What follows belongs to an exercise in optimizing a design on an open flow for small area, a short achievable clock period and few clock cycles; a production flow would make more cautious choices.
At most, simulation tests tie the RTL to the original design; equivalence was not proved.
Not every run is shown, and edits may drop behaviour that the tests do not exercise.
Only the layout flow was run in runs 2, 3 and 10; the RTL was not checked for function there.

==> flow/design.v, too long to show whole: its modules and the start of the top module <==
// module pixel_to_complex: 369 lines
// module mandel_step: 5092 lines
// module depth_engine: 78 lines
// module fa: 4 lines
// module ha: 4 lines
// module mandel_engine: 29 lines
module mandel_engine (
    input  logic        clk,
    input  logic        reset,
    input  logic        start,
    input  logic [10:0] x,
    input  logic [10:0] y,
    input  logic [31:0] zoom,
    input  logic [31:0] real_center,
    input  logic [31:0] imag_center,
    input  logic [9:0]  max_iter,
    input  logic        stall,
    output logic        valid,
    output logic [9:0]  depth
);
  // ...
==> flow/run.sh <==
#!/bin/bash
# synth_recipe.tcl (not shown) runs the flow's synth.tcl, then flattens the netlist and writes it again
# the make line also repeats each setting of config.mk as NAME=value (left out here)
make -C /OpenROAD-flow-scripts/flow DESIGN_CONFIG=/design/flow/config.mk WORK_HOME=/design/flow/orfs CLKGATE_MAP_FILE= SYNTH_SCRIPT=/design/flow/synth_recipe.tcl finish
==> flow/config.mk <==
export PLATFORM = sky130hd
export DESIGN_NAME = mandel_engine
export DESIGN_NICKNAME = mandel_engine
export VERILOG_FILES = /design/flow/design.v
export SDC_FILE = /design/flow/constraint.sdc
export NUM_CORES = 4
export LEC_CHECK = 0
export CAP_MARGIN = 20
export CORE_MARGIN = 2
export CORE_UTILIZATION = 50
export PLACE_DENSITY = 0.65
export SETUP_SLACK_MARGIN = 5
export SLEW_MARGIN = 20
export SYNTH_HIERARCHICAL = 1
export SYNTH_MINIMUM_KEEP_SIZE = 0
==> flow/constraint.sdc <==
create_clock -name core_clock -period 15.0 [get_ports {clk}]
set_input_delay 3.0000 -clock core_clock [delete_from_list [all_inputs] [get_ports {clk}]]
set_output_delay 3.0000 -clock core_clock [all_outputs]
set_load 0.01 [all_outputs]
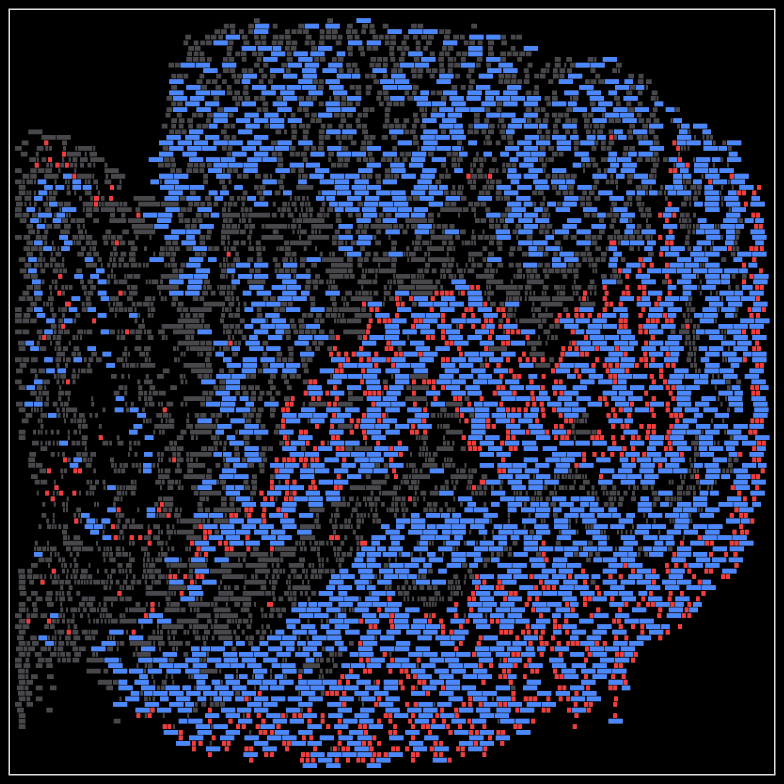
Figure 1: run 1, gate-type map.
AND and OR gates -> red  # cells 981, most used and2_1
adder and majority cells -> blue  # cells 1982, most used fa_1, where all over the die

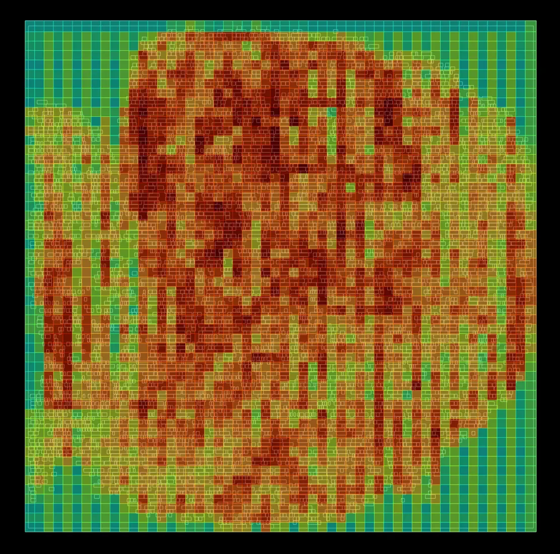
Figure 2: run 1, routing congestion map.
GR Layer Usage met1: 40.6%
grt met2 use: 55.9%
gr busiest metal: met2
Post-Route Utilization: 52.7%

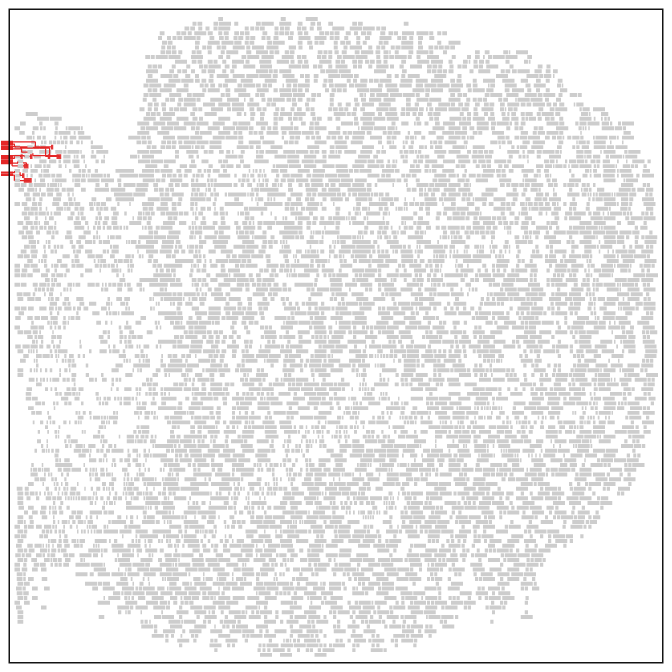
Figure 3: run 1, nets reached from selected ports.
`max_iter` -> red  # direction input, edge left, end cells 10, buffers 10, wire 150 µm

==> reports/qor.txt, run 1 <==
Rows = 135
Drt total wl = 230 mm
Final setup vio count = 0
Crit path launch type = flop
Syn. warnings = 8
Most common cell in the synthesized netlist = fa_1
Core area = 136000 µm²
Register area share after synthesis = 5.13%
Area Growth Syn to Fin = 4.48%
Final period utilization = 65.1%
Worst path most repeated cell = fa_1
Synth Flop Type = dfxtp_1
Slew Limit Headroom = 19.2%
Final routed DRC violation total = 0
Placed cell area = 70800 µm²
Cell taking the most area after synthesis = fa_1
Area of the multi-input gates = 61900 µm²
Synth unique cells = 87
Number of global-route vias before repair = 57620
Synthesized area per cell = 10.1 µm²
Initial antenna violation count = 6
Routed wire length on met3 = 20.3 mm
Unrepaired setup endpoints after global routing = false
Met2 WL = 111 mm
Async SR Flop Fraction = 0%
Status = finished clean
Synth top cells by count = fa_1 (1577), and2_1 (922), xnor2_1 (549)
Hold Path Class = reg2reg
Crit-path leading delay family = adder cells
DR iter-0 viols = 4566
Clock transition at the registers of the reported paths = 0.08 ns
Layout clock area frac = 0.813%
Post-Synth Simple-Gate Area = 14.1%
Die X = 374 µm
Worst Path Max Fanout = 39
Hold_ws = 0.498 ns
Ranking of synthesized cells by area = fa_1 (46%), and2_1 (8.4%), ha_1 (7.4%)
Fmax = 102 MHz
Setup WS pre-CTS = 5.37 ns
Most frequent cells in the layout = fa_1 (1577), and2_1 (922), xnor2_1 (549), a22oi_1 (462), ha_1 (402)
WHS Path Cells = 2
Post-Synth Adder-Cell Area = 53.6%
Wire per inst = 27.8 µm
Design area = 71400 µm²
Leading cell kind = multi-input combinational cells
Share of cells above drive strength 1 = 4.28%
DIE AREA = 140000 µm²
Testbench counts for the RTL of run 1, summed over its fixed seeds: cycles 76,739.
==> run 2: a larger rewrite; changed files in full <==
==> flow/design.v <==
module pixel_to_complex #(
    parameter int WORD_LENGTH = 32,
    parameter int FRAC = 28,
    parameter int SCREEN_WIDTH = 960,
    parameter int SCREEN_HEIGHT = 720
)(
    input  logic [31:0] ZOOM,
    input  logic signed [WORD_LENGTH-1:0] real_center,
    input  logic signed [WORD_LENGTH-1:0] imag_center,
    input  logic clk,
    input  logic rst,
    input  logic [10:0] x,
    input  logic [10:0] y,
    output logic signed [WORD_LENGTH-1:0] real_part,
    output logic signed [WORD_LENGTH-1:0] im_part
);
    logic signed [WORD_LENGTH-1:0] step_real, step_imag;
    logic signed [WORD_LENGTH-1:0] real_min, imag_max;
    logic signed [24:0] step_real_h, step_imag_h;
    logic signed [6:0]  step_real_l, step_imag_l;
    logic signed [WORD_LENGTH-1:0] real_width, imag_height;
    always_comb begin
        real_width = (3 * (1 <<< FRAC)) >>> ZOOM;
        imag_height = (2 * (1 <<< FRAC)) >>> ZOOM;
        real_min = real_center - (real_width >>> 1);
        imag_max = imag_center + (imag_height >>> 1);
        step_real = real_width / SCREEN_WIDTH;
        step_imag = imag_height / SCREEN_HEIGHT;
        step_real_h = step_real >>> 7;
        step_real_l = step_real[6:0];
        step_imag_h = step_imag >>> 7;
        step_imag_l = step_imag[6:0];
    end
    logic signed [42:0] dsp_prod_re, dsp_prod_im;
    logic signed [17:0] fabric_prod_re, fabric_prod_im;
    logic signed [WORD_LENGTH-1:0] real_min_reg, imag_max_reg;
    always_ff @(posedge clk) begin
        if (rst) begin
            real_part <= 0;
            im_part <= 0;
        end else begin
            dsp_prod_re    <= x * step_real_h;
            fabric_prod_re <= x * step_real_l;
            dsp_prod_im    <= y * step_imag_h;
            fabric_prod_im <= y * step_imag_l;
            real_min_reg   <= real_min;
            imag_max_reg   <= imag_max;
            real_part <= real_min_reg + ((dsp_prod_re << 7) + fabric_prod_re);
            im_part   <= imag_max_reg - ((dsp_prod_im << 7) + fabric_prod_im);
        end
    end
endmodule
module depth_engine #(
    parameter FRAC = 28,
    parameter WORD_LENGTH = 32
)(
    input logic                          sysclk,
    input logic                          start,
    input logic                          reset,
    input logic                          fifo_full,
    input logic [9:0]                   max_iter,   
    input logic signed [WORD_LENGTH-1:0] re_c,
    input logic signed [WORD_LENGTH-1:0] im_c,
    output logic [9:0]                  final_depth,
    output logic                         done,
    output logic                         fifo_wen,       
    output logic                         written  
);
typedef enum logic [2:0] {
    IDLE       = 3'd0,
    WAIT_1     = 3'd1,
    ITERATING  = 3'd2,
    FINISHED   = 3'd3,
    WAIT_FIFO  = 3'd4,
    WAIT_2     = 3'd5
} my_states;
my_states current_state, next_state;
logic signed [WORD_LENGTH-1:0] re_z;
logic signed [WORD_LENGTH-1:0] im_z;
logic signed [2*WORD_LENGTH-1:0] re_z_2;
logic signed [2*WORD_LENGTH-1:0] im_z_2;
logic signed [2*WORD_LENGTH-1:0] cp;   
logic [9:0] depth;   
localparam logic [2*WORD_LENGTH-1:0] THRESHOLD = (64'd4 << (2*FRAC));
always_ff @(posedge sysclk) begin
    if(reset) begin
        current_state <= IDLE;
        re_z <= 0;
        im_z <= 0;
        depth <= 0;
        done <= 0;
        final_depth <= 0;
        fifo_wen <= 0;
        written <= 0;
    end
    else begin
        current_state <= next_state;
        case(current_state)
            IDLE: begin
                done <= 0;
                re_z <= 0;
                im_z <= 0;
                depth <= 0;
            end
            ITERATING: begin
                re_z <= ((re_z_2 - im_z_2) >>> FRAC) + re_c;
                im_z <= (cp >>> FRAC) + im_c;
                depth <= depth + 1;
                done <= 0;
            end
        FINISHED: begin
            done <= 1;
            final_depth <= depth;
            if(fifo_full) begin
                fifo_wen <= 0;  
            end else begin
                fifo_wen <= 1;  
                written <= 1;  
            end
        end
        WAIT_FIFO: begin
            fifo_wen <= 0; 
            written <= 0;  
        end
            default: begin
                re_z <= re_z;
                im_z <= im_z;
                depth <= depth;
                done <= 1'b0;
                final_depth <= final_depth;
            end
        endcase
    end
end
always_comb begin
    re_z_2 = re_z * re_z;
    im_z_2 = im_z * im_z;
    cp = (re_z * im_z) << 1;   
end
logic escaped;
always_comb begin
    escaped = (re_z_2 + im_z_2) > THRESHOLD;
    next_state = current_state;
    case(current_state)
        IDLE: begin
            if(start) next_state = WAIT_1;
        end
        WAIT_1: next_state = WAIT_2; 
        WAIT_2: next_state = ITERATING;
        ITERATING: begin
            if(escaped || (depth >= max_iter)) next_state = FINISHED;
            else next_state = WAIT_1;
        end
        FINISHED: begin
            if(fifo_full) next_state = FINISHED; 
            else next_state = WAIT_FIFO;  
        end
        WAIT_FIFO: begin
            next_state = IDLE;
        end      
        default: next_state = IDLE;
    endcase
end
endmodule
module mandel_engine (
    input  logic        clk,
    input  logic        reset,
    input  logic        start,
    input  logic [10:0] x,
    input  logic [10:0] y,
    input  logic [31:0] zoom,
    input  logic [31:0] real_center,
    input  logic [31:0] imag_center,
    input  logic [9:0]  max_iter,
    input  logic        stall,
    output logic        valid,
    output logic [9:0]  depth
);
    logic signed [31:0] re_c, im_c;
    logic engine_done, engine_written;
    pixel_to_complex #(
        .WORD_LENGTH(32),
        .FRAC(28),
        .SCREEN_WIDTH(960),
        .SCREEN_HEIGHT(720)
    ) mapper (
        .ZOOM(zoom),
        .real_center(real_center),
        .imag_center(imag_center),
        .clk(clk),
        .rst(reset),
        .x(x),
        .y(y),
        .real_part(re_c),
        .im_part(im_c)
    );
    depth_engine #(
        .FRAC(28),
        .WORD_LENGTH(32)
    ) engine (
        .sysclk(clk),
        .start(start),
        .reset(reset),
        .fifo_full(stall),
        .max_iter(max_iter),
        .re_c(re_c),
        .im_c(im_c),
        .final_depth(depth),
        .done(engine_done),
        .fifo_wen(valid),
        .written(engine_written)
    );
endmodule
==> flow/config.mk <==
export PLATFORM = sky130hd
export DESIGN_NAME = mandel_engine
export DESIGN_NICKNAME = mandel_engine
export VERILOG_FILES = /design/flow/design.v
export SDC_FILE = /design/flow/constraint.sdc
export NUM_CORES = 4
export LEC_CHECK = 0
export CAP_MARGIN = 20
export CORE_MARGIN = 2
export CORE_UTILIZATION = 40
export PLACE_DENSITY = 0.6
export SLEW_MARGIN = 20
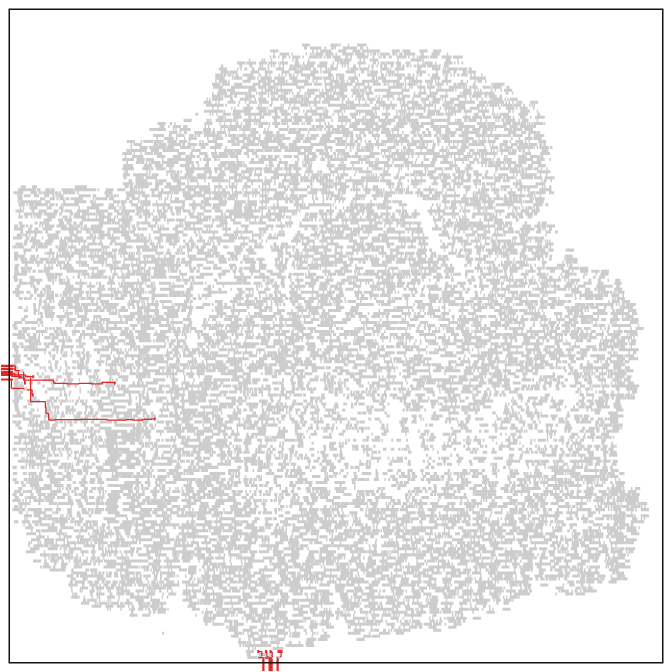
Figure 4: run 2, nets reached from selected ports.
`max_iter` -> red  # direction input, edge 6 left, 4 bottom, end cells 10, buffers 10, wire 409 µm

==> reports/qor.txt, run 2 <==
DR iter-0 viols = 6459
Hold Path Class = reg2reg
Crit-path leading delay family = adder cells
Final setup vio count = 0
Fmax = 71.5 MHz
Share of cells above drive strength 1 = 3.11%
Core area = 340000 µm²
Synth unique cells = 107
WHS Path Cells = 2
Post-Synth Adder-Cell Area = 59.7%
Synth top cells by count = inv_1 (3636), fa_1 (3392), nand2_1 (1861)
Cell taking the most area after synthesis = fa_1
Placed cell area = 143000 µm²
Number of global-route vias before repair = 105393
Wire per inst = 21.2 µm
Syn. warnings = 2
Met2 WL = 199 mm
Most common cell in the synthesized netlist = inv_1
Synth Flop Type = dfxtp_1
Hold_ws = 0.457 ns
GR Layer Usage met1 = 31.6%
Most frequent cells in the layout = inv_1 (3635), fa_1 (3388), nand2_1 (1861), ha_1 (1078), and2_1 (720)
Area of the multi-input gates = 113000 µm²
Routed wire length on met3 = 24.8 mm
Async SR Flop Fraction = 0%
Gr busiest metal = met2
Worst Path Max Fanout = 39
Slew Limit Headroom = 22.7%
Final period utilization = 93.3%
Status = finished clean
Initial antenna violation count = 31
Post-Synth Simple-Gate Area = 13.1%
Clock transition at the registers of the reported paths = 0.07 ns
Crit path launch type = flop
Layout clock area frac = 0.958%
Die X = 588 µm
Rows = 214
Register area share after synthesis = 5.54%
DIE AREA = 345000 µm²
Worst path most repeated cell = fa_1
1st-pass router iterations = 6
Mapped Area = 136000 µm²
Synthesized area per cell = 9.23 µm²
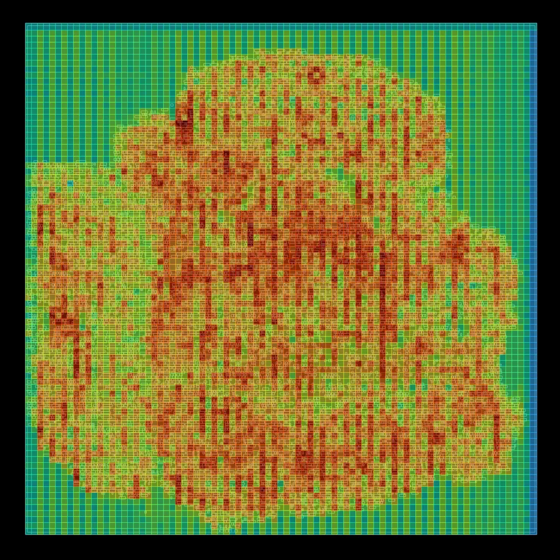
Figure 5: run 2, routing congestion map.
grt met2 use: 41.6%
Tot GR Track Use: 24.2%

## Run 3: large edit since run 2, in outline
flow/design.v: 213 -> 5690 lines; modules unchanged: 0
  pixel_to_complex: edited, 52 -> 369 lines
  mandel_step: new, 5203 lines
  depth_engine: edited, 112 -> 81 lines
  fa: new, 4 lines
  ha: new, 4 lines
  mandel_engine: edited, 49 -> 29 lines
==> module ha as of run 3 <==
module ha (input logic a, input logic b, output logic s, output logic co);
    assign s  = a ^ b;
    assign co = a & b;
endmodule
==> module depth_engine as of run 3 <==
module depth_engine (
    input  logic        clk,
    input  logic        reset,
    input  logic        start,
    input  logic        stall,
    input  logic [9:0]  max_iter,
    input  logic [31:0] op_re_a,
    input  logic [31:0] op_re_b,
    input  logic [31:0] add_re,
    input  logic [31:0] op_im_a,
    input  logic [31:0] op_im_b,
    input  logic [31:0] add_im,
    output logic        valid,
    output logic [9:0]  depth
);
    logic [31:0] re_z, im_z, re_cr, im_cr;
    logic [9:0]  count;
    logic        running, map1, map2, hold;
    logic [31:0] re_next, im_next;
    logic        escaped;
    mandel_step step (
        .re_z(re_z), .im_z(im_z), .re_c(re_cr), .im_c(im_cr),
        .re_next(re_next), .im_next(im_next), .escaped(escaped)
    );
    logic escv;
    wire active = start | running;
    wire term   = escv | (count >= max_iter);
    always_ff @(posedge clk) begin
        if (running) begin
            re_z <= re_next;
            im_z <= im_next;
        end else if (map2) begin
            re_z <= re_cr;
            im_z <= im_next;
        end else if (map1) begin
            re_z <= op_im_a;
            im_z <= op_im_b;
        end else begin
            re_z <= op_re_a;
            im_z <= op_re_b;
        end
        if (map1) re_cr <= im_next;
        if (map2) im_cr <= im_next;
        else if (map1) im_cr <= add_im;
        else if (!running) im_cr <= add_re;
    end
    always_ff @(posedge clk) begin
        if (reset) begin
            count   <= '0;
            escv    <= 1'b0;
            running <= 1'b0;
            map1    <= 1'b0;
            map2    <= 1'b0;
            hold    <= 1'b0;
            valid   <= 1'b0;
        end else begin
            valid <= 1'b0;
            map1  <= 1'b0;
            map2  <= map1;
            if (map2) running <= 1'b1;
            escv  <= running & ~term & escaped;
            if (active) begin
                if (!escv) count <= count + 10'd1;
                if (term) begin
                    running <= 1'b0;
                    hold    <= stall;
                    valid   <= ~stall;
                end else if (start) begin
                    map1 <= 1'b1;
                end
            end else begin
                if (hold) begin
                    hold  <= stall;
                    valid <= ~stall;
                end
                if (valid) count <= '0;
            end
        end
    end
    assign depth = count;
endmodule
==> module pixel_to_complex as of run 3 <==
module pixel_to_complex (
    input  logic [31:0] zoom,
    input  logic [31:0] real_center,
    input  logic [31:0] imag_center,
    input  logic [10:0] x,
    input  logic [10:0] y,
    output logic [31:0] op_re_a,
    output logic [31:0] op_re_b,
    output logic [31:0] add_re,
    output logic [31:0] op_im_a,
    output logic [31:0] op_im_b,
    output logic [31:0] add_im
);
    logic        big;
    logic [19:0] step_re, step_im;
    logic        b_re, b_im;
    always_comb begin
        big     = |zoom[31:5];
        step_re = big ? 20'd0 : 20'(20'd838860 >> zoom[4:0]);
        step_im = big ? 20'd0 : 20'(20'd745654 >> zoom[4:0]);
    end
    always_comb begin
        case (zoom[4:0])
            5'd0: b_re = x >= 11'd1725;
            5'd1: b_re = x >= 11'd1286;
            5'd2: b_re = 1'b0;
            5'd3: b_re = 1'b0;
            5'd4: b_re = x >= 11'd1725;
            5'd5: b_re = x >= 11'd1286;
            5'd6: b_re = 1'b0;
            5'd7: b_re = 1'b0;
            5'd8: b_re = x >= 11'd1725;
            5'd9: b_re = x >= 11'd1286;
            5'd10: b_re = 1'b0;
            5'd11: b_re = 1'b0;
            5'd12: b_re = x >= 11'd1725;
            5'd13: b_re = x >= 11'd1286;
            5'd14: b_re = 1'b0;
            5'd15: b_re = 1'b0;
            5'd16: b_re = 1'b0;
            5'd17: b_re = 1'b0;
            5'd18: b_re = 1'b0;
            5'd19: b_re = 1'b0;
            5'd20: b_re = 1'b0;
            5'd21: b_re = 1'b0;
            5'd22: b_re = 1'b0;
            5'd23: b_re = 1'b0;
            5'd24: b_re = 1'b0;
            5'd25: b_re = 1'b0;
            5'd26: b_re = 1'b0;
            5'd27: b_re = 1'b0;
            5'd28: b_re = 1'b0;
            5'd29: b_re = 1'b0;
            5'd30: b_re = 1'b0;
            5'd31: b_re = 1'b0;
            default: b_re = 1'b0;
        endcase
        if (big) b_re = 1'b0;
    end
    always_comb begin
        case (zoom[4:0])
            5'd0: b_im = 1'b0;
            5'd1: b_im = y >= 11'd1441;
            5'd2: b_im = 1'b0;
            5'd3: b_im = 1'b0;
            5'd4: b_im = 1'b0;
            5'd5: b_im = 1'b0;
            5'd6: b_im = 1'b0;
            5'd7: b_im = y >= 11'd2017;
            5'd8: b_im = y >= 11'd1366;
            5'd9: b_im = 1'b0;
            5'd10: b_im = y >= 11'd1490;
            5'd11: b_im = y >= 11'd1214;
            5'd12: b_im = 1'b0;
            5'd13: b_im = y >= 11'd1441;
            5'd14: b_im = 1'b0;
            5'd15: b_im = 1'b0;
            5'd16: b_im = 1'b0;
            5'd17: b_im = 1'b0;
            5'd18: b_im = 1'b0;
            5'd19: b_im = 1'b0;
            5'd20: b_im = 1'b0;
            5'd21: b_im = 1'b0;
            5'd22: b_im = 1'b0;
            5'd23: b_im = 1'b0;
            5'd24: b_im = 1'b0;
            5'd25: b_im = 1'b0;
            5'd26: b_im = 1'b0;
            5'd27: b_im = 1'b0;
            5'd28: b_im = 1'b0;
            5'd29: b_im = 1'b0;
            5'd30: b_im = 1'b0;
            5'd31: b_im = 1'b0;
            default: b_im = 1'b0;
        endcase
        if (big) b_im = 1'b0;
    end
    assign op_re_a = {1'b0, step_re, 11'd0};
    assign op_re_b = {5'd0, x, 16'd0};
    assign op_im_a = {1'b0, step_im, 11'd0};
    assign op_im_b = -{5'd0, y, 16'd0};
    logic [31:0] off_re, off_im;
    always_comb begin
        case ({big, zoom[4:0], b_re})
            7'd0: off_re = 32'he8000000;
            7'd1: off_re = 32'he7fc0000;
            7'd2: off_re = 32'hf4000000;
            7'd3: off_re = 32'hf3fc0000;
            7'd4: off_re = 32'hfa000000;
            7'd5: off_re = 32'hf9fc0000;
            7'd6: off_re = 32'hfd000000;
            7'd7: off_re = 32'hfcfc0000;
            7'd8: off_re = 32'hfe800000;
            7'd9: off_re = 32'hfe7c0000;
            7'd10: off_re = 32'hff400000;
            7'd11: off_re = 32'hff3c0000;
            7'd12: off_re = 32'hffa00000;
            7'd13: off_re = 32'hff9c0000;
            7'd14: off_re = 32'hffd00000;
            7'd15: off_re = 32'hffcc0000;
            7'd16: off_re = 32'hffe80000;
            7'd17: off_re = 32'hffe40000;
            7'd18: off_re = 32'hfff40000;
            7'd19: off_re = 32'hfff00000;
            7'd20: off_re = 32'hfffa0000;
            7'd21: off_re = 32'hfff60000;
            7'd22: off_re = 32'hfffd0000;
            7'd23: off_re = 32'hfff90000;
            7'd24: off_re = 32'hfffe8000;
            7'd25: off_re = 32'hfffa8000;
            7'd26: off_re = 32'hffff4000;
            7'd27: off_re = 32'hfffb4000;
            7'd28: off_re = 32'hffffa000;
            7'd29: off_re = 32'hfffba000;
            7'd30: off_re = 32'hffffd000;
            7'd31: off_re = 32'hfffbd000;
            7'd32: off_re = 32'hffffe800;
            7'd33: off_re = 32'hfffbe800;
            7'd34: off_re = 32'hfffff400;
            7'd35: off_re = 32'hfffbf400;
            7'd36: off_re = 32'hfffffa00;
            7'd37: off_re = 32'hfffbfa00;
            7'd38: off_re = 32'hfffffd00;
            7'd39: off_re = 32'hfffbfd00;
            7'd40: off_re = 32'hfffffe80;
            7'd41: off_re = 32'hfffbfe80;
            7'd42: off_re = 32'hffffff40;
            7'd43: off_re = 32'hfffbff40;
            7'd44: off_re = 32'hffffffa0;
            7'd45: off_re = 32'hfffbffa0;
            7'd46: off_re = 32'hffffffd0;
            7'd47: off_re = 32'hfffbffd0;
            7'd48: off_re = 32'hffffffe8;
            7'd49: off_re = 32'hfffbffe8;
            7'd50: off_re = 32'hfffffff4;
            7'd51: off_re = 32'hfffbfff4;
            7'd52: off_re = 32'hfffffffa;
            7'd53: off_re = 32'hfffbfffa;
            7'd54: off_re = 32'hfffffffd;
            7'd55: off_re = 32'hfffbfffd;
            7'd56: off_re = 32'hffffffff;
            7'd57: off_re = 32'hfffbffff;
            7'd58: off_re = 32'h00000000;
            7'd59: off_re = 32'hfffc0000;
            7'd60: off_re = 32'h00000000;
            7'd61: off_re = 32'hfffc0000;
            7'd62: off_re = 32'h00000000;
            7'd63: off_re = 32'hfffc0000;
            7'd64: off_re = 32'h00000000;
            7'd65: off_re = 32'hfffc0000;
            7'd66: off_re = 32'h00000000;
            7'd67: off_re = 32'hfffc0000;
            7'd68: off_re = 32'h00000000;
            7'd69: off_re = 32'hfffc0000;
            7'd70: off_re = 32'h00000000;
            7'd71: off_re = 32'hfffc0000;
            7'd72: off_re = 32'h00000000;
            7'd73: off_re = 32'hfffc0000;
            7'd74: off_re = 32'h00000000;
            7'd75: off_re = 32'hfffc0000;
            7'd76: off_re = 32'h00000000;
            7'd77: off_re = 32'hfffc0000;
            7'd78: off_re = 32'h00000000;
            7'd79: off_re = 32'hfffc0000;
            7'd80: off_re = 32'h00000000;
            7'd81: off_re = 32'hfffc0000;
            7'd82: off_re = 32'h00000000;
            7'd83: off_re = 32'hfffc0000;
            7'd84: off_re = 32'h00000000;
            7'd85: off_re = 32'hfffc0000;
            7'd86: off_re = 32'h00000000;
            7'd87: off_re = 32'hfffc0000;
            7'd88: off_re = 32'h00000000;
            7'd89: off_re = 32'hfffc0000;
            7'd90: off_re = 32'h00000000;
            7'd91: off_re = 32'hfffc0000;
            7'd92: off_re = 32'h00000000;
            7'd93: off_re = 32'hfffc0000;
            7'd94: off_re = 32'h00000000;
            7'd95: off_re = 32'hfffc0000;
            7'd96: off_re = 32'h00000000;
            7'd97: off_re = 32'hfffc0000;
            7'd98: off_re = 32'h00000000;
            7'd99: off_re = 32'hfffc0000;
            7'd100: off_re = 32'h00000000;
            7'd101: off_re = 32'hfffc0000;
            7'd102: off_re = 32'h00000000;
            7'd103: off_re = 32'hfffc0000;
            7'd104: off_re = 32'h00000000;
            7'd105: off_re = 32'hfffc0000;
            7'd106: off_re = 32'h00000000;
            7'd107: off_re = 32'hfffc0000;
            7'd108: off_re = 32'h00000000;
            7'd109: off_re = 32'hfffc0000;
            7'd110: off_re = 32'h00000000;
            7'd111: off_re = 32'hfffc0000;
            7'd112: off_re = 32'h00000000;
            7'd113: off_re = 32'hfffc0000;
            7'd114: off_re = 32'h00000000;
            7'd115: off_re = 32'hfffc0000;
            7'd116: off_re = 32'h00000000;
            7'd117: off_re = 32'hfffc0000;
            7'd118: off_re = 32'h00000000;
            7'd119: off_re = 32'hfffc0000;
            7'd120: off_re = 32'h00000000;
            7'd121: off_re = 32'hfffc0000;
            7'd122: off_re = 32'h00000000;
            7'd123: off_re = 32'hfffc0000;
            7'd124: off_re = 32'h00000000;
            7'd125: off_re = 32'hfffc0000;
            7'd126: off_re = 32'h00000000;
            7'd127: off_re = 32'hfffc0000;
            default: off_re = 32'h0;
        endcase
        case ({big, zoom[4:0], b_im})
            7'd0: off_im = 32'h10000000;
            7'd1: off_im = 32'h10040000;
            7'd2: off_im = 32'h08000000;
            7'd3: off_im = 32'h08040000;
            7'd4: off_im = 32'h04000000;
            7'd5: off_im = 32'h04040000;
            7'd6: off_im = 32'h02000000;
            7'd7: off_im = 32'h02040000;
            7'd8: off_im = 32'h01000000;
            7'd9: off_im = 32'h01040000;
            7'd10: off_im = 32'h00800000;
            7'd11: off_im = 32'h00840000;
            7'd12: off_im = 32'h00400000;
            7'd13: off_im = 32'h00440000;
            7'd14: off_im = 32'h00200000;
            7'd15: off_im = 32'h00240000;
            7'd16: off_im = 32'h00100000;
            7'd17: off_im = 32'h00140000;
            7'd18: off_im = 32'h00080000;
            7'd19: off_im = 32'h000c0000;
            7'd20: off_im = 32'h00040000;
            7'd21: off_im = 32'h00080000;
            7'd22: off_im = 32'h00020000;
            7'd23: off_im = 32'h00060000;
            7'd24: off_im = 32'h00010000;
            7'd25: off_im = 32'h00050000;
            7'd26: off_im = 32'h00008000;
            7'd27: off_im = 32'h00048000;
            7'd28: off_im = 32'h00004000;
            7'd29: off_im = 32'h00044000;
            7'd30: off_im = 32'h00002000;
            7'd31: off_im = 32'h00042000;
            7'd32: off_im = 32'h00001000;
            7'd33: off_im = 32'h00041000;
            7'd34: off_im = 32'h00000800;
            7'd35: off_im = 32'h00040800;
            7'd36: off_im = 32'h00000400;
            7'd37: off_im = 32'h00040400;
            7'd38: off_im = 32'h00000200;
            7'd39: off_im = 32'h00040200;
            7'd40: off_im = 32'h00000100;
            7'd41: off_im = 32'h00040100;
            7'd42: off_im = 32'h00000080;
            7'd43: off_im = 32'h00040080;
            7'd44: off_im = 32'h00000040;
            7'd45: off_im = 32'h00040040;
            7'd46: off_im = 32'h00000020;
            7'd47: off_im = 32'h00040020;
            7'd48: off_im = 32'h00000010;
            7'd49: off_im = 32'h00040010;
            7'd50: off_im = 32'h00000008;
            7'd51: off_im = 32'h00040008;
            7'd52: off_im = 32'h00000004;
            7'd53: off_im = 32'h00040004;
            7'd54: off_im = 32'h00000002;
            7'd55: off_im = 32'h00040002;
            7'd56: off_im = 32'h00000001;
            7'd57: off_im = 32'h00040001;
            7'd58: off_im = 32'h00000000;
            7'd59: off_im = 32'h00040000;
            7'd60: off_im = 32'h00000000;
            7'd61: off_im = 32'h00040000;
            7'd62: off_im = 32'h00000000;
            7'd63: off_im = 32'h00040000;
            7'd64: off_im = 32'h00000000;
            7'd65: off_im = 32'h00040000;
            7'd66: off_im = 32'h00000000;
            7'd67: off_im = 32'h00040000;
            7'd68: off_im = 32'h00000000;
            7'd69: off_im = 32'h00040000;
            7'd70: off_im = 32'h00000000;
            7'd71: off_im = 32'h00040000;
            7'd72: off_im = 32'h00000000;
            7'd73: off_im = 32'h00040000;
            7'd74: off_im = 32'h00000000;
            7'd75: off_im = 32'h00040000;
            7'd76: off_im = 32'h00000000;
            7'd77: off_im = 32'h00040000;
            7'd78: off_im = 32'h00000000;
            7'd79: off_im = 32'h00040000;
            7'd80: off_im = 32'h00000000;
            7'd81: off_im = 32'h00040000;
            7'd82: off_im = 32'h00000000;
            7'd83: off_im = 32'h00040000;
            7'd84: off_im = 32'h00000000;
            7'd85: off_im = 32'h00040000;
            7'd86: off_im = 32'h00000000;
            7'd87: off_im = 32'h00040000;
            7'd88: off_im = 32'h00000000;
            7'd89: off_im = 32'h00040000;
            7'd90: off_im = 32'h00000000;
            7'd91: off_im = 32'h00040000;
            7'd92: off_im = 32'h00000000;
            7'd93: off_im = 32'h00040000;
            7'd94: off_im = 32'h00000000;
            7'd95: off_im = 32'h00040000;
            7'd96: off_im = 32'h00000000;
            7'd97: off_im = 32'h00040000;
            7'd98: off_im = 32'h00000000;
            7'd99: off_im = 32'h00040000;
            7'd100: off_im = 32'h00000000;
            7'd101: off_im = 32'h00040000;
            7'd102: off_im = 32'h00000000;
            7'd103: off_im = 32'h00040000;
            7'd104: off_im = 32'h00000000;
            7'd105: off_im = 32'h00040000;
            7'd106: off_im = 32'h00000000;
            7'd107: off_im = 32'h00040000;
            7'd108: off_im = 32'h00000000;
            7'd109: off_im = 32'h00040000;
            7'd110: off_im = 32'h00000000;
            7'd111: off_im = 32'h00040000;
            7'd112: off_im = 32'h00000000;
            7'd113: off_im = 32'h00040000;
            7'd114: off_im = 32'h00000000;
            7'd115: off_im = 32'h00040000;
            7'd116: off_im = 32'h00000000;
            7'd117: off_im = 32'h00040000;
            7'd118: off_im = 32'h00000000;
            7'd119: off_im = 32'h00040000;
            7'd120: off_im = 32'h00000000;
            7'd121: off_im = 32'h00040000;
            7'd122: off_im = 32'h00000000;
            7'd123: off_im = 32'h00040000;
            7'd124: off_im = 32'h00000000;
            7'd125: off_im = 32'h00040000;
            7'd126: off_im = 32'h00000000;
            7'd127: off_im = 32'h00040000;
            default: off_im = 32'h0;
        endcase
    end
    assign add_re  = real_center + off_re;
    assign add_im  = imag_center + off_im;
endmodule
==> module fa as of run 3 <==
module fa (input logic a, input logic b, input logic c, output logic s, output logic co);
    assign s  = a ^ b ^ c;
    assign co = (a & b) | (a & c) | (b & c);
endmodule
==> module mandel_engine as of run 3 <==
module mandel_engine (
    input  logic        clk,
    input  logic        reset,
    input  logic        start,
    input  logic [10:0] x,
    input  logic [10:0] y,
    input  logic [31:0] zoom,
    input  logic [31:0] real_center,
    input  logic [31:0] imag_center,
    input  logic [9:0]  max_iter,
    input  logic        stall,
    output logic        valid,
    output logic [9:0]  depth
);
    logic [31:0] op_re_a, op_re_b, add_re, op_im_a, op_im_b, add_im;
    pixel_to_complex mapper (
        .zoom(zoom), .real_center(real_center), .imag_center(imag_center),
        .x(x), .y(y),
        .op_re_a(op_re_a), .op_re_b(op_re_b), .add_re(add_re),
        .op_im_a(op_im_a), .op_im_b(op_im_b), .add_im(add_im)
    );
    depth_engine engine (
        .clk(clk), .reset(reset), .start(start), .stall(stall),
        .max_iter(max_iter),
        .op_re_a(op_re_a), .op_re_b(op_re_b), .add_re(add_re),
        .op_im_a(op_im_a), .op_im_b(op_im_b), .add_im(add_im),
        .valid(valid), .depth(depth)
    );
endmodule
--- a/flow/config.mk
+++ b/flow/config.mk
@@ -8,5 +8,8 @@
 export CAP_MARGIN = 20
 export CORE_MARGIN = 2
-export CORE_UTILIZATION = 40
-export PLACE_DENSITY = 0.6
+export CORE_UTILIZATION = 50
+export PLACE_DENSITY = 0.65
+export SETUP_SLACK_MARGIN = 5
 export SLEW_MARGIN = 20
+export SYNTH_HIERARCHICAL = 1
+export SYNTH_MINIMUM_KEEP_SIZE = 0
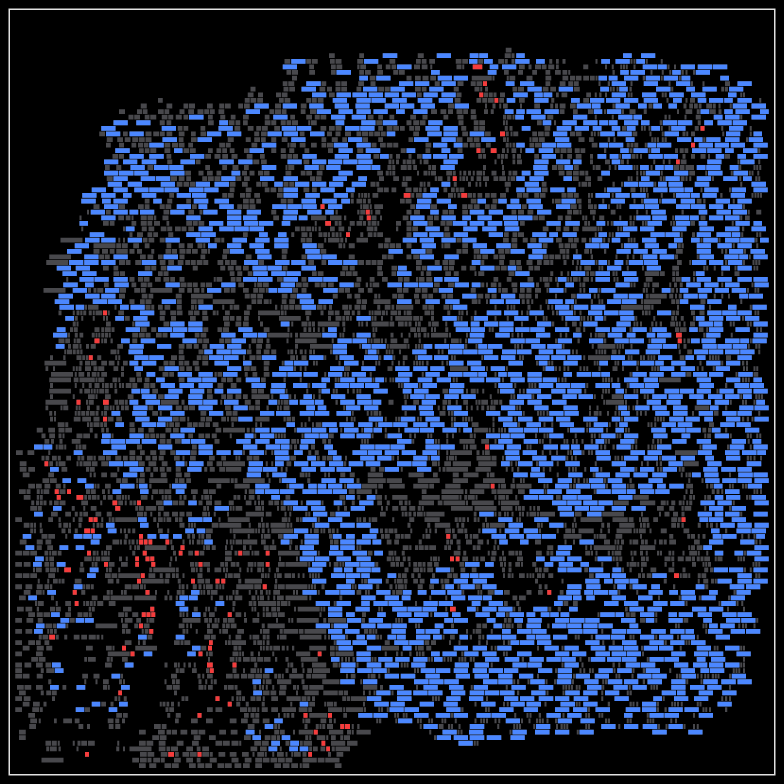
Figure 6: run 3, gate-type map.
adder and majority cells -> blue  # cells 1999, most used fa_1, where all over the die
AND and OR gates -> red  # cells 109, most used and3_1

==> reports/qor.txt, run 3 <==
DR iter-0 viols = 6381
Hold_ws = 0.476 ns
Routed wire length on met3 = 29.9 mm
Number of global-route vias before repair = 59846
Crit path launch type = flop
Area Growth Syn to Fin = 4.35%
Die X = 372 µm
Register area share after synthesis = 5.21%
Setup WS pre-CTS = 5.65 ns
Core area = 134000 µm²
Worst Path Max Fanout = 30
Cell taking the most area after synthesis = fa_1
Rows = 134
1st-pass router iterations = 9
Synth top cells by count = fa_1 (1532), nand2_1 (1167), xnor2_1 (602)
Wire per inst = 29.7 µm
Final period utilization = 63.8%
Initial antenna violation count = 14
Leading cell kind = multi-input combinational cells
Gr busiest metal = met2
Worst path most repeated cell = fa_1
Syn. warnings = 8
Ranking of synthesized cells by area = fa_1 (45%), ha_1 (8.6%), xnor2_1 (7.8%)
Synthesized area per cell = 9.51 µm²
Post-Synth Adder-Cell Area = 54.0%
Post-Route Utilization = 52.7%
Synth Flop Type = dfxtp_1
Drt total wl = 255 mm
Tot GR Track Use = 37.6%
Most frequent cells in the layout = fa_1 (1532), nand2_1 (1167), xnor2_1 (599), ha_1 (466), a22oi_1 (463)
Met2 WL = 115 mm
DIE AREA = 138000 µm²
Final setup vio count = 0
Synth unique cells = 91
Grt met2 use = 59.0%
Clock transition at the registers of the reported paths = 0.08 ns
GR Layer Usage met1 = 45.5%
Area of the multi-input gates = 60200 µm²
Share of cells above drive strength 1 = 4.09%
Status = finished clean
Final routed DRC violation total = 0
Layout clock area frac = 0.867%
Async SR Flop Fraction = 0%
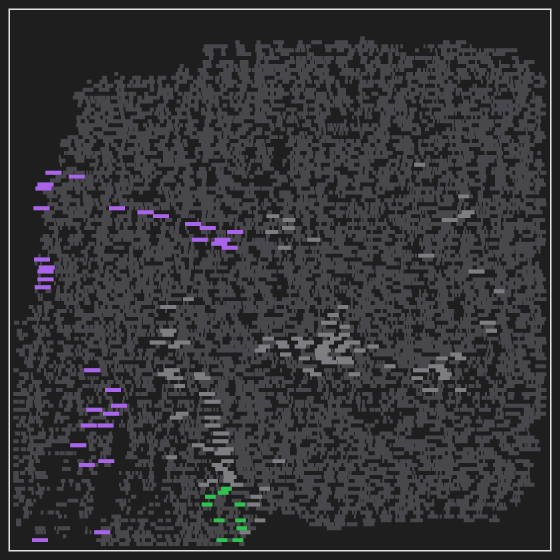
Figure 7: run 3, register map, names as in the netlist.
`engine.count` -> green  # sequential cells 10, where bottom middle
`engine.im_cr` -> purple  # sequential cells 32
not coloured = 102

## Run 4: large edit since run 3, in outline
flow/design.v: 5690 -> 5508 lines; modules unchanged: 2
  pixel_to_complex: edited, 369 -> 175 lines
  mandel_step: edited, 5203 -> 5195 lines
  depth_engine: edited, 81 -> 98 lines
  mandel_engine: edited, 29 -> 32 lines
==> module mandel_engine as of run 4 <==
module mandel_engine (
    input  logic        clk,
    input  logic        reset,
    input  logic        start,
    input  logic [10:0] x,
    input  logic [10:0] y,
    input  logic [31:0] zoom,
    input  logic [31:0] real_center,
    input  logic [31:0] imag_center,
    input  logic [9:0]  max_iter,
    input  logic        stall,
    output logic        valid,
    output logic [9:0]  depth
);
    logic [31:0] op_re_a, op_re_b, add_re, op_im_a, op_im_b, add_im;
    logic        b_re, b_im;
    pixel_to_complex mapper (
        .zoom(zoom), .real_center(real_center), .imag_center(imag_center),
        .x(x), .y(y),
        .op_re_a(op_re_a), .op_re_b(op_re_b), .add_re(add_re),
        .op_im_a(op_im_a), .op_im_b(op_im_b), .add_im(add_im),
        .b_re(b_re), .b_im(b_im)
    );
    depth_engine engine (
        .clk(clk), .reset(reset), .start(start), .stall(stall),
        .max_iter(max_iter),
        .op_re_a(op_re_a), .op_re_b(op_re_b), .add_re(add_re),
        .op_im_a(op_im_a), .op_im_b(op_im_b), .add_im(add_im),
        .b_re(b_re), .b_im(b_im),
        .valid(valid), .depth(depth)
    );
endmodule
==> module pixel_to_complex as of run 4 <==
module pixel_to_complex (
    input  logic [31:0] zoom,
    input  logic [31:0] real_center,
    input  logic [31:0] imag_center,
    input  logic [10:0] x,
    input  logic [10:0] y,
    output logic [31:0] op_re_a,
    output logic [31:0] op_re_b,
    output logic [31:0] add_re,
    output logic [31:0] op_im_a,
    output logic [31:0] op_im_b,
    output logic [31:0] add_im,
    output logic        b_re,
    output logic        b_im
);
    logic        big;
    logic [19:0] step_re, step_im;
    always_comb begin
        big     = |zoom[31:5];
        step_re = big ? 20'd0 : 20'(20'd838860 >> zoom[4:0]);
        step_im = big ? 20'd0 : 20'(20'd745654 >> zoom[4:0]);
    end
    always_comb begin
        case (zoom[4:0])
            5'd0: b_re = x >= 11'd1725;
            5'd1: b_re = x >= 11'd1286;
            5'd2: b_re = 1'b0;
            5'd3: b_re = 1'b0;
            5'd4: b_re = x >= 11'd1725;
            5'd5: b_re = x >= 11'd1286;
            5'd6: b_re = 1'b0;
            5'd7: b_re = 1'b0;
            5'd8: b_re = x >= 11'd1725;
            5'd9: b_re = x >= 11'd1286;
            5'd10: b_re = 1'b0;
            5'd11: b_re = 1'b0;
            5'd12: b_re = x >= 11'd1725;
            5'd13: b_re = x >= 11'd1286;
            5'd14: b_re = 1'b0;
            5'd15: b_re = 1'b0;
            5'd16: b_re = 1'b0;
            5'd17: b_re = 1'b0;
            5'd18: b_re = 1'b0;
            5'd19: b_re = 1'b0;
            5'd20: b_re = 1'b0;
            5'd21: b_re = 1'b0;
            5'd22: b_re = 1'b0;
            5'd23: b_re = 1'b0;
            5'd24: b_re = 1'b0;
            5'd25: b_re = 1'b0;
            5'd26: b_re = 1'b0;
            5'd27: b_re = 1'b0;
            5'd28: b_re = 1'b0;
            5'd29: b_re = 1'b0;
            5'd30: b_re = 1'b0;
            5'd31: b_re = 1'b0;
            default: b_re = 1'b0;
        endcase
        if (big) b_re = 1'b0;
    end
    always_comb begin
        case (zoom[4:0])
            5'd0: b_im = 1'b0;
            5'd1: b_im = y >= 11'd1441;
            5'd2: b_im = 1'b0;
            5'd3: b_im = 1'b0;
            5'd4: b_im = 1'b0;
            5'd5: b_im = 1'b0;
            5'd6: b_im = 1'b0;
            5'd7: b_im = y >= 11'd2017;
            5'd8: b_im = y >= 11'd1366;
            5'd9: b_im = 1'b0;
            5'd10: b_im = y >= 11'd1490;
            5'd11: b_im = y >= 11'd1214;
            5'd12: b_im = 1'b0;
            5'd13: b_im = y >= 11'd1441;
            5'd14: b_im = 1'b0;
            5'd15: b_im = 1'b0;
            5'd16: b_im = 1'b0;
            5'd17: b_im = 1'b0;
            5'd18: b_im = 1'b0;
            5'd19: b_im = 1'b0;
            5'd20: b_im = 1'b0;
            5'd21: b_im = 1'b0;
            5'd22: b_im = 1'b0;
            5'd23: b_im = 1'b0;
            5'd24: b_im = 1'b0;
            5'd25: b_im = 1'b0;
            5'd26: b_im = 1'b0;
            5'd27: b_im = 1'b0;
            5'd28: b_im = 1'b0;
            5'd29: b_im = 1'b0;
            5'd30: b_im = 1'b0;
            5'd31: b_im = 1'b0;
            default: b_im = 1'b0;
        endcase
        if (big) b_im = 1'b0;
    end
    assign op_re_a = {1'b0, step_re, 11'd0};
    assign op_re_b = {5'd0, x, 16'd0};
    assign op_im_a = {1'b0, step_im, 11'd0};
    assign op_im_b = -{5'd0, y, 16'd0};
    logic [31:0] off_re, off_im;
    always_comb begin
        case ({big, zoom[4:0]})
            6'd0: begin off_re = 32'he8000000; off_im = 32'h10000000; end
            6'd1: begin off_re = 32'hf4000000; off_im = 32'h08000000; end
            6'd2: begin off_re = 32'hfa000000; off_im = 32'h04000000; end
            6'd3: begin off_re = 32'hfd000000; off_im = 32'h02000000; end
            6'd4: begin off_re = 32'hfe800000; off_im = 32'h01000000; end
            6'd5: begin off_re = 32'hff400000; off_im = 32'h00800000; end
            6'd6: begin off_re = 32'hffa00000; off_im = 32'h00400000; end
            6'd7: begin off_re = 32'hffd00000; off_im = 32'h00200000; end
            6'd8: begin off_re = 32'hffe80000; off_im = 32'h00100000; end
            6'd9: begin off_re = 32'hfff40000; off_im = 32'h00080000; end
            6'd10: begin off_re = 32'hfffa0000; off_im = 32'h00040000; end
            6'd11: begin off_re = 32'hfffd0000; off_im = 32'h00020000; end
            6'd12: begin off_re = 32'hfffe8000; off_im = 32'h00010000; end
            6'd13: begin off_re = 32'hffff4000; off_im = 32'h00008000; end
            6'd14: begin off_re = 32'hffffa000; off_im = 32'h00004000; end
            6'd15: begin off_re = 32'hffffd000; off_im = 32'h00002000; end
            6'd16: begin off_re = 32'hffffe800; off_im = 32'h00001000; end
            6'd17: begin off_re = 32'hfffff400; off_im = 32'h00000800; end
            6'd18: begin off_re = 32'hfffffa00; off_im = 32'h00000400; end
            6'd19: begin off_re = 32'hfffffd00; off_im = 32'h00000200; end
            6'd20: begin off_re = 32'hfffffe80; off_im = 32'h00000100; end
            6'd21: begin off_re = 32'hffffff40; off_im = 32'h00000080; end
            6'd22: begin off_re = 32'hffffffa0; off_im = 32'h00000040; end
            6'd23: begin off_re = 32'hffffffd0; off_im = 32'h00000020; end
            6'd24: begin off_re = 32'hffffffe8; off_im = 32'h00000010; end
            6'd25: begin off_re = 32'hfffffff4; off_im = 32'h00000008; end
            6'd26: begin off_re = 32'hfffffffa; off_im = 32'h00000004; end
            6'd27: begin off_re = 32'hfffffffd; off_im = 32'h00000002; end
            6'd28: begin off_re = 32'hffffffff; off_im = 32'h00000001; end
            6'd29: begin off_re = 32'h00000000; off_im = 32'h00000000; end
            6'd30: begin off_re = 32'h00000000; off_im = 32'h00000000; end
            6'd31: begin off_re = 32'h00000000; off_im = 32'h00000000; end
            6'd32: begin off_re = 32'h00000000; off_im = 32'h00000000; end
            6'd33: begin off_re = 32'h00000000; off_im = 32'h00000000; end
            6'd34: begin off_re = 32'h00000000; off_im = 32'h00000000; end
            6'd35: begin off_re = 32'h00000000; off_im = 32'h00000000; end
            6'd36: begin off_re = 32'h00000000; off_im = 32'h00000000; end
            6'd37: begin off_re = 32'h00000000; off_im = 32'h00000000; end
            6'd38: begin off_re = 32'h00000000; off_im = 32'h00000000; end
            6'd39: begin off_re = 32'h00000000; off_im = 32'h00000000; end
            6'd40: begin off_re = 32'h00000000; off_im = 32'h00000000; end
            6'd41: begin off_re = 32'h00000000; off_im = 32'h00000000; end
            6'd42: begin off_re = 32'h00000000; off_im = 32'h00000000; end
            6'd43: begin off_re = 32'h00000000; off_im = 32'h00000000; end
            6'd44: begin off_re = 32'h00000000; off_im = 32'h00000000; end
            6'd45: begin off_re = 32'h00000000; off_im = 32'h00000000; end
            6'd46: begin off_re = 32'h00000000; off_im = 32'h00000000; end
            6'd47: begin off_re = 32'h00000000; off_im = 32'h00000000; end
            6'd48: begin off_re = 32'h00000000; off_im = 32'h00000000; end
            6'd49: begin off_re = 32'h00000000; off_im = 32'h00000000; end
            6'd50: begin off_re = 32'h00000000; off_im = 32'h00000000; end
            6'd51: begin off_re = 32'h00000000; off_im = 32'h00000000; end
            6'd52: begin off_re = 32'h00000000; off_im = 32'h00000000; end
            6'd53: begin off_re = 32'h00000000; off_im = 32'h00000000; end
            6'd54: begin off_re = 32'h00000000; off_im = 32'h00000000; end
            6'd55: begin off_re = 32'h00000000; off_im = 32'h00000000; end
            6'd56: begin off_re = 32'h00000000; off_im = 32'h00000000; end
            6'd57: begin off_re = 32'h00000000; off_im = 32'h00000000; end
            6'd58: begin off_re = 32'h00000000; off_im = 32'h00000000; end
            6'd59: begin off_re = 32'h00000000; off_im = 32'h00000000; end
            6'd60: begin off_re = 32'h00000000; off_im = 32'h00000000; end
            6'd61: begin off_re = 32'h00000000; off_im = 32'h00000000; end
            6'd62: begin off_re = 32'h00000000; off_im = 32'h00000000; end
            6'd63: begin off_re = 32'h00000000; off_im = 32'h00000000; end
            default: begin off_re = 32'h0; off_im = 32'h0; end
        endcase
    end
    assign add_re  = real_center + off_re;
    assign add_im  = imag_center + off_im;
endmodule
==> module depth_engine as of run 4 <==
module depth_engine (
    input  logic        clk,
    input  logic        reset,
    input  logic        start,
    input  logic        stall,
    input  logic [9:0]  max_iter,
    input  logic [31:0] op_re_a,
    input  logic [31:0] op_re_b,
    input  logic [31:0] add_re,
    input  logic [31:0] op_im_a,
    input  logic [31:0] op_im_b,
    input  logic [31:0] add_im,
    input  logic        b_re,
    input  logic        b_im,
    output logic        valid,
    output logic [9:0]  depth
);
    logic [31:0] re_z, im_z, re_cr, im_cr;
    logic [9:0]  count;
    logic        running, map1, map2, hold;
    logic [31:0] re_next, im_next;
    logic        escaped;
    logic b_re_r, b_im_r;
    always_ff @(posedge clk) begin
        b_re_r <= b_re;
        b_im_r <= b_im;
    end
    mandel_step step (
        .re_z(re_z), .im_z(im_z), .re_c(re_cr), .im_c(im_cr),
        .corr1(~(map1 & b_re_r)), .corr2(map2 & b_im_r),
        .re_next(re_next), .im_next(im_next), .escaped(escaped)
    );
    logic escv;
    logic [31:0] re_s, im_s;
    wire periodic = running & (count != 10'd1) & (re_z == re_s) & (im_z == im_s);
    wire save     = running & ((count[2:0] == 3'd0) | (count == 10'd1));
    wire active = start | running;
    wire term   = escv | periodic | (count >= max_iter);
    always_ff @(posedge clk) begin
        if (save) begin
            re_s <= re_z;
            im_s <= im_z;
        end
    end
    always_ff @(posedge clk) begin
        if (running) begin
            re_z <= re_next;
            im_z <= im_next;
        end else if (map2) begin
            re_z <= re_cr;
            im_z <= im_next;
        end else if (map1) begin
            re_z <= op_im_a;
            im_z <= op_im_b;
        end else begin
            re_z <= op_re_a;
            im_z <= op_re_b;
        end
        if (map1) re_cr <= im_next;
        if (map2) im_cr <= im_next;
        else if (map1) im_cr <= add_im;
        else if (!running) im_cr <= add_re;
    end
    always_ff @(posedge clk) begin
        if (reset) begin
            count   <= '0;
            escv    <= 1'b0;
            running <= 1'b0;
            map1    <= 1'b0;
            map2    <= 1'b0;
            hold    <= 1'b0;
            valid   <= 1'b0;
        end else begin
            valid <= 1'b0;
            map1  <= 1'b0;
            map2  <= map1;
            if (map2) running <= 1'b1;
            escv  <= running & ~term & escaped;
            if (active) begin
                if (!escv) count <= periodic ? max_iter + 10'd1 : count + 10'd1;
                if (term) begin
                    running <= 1'b0;
                    hold    <= stall;
                    valid   <= ~stall;
                end else if (start) begin
                    map1 <= 1'b1;
                end
            end else begin
                if (hold) begin
                    hold  <= stall;
                    valid <= ~stall;
                end
                if (valid) count <= '0;
            end
        end
    end
    assign depth = count;
endmodule
==> flow/flow/run.sh (new file) <==
#!/bin/bash
set -euo pipefail
export SETUP_SLACK_MARGIN=7
bash standard.sh > standard.log 2>&1
==> flow/standard.sh (new file) <==
#!/bin/bash
# synth_recipe.tcl (not shown) runs the flow's synth.tcl, then flattens the netlist and writes it again
# the make line also repeats each setting of config.mk as NAME=value (left out here)
make -C /OpenROAD-flow-scripts/flow DESIGN_CONFIG=/design/flow/config.mk WORK_HOME=/design/flow/orfs CLKGATE_MAP_FILE= SYNTH_SCRIPT=/design/flow/synth_recipe.tcl "${@:-finish}"
--- a/flow/config.mk
+++ b/flow/config.mk
@@ -10,5 +10,4 @@
 export CORE_UTILIZATION = 50
 export PLACE_DENSITY = 0.65
-export SETUP_SLACK_MARGIN = 5
 export SLEW_MARGIN = 20
 export SYNTH_HIERARCHICAL = 1
removed: flow/run.sh
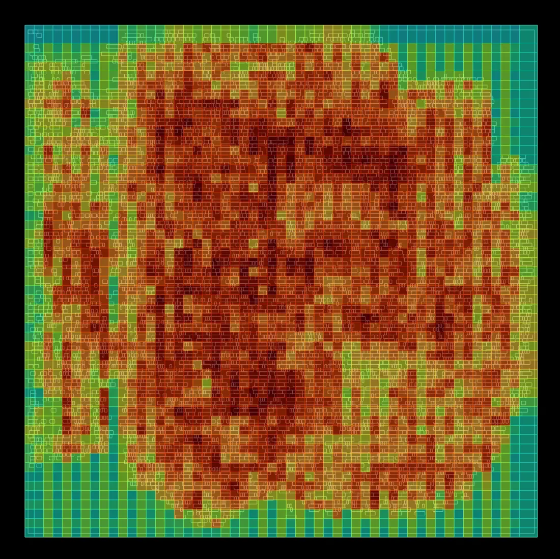
Figure 8: run 4, routing congestion map.
Post-Route Utilization: 54.4%
met3 usage: 11.6%
grt met2 use: 60.2%

==> reports/qor.txt, run 4 <==
Status = finished clean
Final setup vio count = 0
Placed cell area = 72700 µm²
Async SR Flop Fraction = 0%
Core area = 140000 µm²
Final routed DRC violation total = 0
Wire per inst = 31.2 µm
Setup WS pre-CTS = 5.47 ns
Post-Synth Adder-Cell Area = 51.9%
Layout clock area frac = 1.20%
Synth unique cells = 103
Area of the multi-input gates = 61000 µm²
DIE AREA = 144000 µm²
GR Layer Usage met1 = 45.3%
Share of cells above drive strength 1 = 6.69%
Initial antenna violation count = 20
Rows = 137
Leading cell kind = multi-input combinational cells
Unrepaired setup endpoints after global routing = true
Worst path most repeated cell = fa_1
Mapped Area = 70300 µm²
Most frequent cells in the layout = fa_1 (1565), nand2_1 (1193), xnor2_1 (634), a22oi_1 (464), ha_1 (401)
Cell taking the most area after synthesis = fa_1
Die X = 379 µm
Testbench counts for the RTL of run 4, summed over its fixed seeds: cycles 49,389.
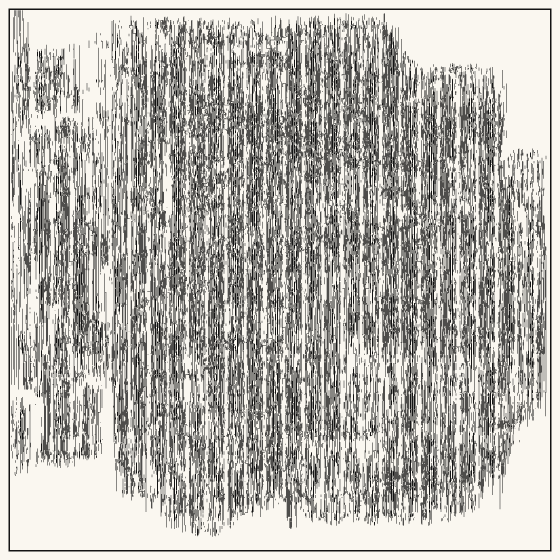
Figure 9: run 4, the metal 2 layer.
wire length on this layer = 124 mm
share of all routed wire = 44%

==> run 5: changes to the inputs <==
==> flow/run.sh (new file) <==
#!/bin/bash
# synth_recipe.tcl (not shown) runs the flow's synth.tcl, then flattens the netlist and writes it again
# the make line also repeats each setting of config.mk as NAME=value (left out here)
make -C /OpenROAD-flow-scripts/flow DESIGN_CONFIG=/design/flow/config.mk WORK_HOME=/design/flow/orfs CLKGATE_MAP_FILE= SYNTH_SCRIPT=/design/flow/synth_recipe.tcl finish
--- a/flow/config.mk
+++ b/flow/config.mk
@@ -11,2 +11,3 @@
 export PLACE_DENSITY = 0.65
+export SETUP_SLACK_MARGIN = 5
 export SLEW_MARGIN = 20
removed: flow/flow/run.sh
removed: flow/standard.sh
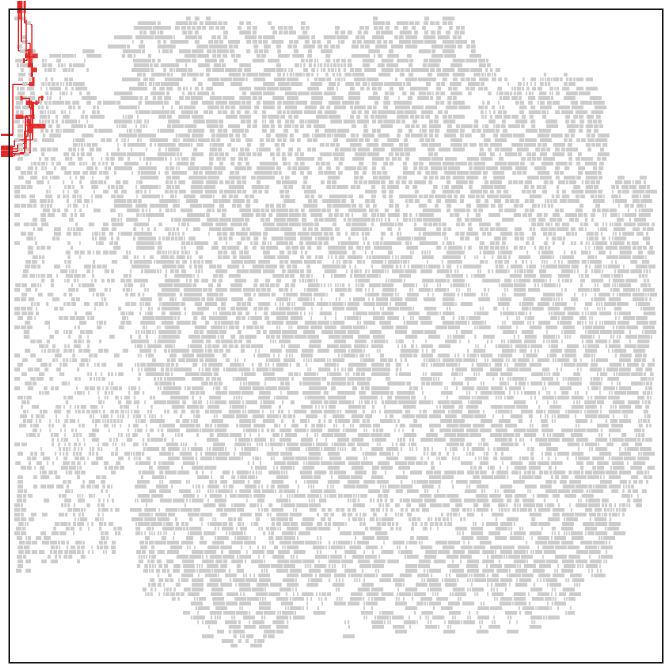
Figure 10: run 5, nets reached from selected ports.
`max_iter` -> red  # direction input, edge 6 left, 4 top, end cells 25, buffers 10, wire 389 µm

==> reports/qor.txt, run 5 <==
Slew Limit Headroom = 15.2%
Fmax = 102 MHz
Gr busiest metal = met2
Layout clock area frac = 1.24%
Most common cell in the synthesized netlist = fa_1
Syn. warnings = 8
Most frequent cells in the layout = fa_1 (1569), nand2_1 (1197), xnor2_1 (637), a22oi_1 (465), ha_1 (404)
Initial antenna violation count = 19
Post-Synth Simple-Gate Area = 11.1%
Mapped Area = 70300 µm²
Die X = 379 µm
GR Layer Usage met1 = 44.7%
Synth Flop Type = edfxtp_1
Hold Path Class = reg2reg
Synthesized area per cell = 9.70 µm²
Area of the multi-input gates = 60800 µm²
Post-route minimum period = 9.76 ns
Number of global-route vias before repair = 62091
Share of cells above drive strength 1 = 4.58%
Status = finished clean
Rows = 137
Core area = 140000 µm²
Synth unique cells = 103
Invs w/o clock = 398
DIE AREA = 144000 µm²
Placed cell area = 72700 µm²
Synth top cells by count = fa_1 (1569), nand2_1 (1197), xnor2_1 (638)
Crit-path leading delay family = adder cells
Area Growth Syn to Fin = 4.71%
Ranking of synthesized cells by area = fa_1 (45%), xnor2_1 (8.0%), ha_1 (7.2%)
Drt total wl = 269 mm
Crit path launch type = flop
Worst path most repeated cell = fa_1
Final routed DRC violation total = 0
Routed wire length on met3 = 32.1 mm
Clock transition at the registers of the reported paths = 0.06 ns
Deepest clock path buffer count = 3
Grt met2 use = 59.6%
Final setup vio count = 0
Final period utilization = 65.1%
Unrepaired setup endpoints after global routing = false
Hold_ws = 0.438 ns
DR iter-0 viols = 6684
Met2 WL = 121 mm
Async SR Flop Fraction = 0%
Register area share after synthesis = 7.80%
Cell taking the most area after synthesis = fa_1
Setup WS pre-CTS = 5.47 ns
Design area = 73600 µm²
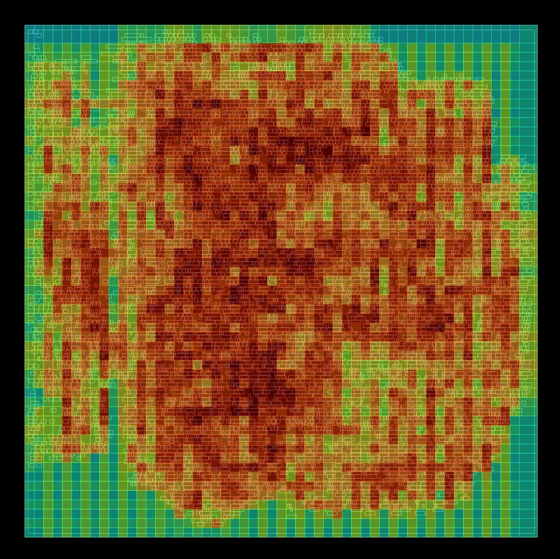
Figure 11: run 5, routing congestion map.
met3 usage: 10.9%
Tot GR Track Use: 38.1%
Post-Route Utilization: 52.7%
wire per inst: 30.5 µm

==> run 6: changes to the inputs <==
--- a/flow/design.v
+++ b/flow/design.v
@@ -5408,2 +5408,3 @@
     wire term   = escv | periodic | (count >= max_iter);
+    wire fire   = active & term;        
     always_ff @(posedge clk) begin
@@ -5414,2 +5415,16 @@
     end
+    logic       stall_r;
+    logic [9:0] limit1;                 
+    logic [9:0] result;
+    always_comb begin
+        if (hold || escv) result = count;
+        else if (periodic) result = limit1;
+        else result = count + 10'd1;
+    end
+    assign valid = ~reset & ~stall_r & ((running & term) | hold);
+    assign depth = result;
+    always_ff @(posedge clk) begin
+        stall_r <= stall;
+        limit1  <= max_iter + 10'd1;
+    end
     always_ff @(posedge clk) begin
@@ -5441,24 +5456,15 @@
             hold    <= 1'b0;
-            valid   <= 1'b0;
         end else begin
-            valid <= 1'b0;
-            map1  <= 1'b0;
-            map2  <= map1;
-            if (map2) running <= 1'b1;
-            escv  <= running & ~term & escaped;
-            if (active) begin
-                if (!escv) count <= periodic ? max_iter + 10'd1 : count + 10'd1;
-                if (term) begin
-                    running <= 1'b0;
-                    hold    <= stall;
-                    valid   <= ~stall;
-                end else if (start) begin
-                    map1 <= 1'b1;
-                end
-            end else begin
-                if (hold) begin
-                    hold  <= stall;
-                    valid <= ~stall;
-                end
-                if (valid) count <= '0;
+            map1    <= start & ~term;
+            map2    <= map1;
+            running <= map2 | (running & ~term);
+            escv    <= running & ~term & escaped;
+            if (valid) begin
+                count <= '0;
+                hold  <= 1'b0;
+            end else if (fire) begin           
+                count <= result;
+                hold  <= 1'b1;
+            end else if (active) begin
+                count <= count + 10'd1;
             end
@@ -5466,3 +5472,2 @@
     end
-    assign depth = count;
 endmodule
==> flow/flow/run.sh (new file) <==
#!/bin/bash
set -euo pipefail
export SETUP_SLACK_MARGIN=7
bash standard.sh > standard.log 2>&1
==> flow/standard.sh (new file) <==
#!/bin/bash
# synth_recipe.tcl (not shown) runs the flow's synth.tcl, then flattens the netlist and writes it again
# the make line also repeats each setting of config.mk as NAME=value (left out here)
make -C /OpenROAD-flow-scripts/flow DESIGN_CONFIG=/design/flow/config.mk WORK_HOME=/design/flow/orfs CLKGATE_MAP_FILE= SYNTH_SCRIPT=/design/flow/synth_recipe.tcl "${@:-finish}"
--- a/flow/config.mk
+++ b/flow/config.mk
@@ -9,5 +9,4 @@
 export CORE_MARGIN = 2
-export CORE_UTILIZATION = 50
-export PLACE_DENSITY = 0.65
-export SETUP_SLACK_MARGIN = 5
+export CORE_UTILIZATION = 60
+export PLACE_DENSITY = 0.72
 export SLEW_MARGIN = 20
removed: flow/run.sh
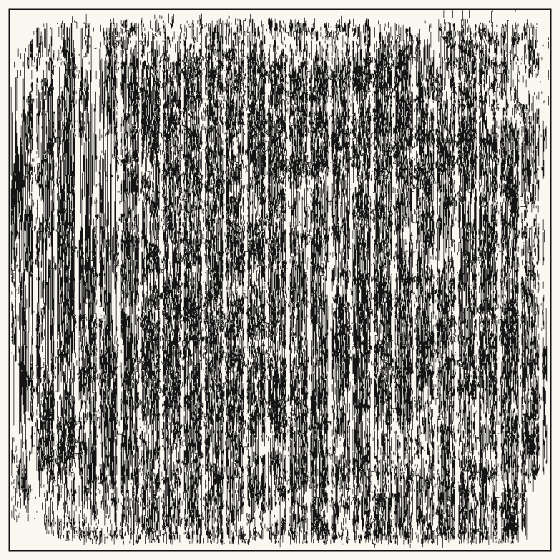
Figure 12: run 6, the metal 2 layer.
share of all routed wire = 43%
main direction = vertical
longest straight run = 142 µm
nets with wire on the layer = 8069
wire length on this layer = 123 mm

==> reports/qor.txt, run 6 <==
Status = finished clean
Core area = 117000 µm²
Fmax = 124 MHz
Deepest clock path buffer count = 3
Crit-path leading delay family = simple AND/OR/NAND/NOR gates
Layout clock area frac = 1.33%
Hold_ws = 0.576 ns
Async SR Flop Fraction = 0%
Leading cell kind = multi-input combinational cells
Fill cells = 9343
Setup WS pre-CTS = 5.29 ns
Area Growth Syn to Fin = 7.55%
Worst Path Max Fanout = 24
Kind of critical path = reg2out
Hold Path Class = reg2reg
Slew Limit Headroom = 13.5%
Compound-Gate Fraction of Synth Area = 12.5%
Design area = 76000 µm²
Cell taking the most area after synthesis = fa_1
Post-Route Utilization = 65.3%
Placed cell area = 72600 µm²
Most common cell in the synthesized netlist = fa_1
Grt met2 use = 71.2%
1st-pass router iterations = 11
Number of global-route vias before repair = 63761
Synth Flop Type = edfxtp_1
Ranking of synthesized cells by area = fa_1 (44%), xnor2_1 (7.8%), ha_1 (7.2%)
Drt total wl = 285 mm
WHS Path Cells = 2
Crit path launch type = flop
Initial antenna violation count = 15
Die X = 347 µm
Synth top cells by count = fa_1 (1569), nand2_1 (1214), xnor2_1 (632)
Synth unique cells = 98
Met2 WL = 123 mm
Met3 usage = 15.7%
DR iter-0 viols = 7767
Share of cells above drive strength 1 = 6.81%
Syn. warnings = 8
Wire per inst = 32.9 µm
GR Layer Usage met1 = 54.3%
Synthesized area per cell = 9.66 µm²
Gr busiest metal = met2
Final routed DRC violation total = 0
Unrepaired setup endpoints after global routing = true
Routed wire length on met3 = 37.8 mm
Post-Synth Adder-Cell Area = 51.7%
Invs w/o clock = 398
Testbench counts for the RTL of run 6, summed over its fixed seeds: cycles 48,109.
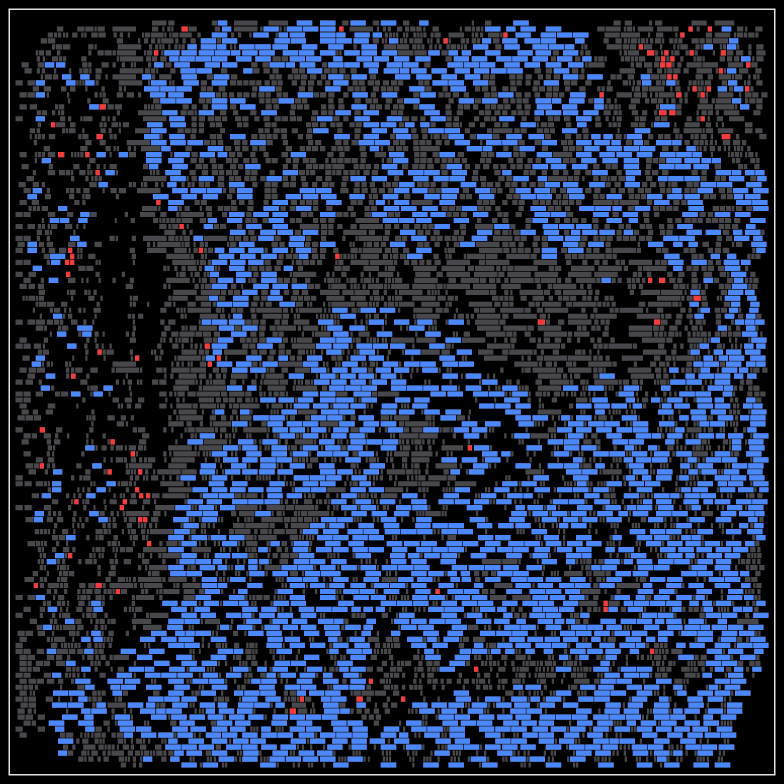
Figure 13: run 6, gate-type map.
adder and majority cells -> blue  # cells 1978, most used fa_1, where all over the die
AND and OR gates -> red  # cells 87, most used and3_1, where all over the die

==> run 7: changes to the inputs <==
--- a/flow/config.mk
+++ b/flow/config.mk
@@ -9,4 +9,4 @@
 export CORE_MARGIN = 2
-export CORE_UTILIZATION = 60
-export PLACE_DENSITY = 0.72
+export CORE_UTILIZATION = 50
+export PLACE_DENSITY = 0.65
 export SLEW_MARGIN = 20
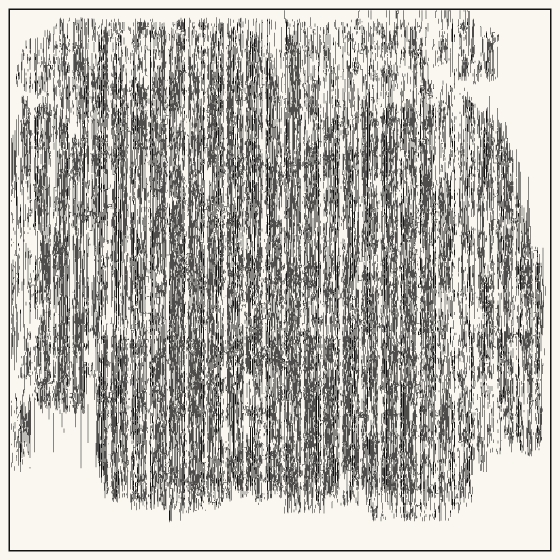
Figure 14: run 7, the metal 2 layer.
main direction = vertical
nets with wire on the layer = 7945

==> reports/qor.txt, run 7 <==
DR iter-0 viols = 7294
Met3 usage = 12.6%
Post-route minimum period = 7.93 ns
Hold Path Class = reg2reg
Number of global-route vias before repair = 64226
Status = finished clean
Post-Synth Simple-Gate Area = 11.6%
Post-Synth Adder-Cell Area = 51.7%
Final routed DRC violation total = 0
Layout clock area frac = 1.36%
Mapped Area = 70700 µm²
Tot GR Track Use = 39.5%
Die X = 380 µm
Compound-Gate Fraction of Synth Area = 12.5%
Final setup vio count = 0
Synth unique cells = 98
Worst path most repeated cell = fa_1
Fmax = 126 MHz
Synthesized area per cell = 9.66 µm²
Placed cell area = 73100 µm²
Slew Limit Headroom = 19.8%
Worst Path Max Fanout = 32
Crit-path leading delay family = adder cells
Cell taking the most area after synthesis = fa_1
Design area = 76200 µm²
1st-pass router iterations = 10
Area of the multi-input gates = 61300 µm²
Leading cell kind = multi-input combinational cells
Rows = 137
Most common cell in the synthesized netlist = fa_1
Invs w/o clock = 398
Initial antenna violation count = 18
Post-Route Utilization = 54.5%
Most frequent cells in the layout = fa_1 (1567), nand2_1 (1212), xnor2_1 (628), a22oi_1 (462), ha_1 (401)
Share of cells above drive strength 1 = 6.55%
Area Growth Syn to Fin = 7.81%
WHS Path Cells = 0
GR Layer Usage met1 = 47.1%
Wire per inst = 31.8 µm
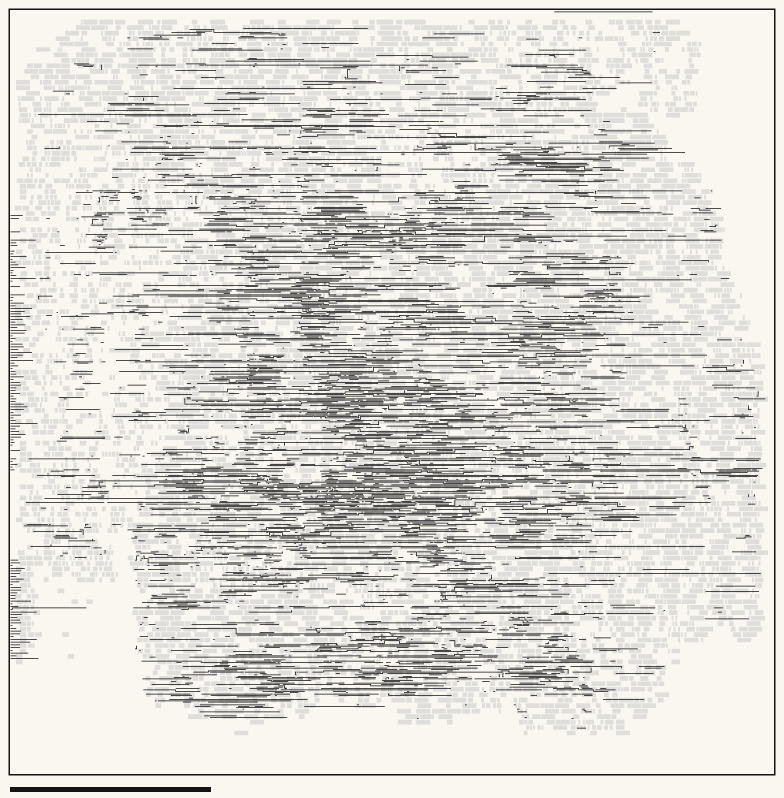
Figure 15: run 7, signal wires on met3.
Scale bar: 100 µm.
nets with wire on the layer = 948
wire length on this layer = 37.3 mm

==> run 8: changes to the inputs <==
--- a/flow/config.mk
+++ b/flow/config.mk
@@ -7,2 +7,3 @@
 export LEC_CHECK = 0
+export ABC_AREA = 1
 export CAP_MARGIN = 20
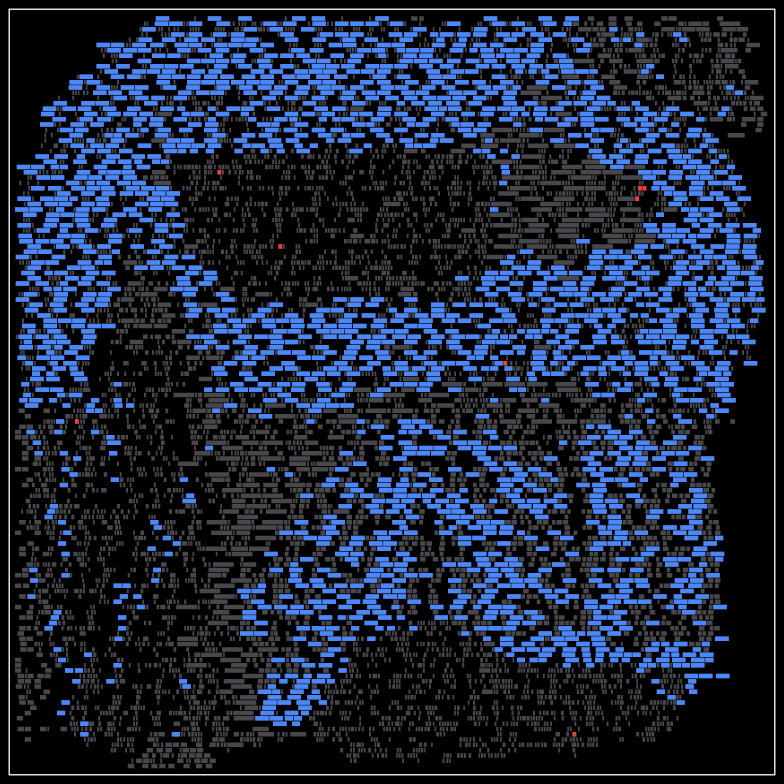
Figure 16: run 8, gate-type map.
AND and OR gates -> red  # cells 8, most used or2_2
adder and majority cells -> blue  # cells 1978, most used fa_1, where all over the die

==> reports/qor.txt, run 8 <==
Status = finished clean
Invs w/o clock = 1058
Worst Path Max Fanout = 46
Final routed DRC violation total = 0
Grt met2 use = 60.4%
Setup WS pre-CTS = 6.35 ns
Mapped Area = 75300 µm²
Syn. warnings = 8
Clock transition at the registers of the reported paths = 0.09 ns
Hold Path Class = reg2reg
DIE AREA = 154000 µm²
Unrepaired setup endpoints after global routing = false
Most frequent cells in the layout = nand2_1 (2313), fa_1 (1569), inv_1 (1021), nor2_1 (680), xor2_1 (585)
Initial antenna violation count = 10
Area Growth Syn to Fin = 5.20%
Final setup vio count = 0
Worst path most repeated cell = fa_1
Crit path launch type = flop
Design area = 79200 µm²
Gr busiest metal = met2
Die X = 392 µm
Register area share after synthesis = 7.55%
Routed wire length on met3 = 36.7 mm
Synth Flop Type = edfxtp_1
Deepest clock path buffer count = 3
Crit-path leading delay family = adder cells
Hold_ws = 0.473 ns
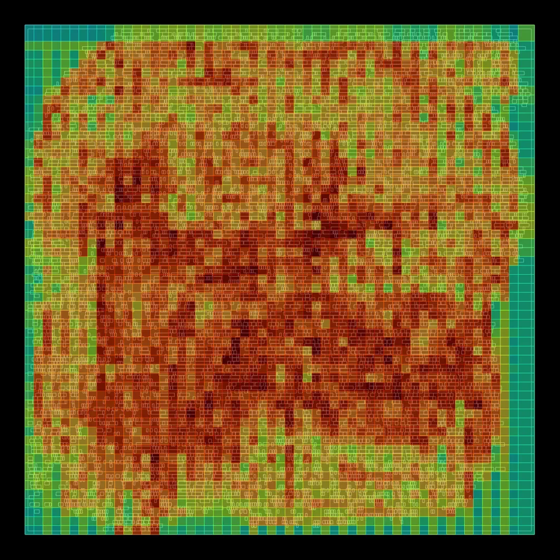
Figure 17: run 8, routing congestion map.
GR Layer Usage met1: 51.0%
met3 usage: 11.2%
Post-Route Utilization: 52.9%
Tot GR Track Use: 39.7%

==> run 9: changes to the inputs <==
==> flow/flow/run.sh (replaced) <==
#!/bin/bash
set -euo pipefail
export SETUP_SLACK_MARGIN=8
bash standard.sh > standard.log 2>&1
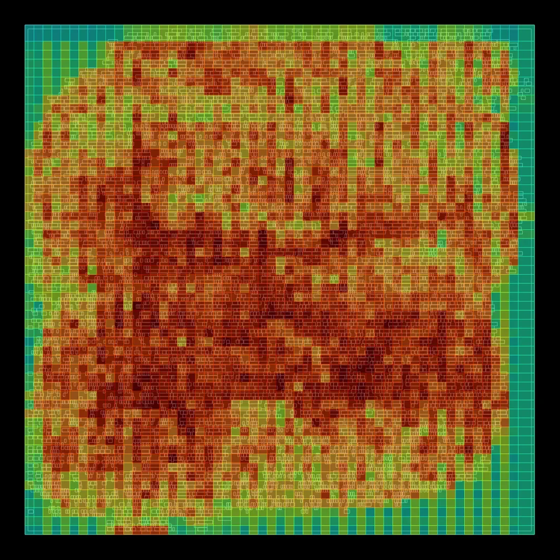
Figure 18: run 9, routing congestion map.
Tot GR Track Use: 41.3%
met3 usage: 14.2%
wire per inst: 28.8 µm
Post-Route Utilization: 55.1%

==> reports/qor.txt, run 9 <==
Unrepaired setup endpoints after global routing = true
Synthesized area per cell = 8.19 µm²
WHS Path Cells = 2
Initial antenna violation count = 11
Area of the multi-input gates = 64100 µm²
Hold_ws = 0.556 ns
Synth top cells by count = nand2_1 (2317), fa_1 (1569), inv_1 (1031)
Leading cell kind = multi-input combinational cells
Final period utilization = 49.9%
Worst path most repeated cell = nand2_4
Async SR Flop Fraction = 0%
Share of cells above drive strength 1 = 6.67%
Status = finished clean
Placed cell area = 78000 µm²
Kind of critical path = in2out
Post-Synth Simple-Gate Area = 18.1%
Fmax = 134 MHz
Routed wire length on met3 = 44.7 mm
Drt total wl = 320 mm
DIE AREA = 154000 µm²
Most common cell in the synthesized netlist = nand2_1
Design area = 82400 µm²
Area Growth Syn to Fin = 9.49%
Compound-Gate Fraction of Synth Area = 9.99%
Gr busiest metal = met2
Clock transition at the registers of the reported paths = 0.07 ns
Synth Flop Type = edfxtp_1
Hold Path Class = reg2reg
Layout clock area frac = 1.32%
Ranking of synthesized cells by area = fa_1 (42%), nand2_1 (12%), xor2_1 (6.9%)
Post-route minimum period = 7.48 ns
Grt met2 use = 59.9%
Syn. warnings = 8
GR Layer Usage met1 = 51.8%
Met2 WL = 134 mm
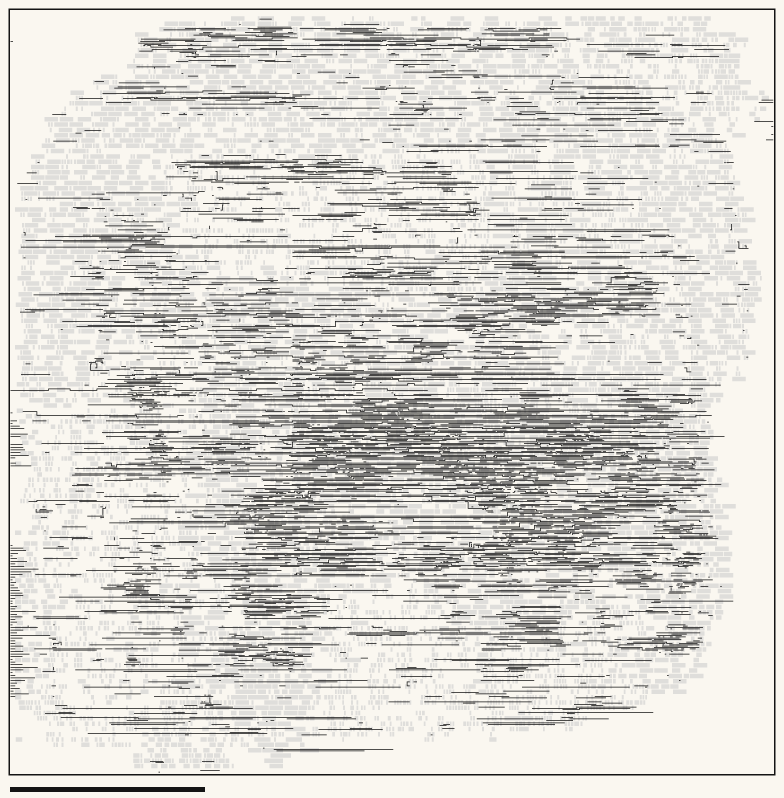
Figure 19: run 9, signal wires on met3.
Scale bar: 100 µm.
main direction = horizontal
longest straight run = 185 µm

==> run 10: too many edits to list; what changed since run 9 <==
flow/design.v: 5513 -> 6740 lines; modules unchanged: 2
  pixel_to_complex: edited, 175 -> 1561 lines
  mandel_step: edited, 5195 -> 5092 lines
  depth_engine: edited, 103 -> 54 lines
  mandel_engine: edited, 32 -> 25 lines
==> module mandel_engine as of run 10 <==
module mandel_engine (
    input  logic        clk,
    input  logic        reset,
    input  logic        start,
    input  logic [10:0] x,
    input  logic [10:0] y,
    input  logic [31:0] zoom,
    input  logic [31:0] real_center,
    input  logic [31:0] imag_center,
    input  logic [9:0]  max_iter,
    input  logic        stall,
    output logic        valid,
    output logic [9:0]  depth
);
    logic signed [31:0] re_c, im_c;
    pixel_to_complex mapper (
        .zoom(zoom), .real_center(real_center), .imag_center(imag_center),
        .x(x), .y(y), .re_c(re_c), .im_c(im_c)
    );
    depth_engine engine (
        .clk(clk), .reset(reset), .start(start), .stall(stall),
        .max_iter(max_iter), .re_c(re_c), .im_c(im_c),
        .valid(valid), .depth(depth)
    );
endmodule
==> module depth_engine as of run 10 <==
module depth_engine (
    input  logic        clk,
    input  logic        reset,
    input  logic        start,
    input  logic        stall,
    input  logic [9:0]  max_iter,
    input  logic [31:0] re_c,
    input  logic [31:0] im_c,
    output logic        valid,
    output logic [9:0]  depth
);
    logic [31:0] re_z, im_z, re_cr, im_cr;
    logic [9:0]  count;
    logic        running, hold;
    logic [31:0] re_next, im_next;
    logic        escaped;
    mandel_step step (
        .re_z(re_z), .im_z(im_z), .re_c(re_cr), .im_c(im_cr),
        .re_next(re_next), .im_next(im_next), .escaped(escaped)
    );
    wire active = start | running;
    wire term   = (running & escaped) | (count >= max_iter);
    always_ff @(posedge clk) begin
        re_cr <= re_c;
        im_cr <= im_c;
        re_z  <= running ? re_next : re_c;
        im_z  <= running ? im_next : im_c;
    end
    always_ff @(posedge clk) begin
        if (reset) begin
            count   <= '0;
            running <= 1'b0;
            hold    <= 1'b0;
            valid   <= 1'b0;
        end else begin
            valid <= 1'b0;
            if (active) begin
                count   <= count + 10'd1;
                running <= ~term;
                if (term) begin
                    hold  <= stall;
                    valid <= ~stall;
                end
            end else begin
                if (hold) begin
                    hold  <= stall;
                    valid <= ~stall;
                end
                if (valid) count <= '0;
            end
        end
    end
    assign depth = count;
endmodule
==> flow/run.sh (new file) <==
#!/bin/bash
# synth_recipe.tcl (not shown) runs the flow's synth.tcl, then flattens the netlist and writes it again
# the make line also repeats each setting of config.mk as NAME=value (left out here)
make -C /OpenROAD-flow-scripts/flow DESIGN_CONFIG=/design/flow/config.mk WORK_HOME=/design/flow/orfs CLKGATE_MAP_FILE= SYNTH_SCRIPT=/design/flow/synth_recipe.tcl finish
--- a/flow/config.mk
+++ b/flow/config.mk
@@ -6,9 +6,8 @@
 export NUM_CORES = 4
 export LEC_CHECK = 0
-export ABC_AREA = 1
 export CAP_MARGIN = 20
 export CORE_MARGIN = 2
-export CORE_UTILIZATION = 50
-export PLACE_DENSITY = 0.65
+export CORE_UTILIZATION = 40
+export PLACE_DENSITY = 0.6
 export SLEW_MARGIN = 20
 export SYNTH_HIERARCHICAL = 1
removed: flow/flow/run.sh
removed: flow/standard.sh
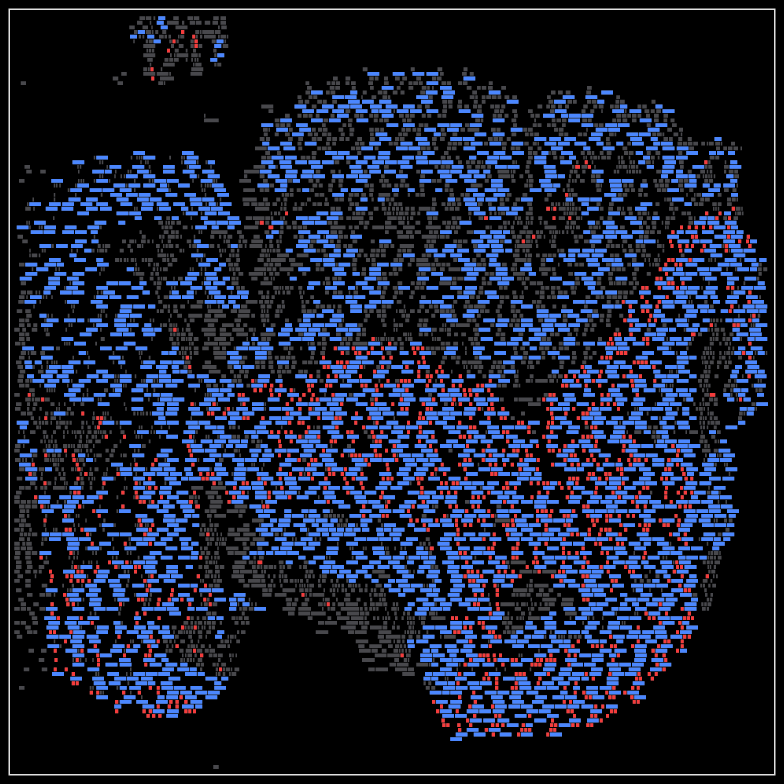
Figure 20: run 10, gate-type map.
adder and majority cells -> blue  # cells 2488, most used fa_1, where all over the die
AND and OR gates -> red  # cells 1128, most used and2_1

==> reports/qor.txt, run 10 <==
Synth unique cells = 89
Kind of critical path = in2reg
Hold Path Class = reg2reg
DIE AREA = 200000 µm²
Initial antenna violation count = 3
Async SR Flop Fraction = 0%
Invs w/o clock = 177
Mapped Area = 78400 µm²
Ranking of synthesized cells by area = fa_1 (52%), and2_1 (8.0%), ha_1 (7.1%)
Worst path most repeated cell = fa_1
Register area share after synthesis = 3.60%
Die X = 447 µm
Leading cell kind = multi-input combinational cells
Post-Synth Adder-Cell Area = 59.3%
Setup WS pre-CTS = 3.94 ns
Rows = 162
WHS Path Cells = 2
Gr busiest metal = met2
Post-route minimum period = 10.65 ns
Syn. warnings = 8
Final routed DRC violation total = 0
Routed wire length on met3 = 24.8 mm
Status = finished clean
Layout clock area frac = 0.699%
Placed cell area = 82200 µm²
Synthesized area per cell = 10.5 µm²
Deepest clock path buffer count = 2
Met2 WL = 129 mm
Compound-Gate Fraction of Synth Area = 10.5%
Hold_ws = 0.519 ns
Final period utilization = 71.0%
Synth Flop Type = dfxtp_1
Drt total wl = 275 mm
Core area = 195000 µm²
Cell taking the most area after synthesis = fa_1
Most common cell in the synthesized netlist = fa_1
Unrepaired setup endpoints after global routing = false
Area Growth Syn to Fin = 5.67%
Design area = 82800 µm²
DR iter-0 viols = 5664
Fmax = 93.9 MHz
Fill cells = 18799
Number of global-route vias before repair = 66628
Share of cells above drive strength 1 = 4.92%
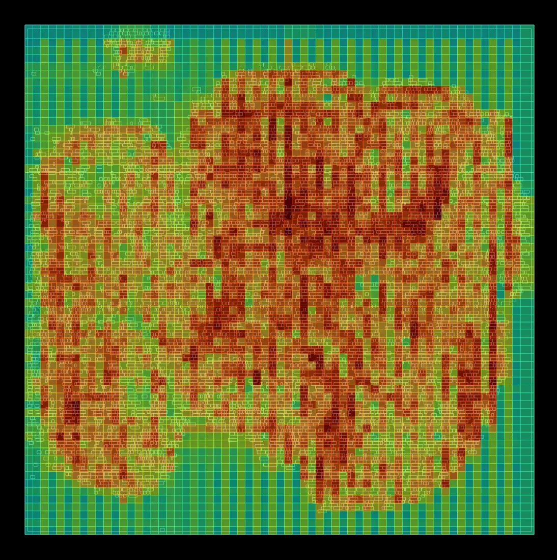
Figure 21: run 10, routing congestion map.
met3 usage: 5.97%
grt met2 use: 45.9%
Post-Route Utilization: 42.5%
GR Layer Usage met1: 36.3%
wire per inst: 27.9 µm


==> gallery <==
Routing congestion map.
shot_01.png
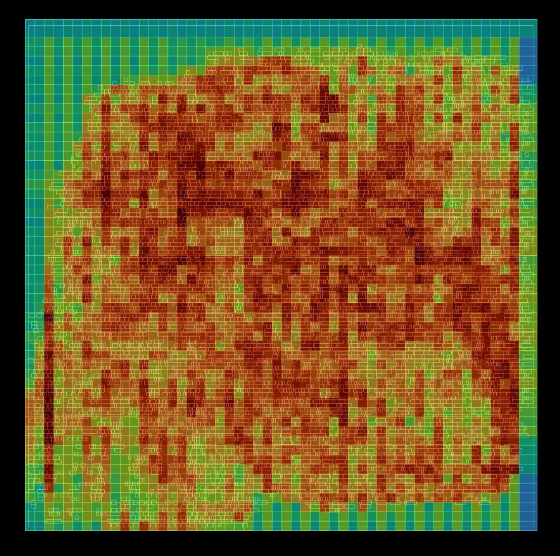
shot_02.png
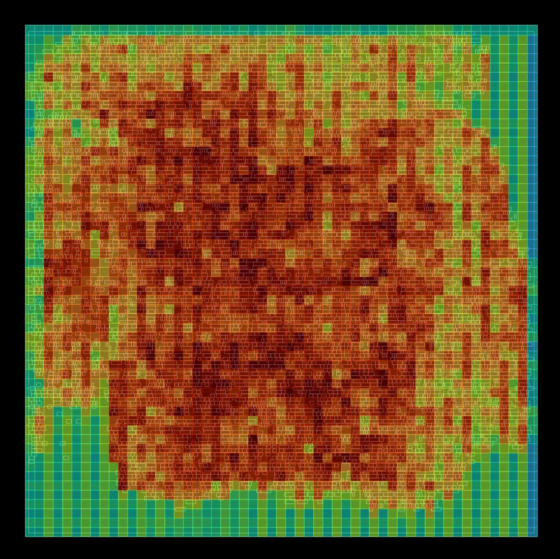
shot_03.png
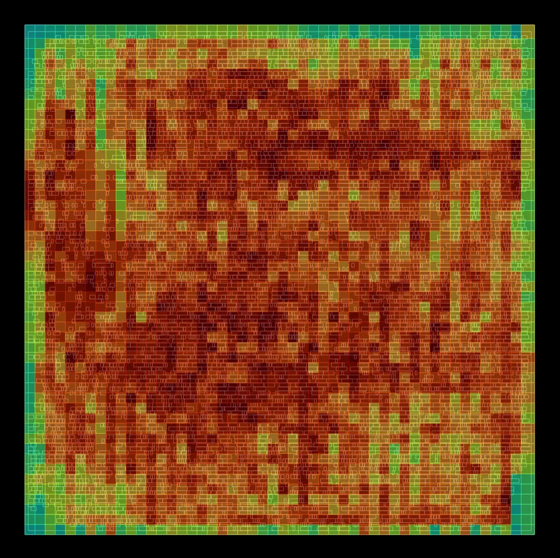
shot_03.png -> run 6
shot_02.png -> run 7
shot_01.png -> run 3


==> notes/layouts.md <==
Pictures saved along the way, in no particular order.

The metal 2 layer.
panel A
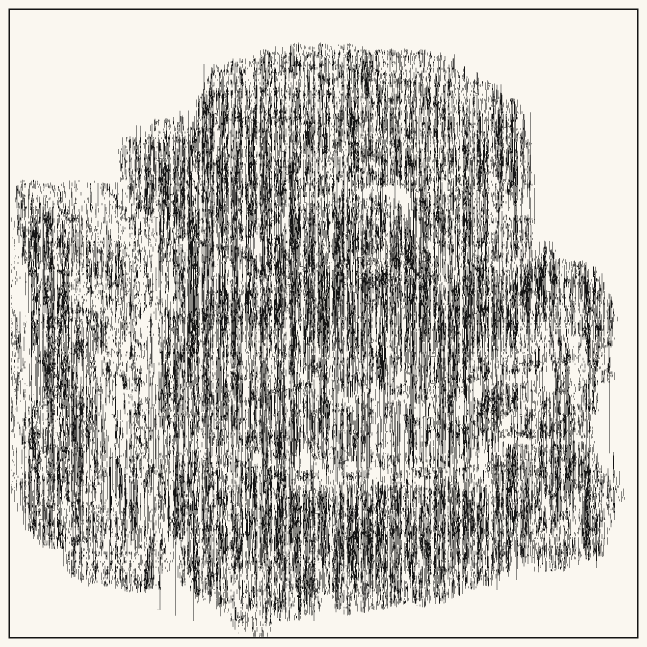
panel B
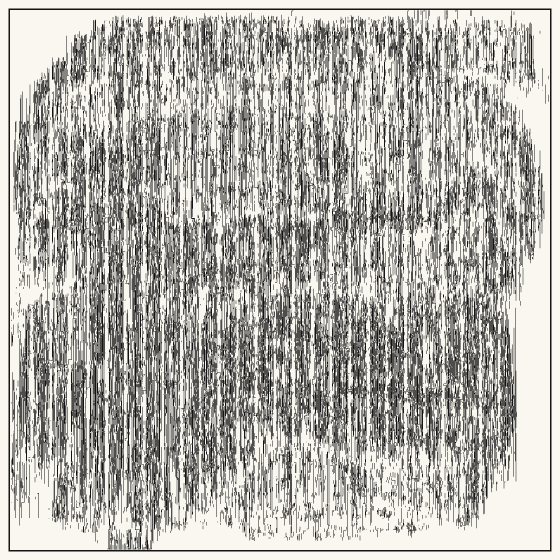
panel C
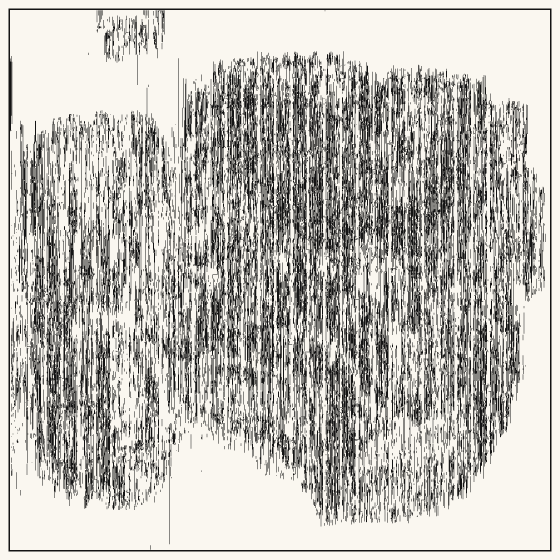
panel D
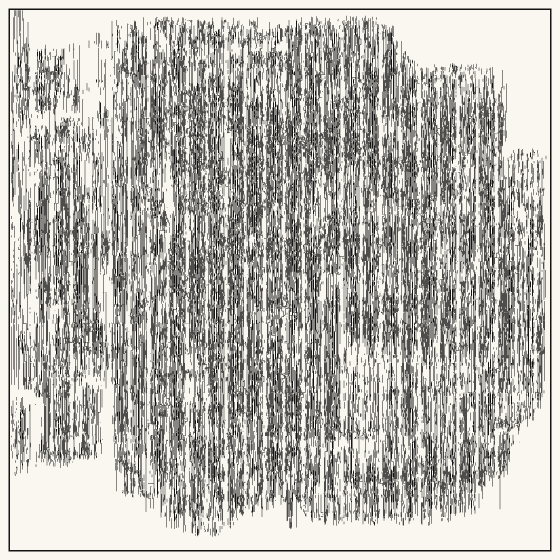
panel E
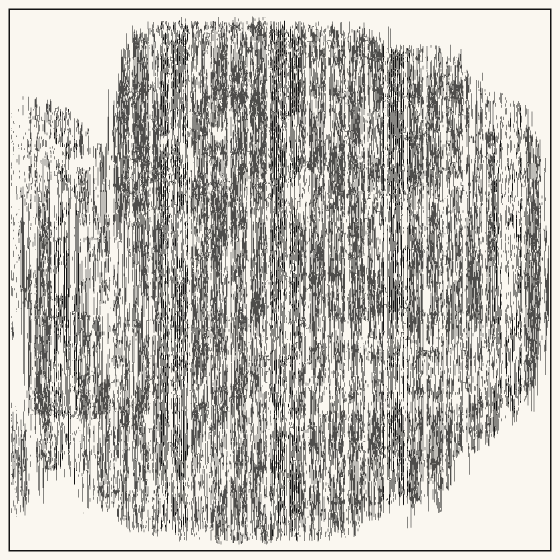
panel F
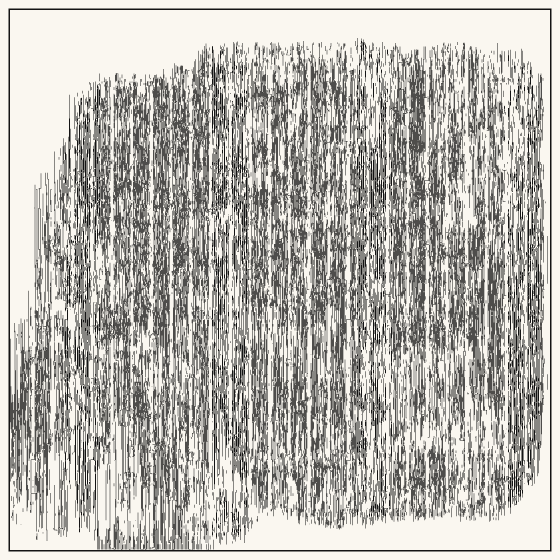
Panel D comes from run 5.
Panel F comes from run 3.
Panel C comes from run 10.
Panel A comes from run 2.
Panel B comes from run 8.
Panel E comes from run 1.

[separate check: timing with driven ports]
In the flow no input, the clock included, has a driving cell. The finished layouts below were timed again as built, in two steps.
Step 1 (the two cells are an assumption about what drives the block):
set clk [get_ports {clk}]
set_driving_cell -lib_cell sky130_fd_sc_hd__clkbuf_16 $clk
set_driving_cell -lib_cell sky130_fd_sc_hd__buf_2 [delete_from_list [all_inputs] $clk]
Step 2 also shifts input and output timing later by t, the mid clock arrival at the registers, as if the neighbouring blocks saw the same clock.
Slacks: ideal ports / drivers / drivers and shift; pairs: ideal ports / drivers.
| run | t, ns | setup WS [ns] | slew at the worst register clock pin (ns) |
|---|---|---|---|
| run 1 | 0.569 | 5.230 / 5.230 / 5.230 | 0.08 / 0.08 |
| run 2 | 0.738 | 1.005 / 1.005 / 1.005 | 0.07 / 0.07 |
| run 3 | 0.577 | 5.431 / 5.431 / 5.431 | 0.09 / 0.09 |
| run 4 | 0.669 | 7.070 / 7.070 / 6.909 | 0.07 / 0.07 |
| run 5 | 0.653 | 5.237 / 5.237 / 5.237 | 0.07 / 0.07 |
| run 6 | 0.722 | 6.907 / 6.828 / 6.573 | 0.07 / 0.07 |
| run 7 | 0.675 | 7.075 / 7.075 / 6.604 | 0.07 / 0.07 |
| run 8 | 0.699 | 7.200 / 7.188 / 7.188 | 0.09 / 0.09 |
| run 9 | 0.742 | 7.522 / 7.488 / 7.371 | 0.09 / 0.09 |
| run 10 | 0.586 | 4.348 / 4.391 / 3.805 | 0.09 / 0.09 |
After both steps every run listed still meets setup and hold. For run 10, which loses most, drivers alone change the setup slack by +0.043 ns; drivers and shift together by -0.543 ns.
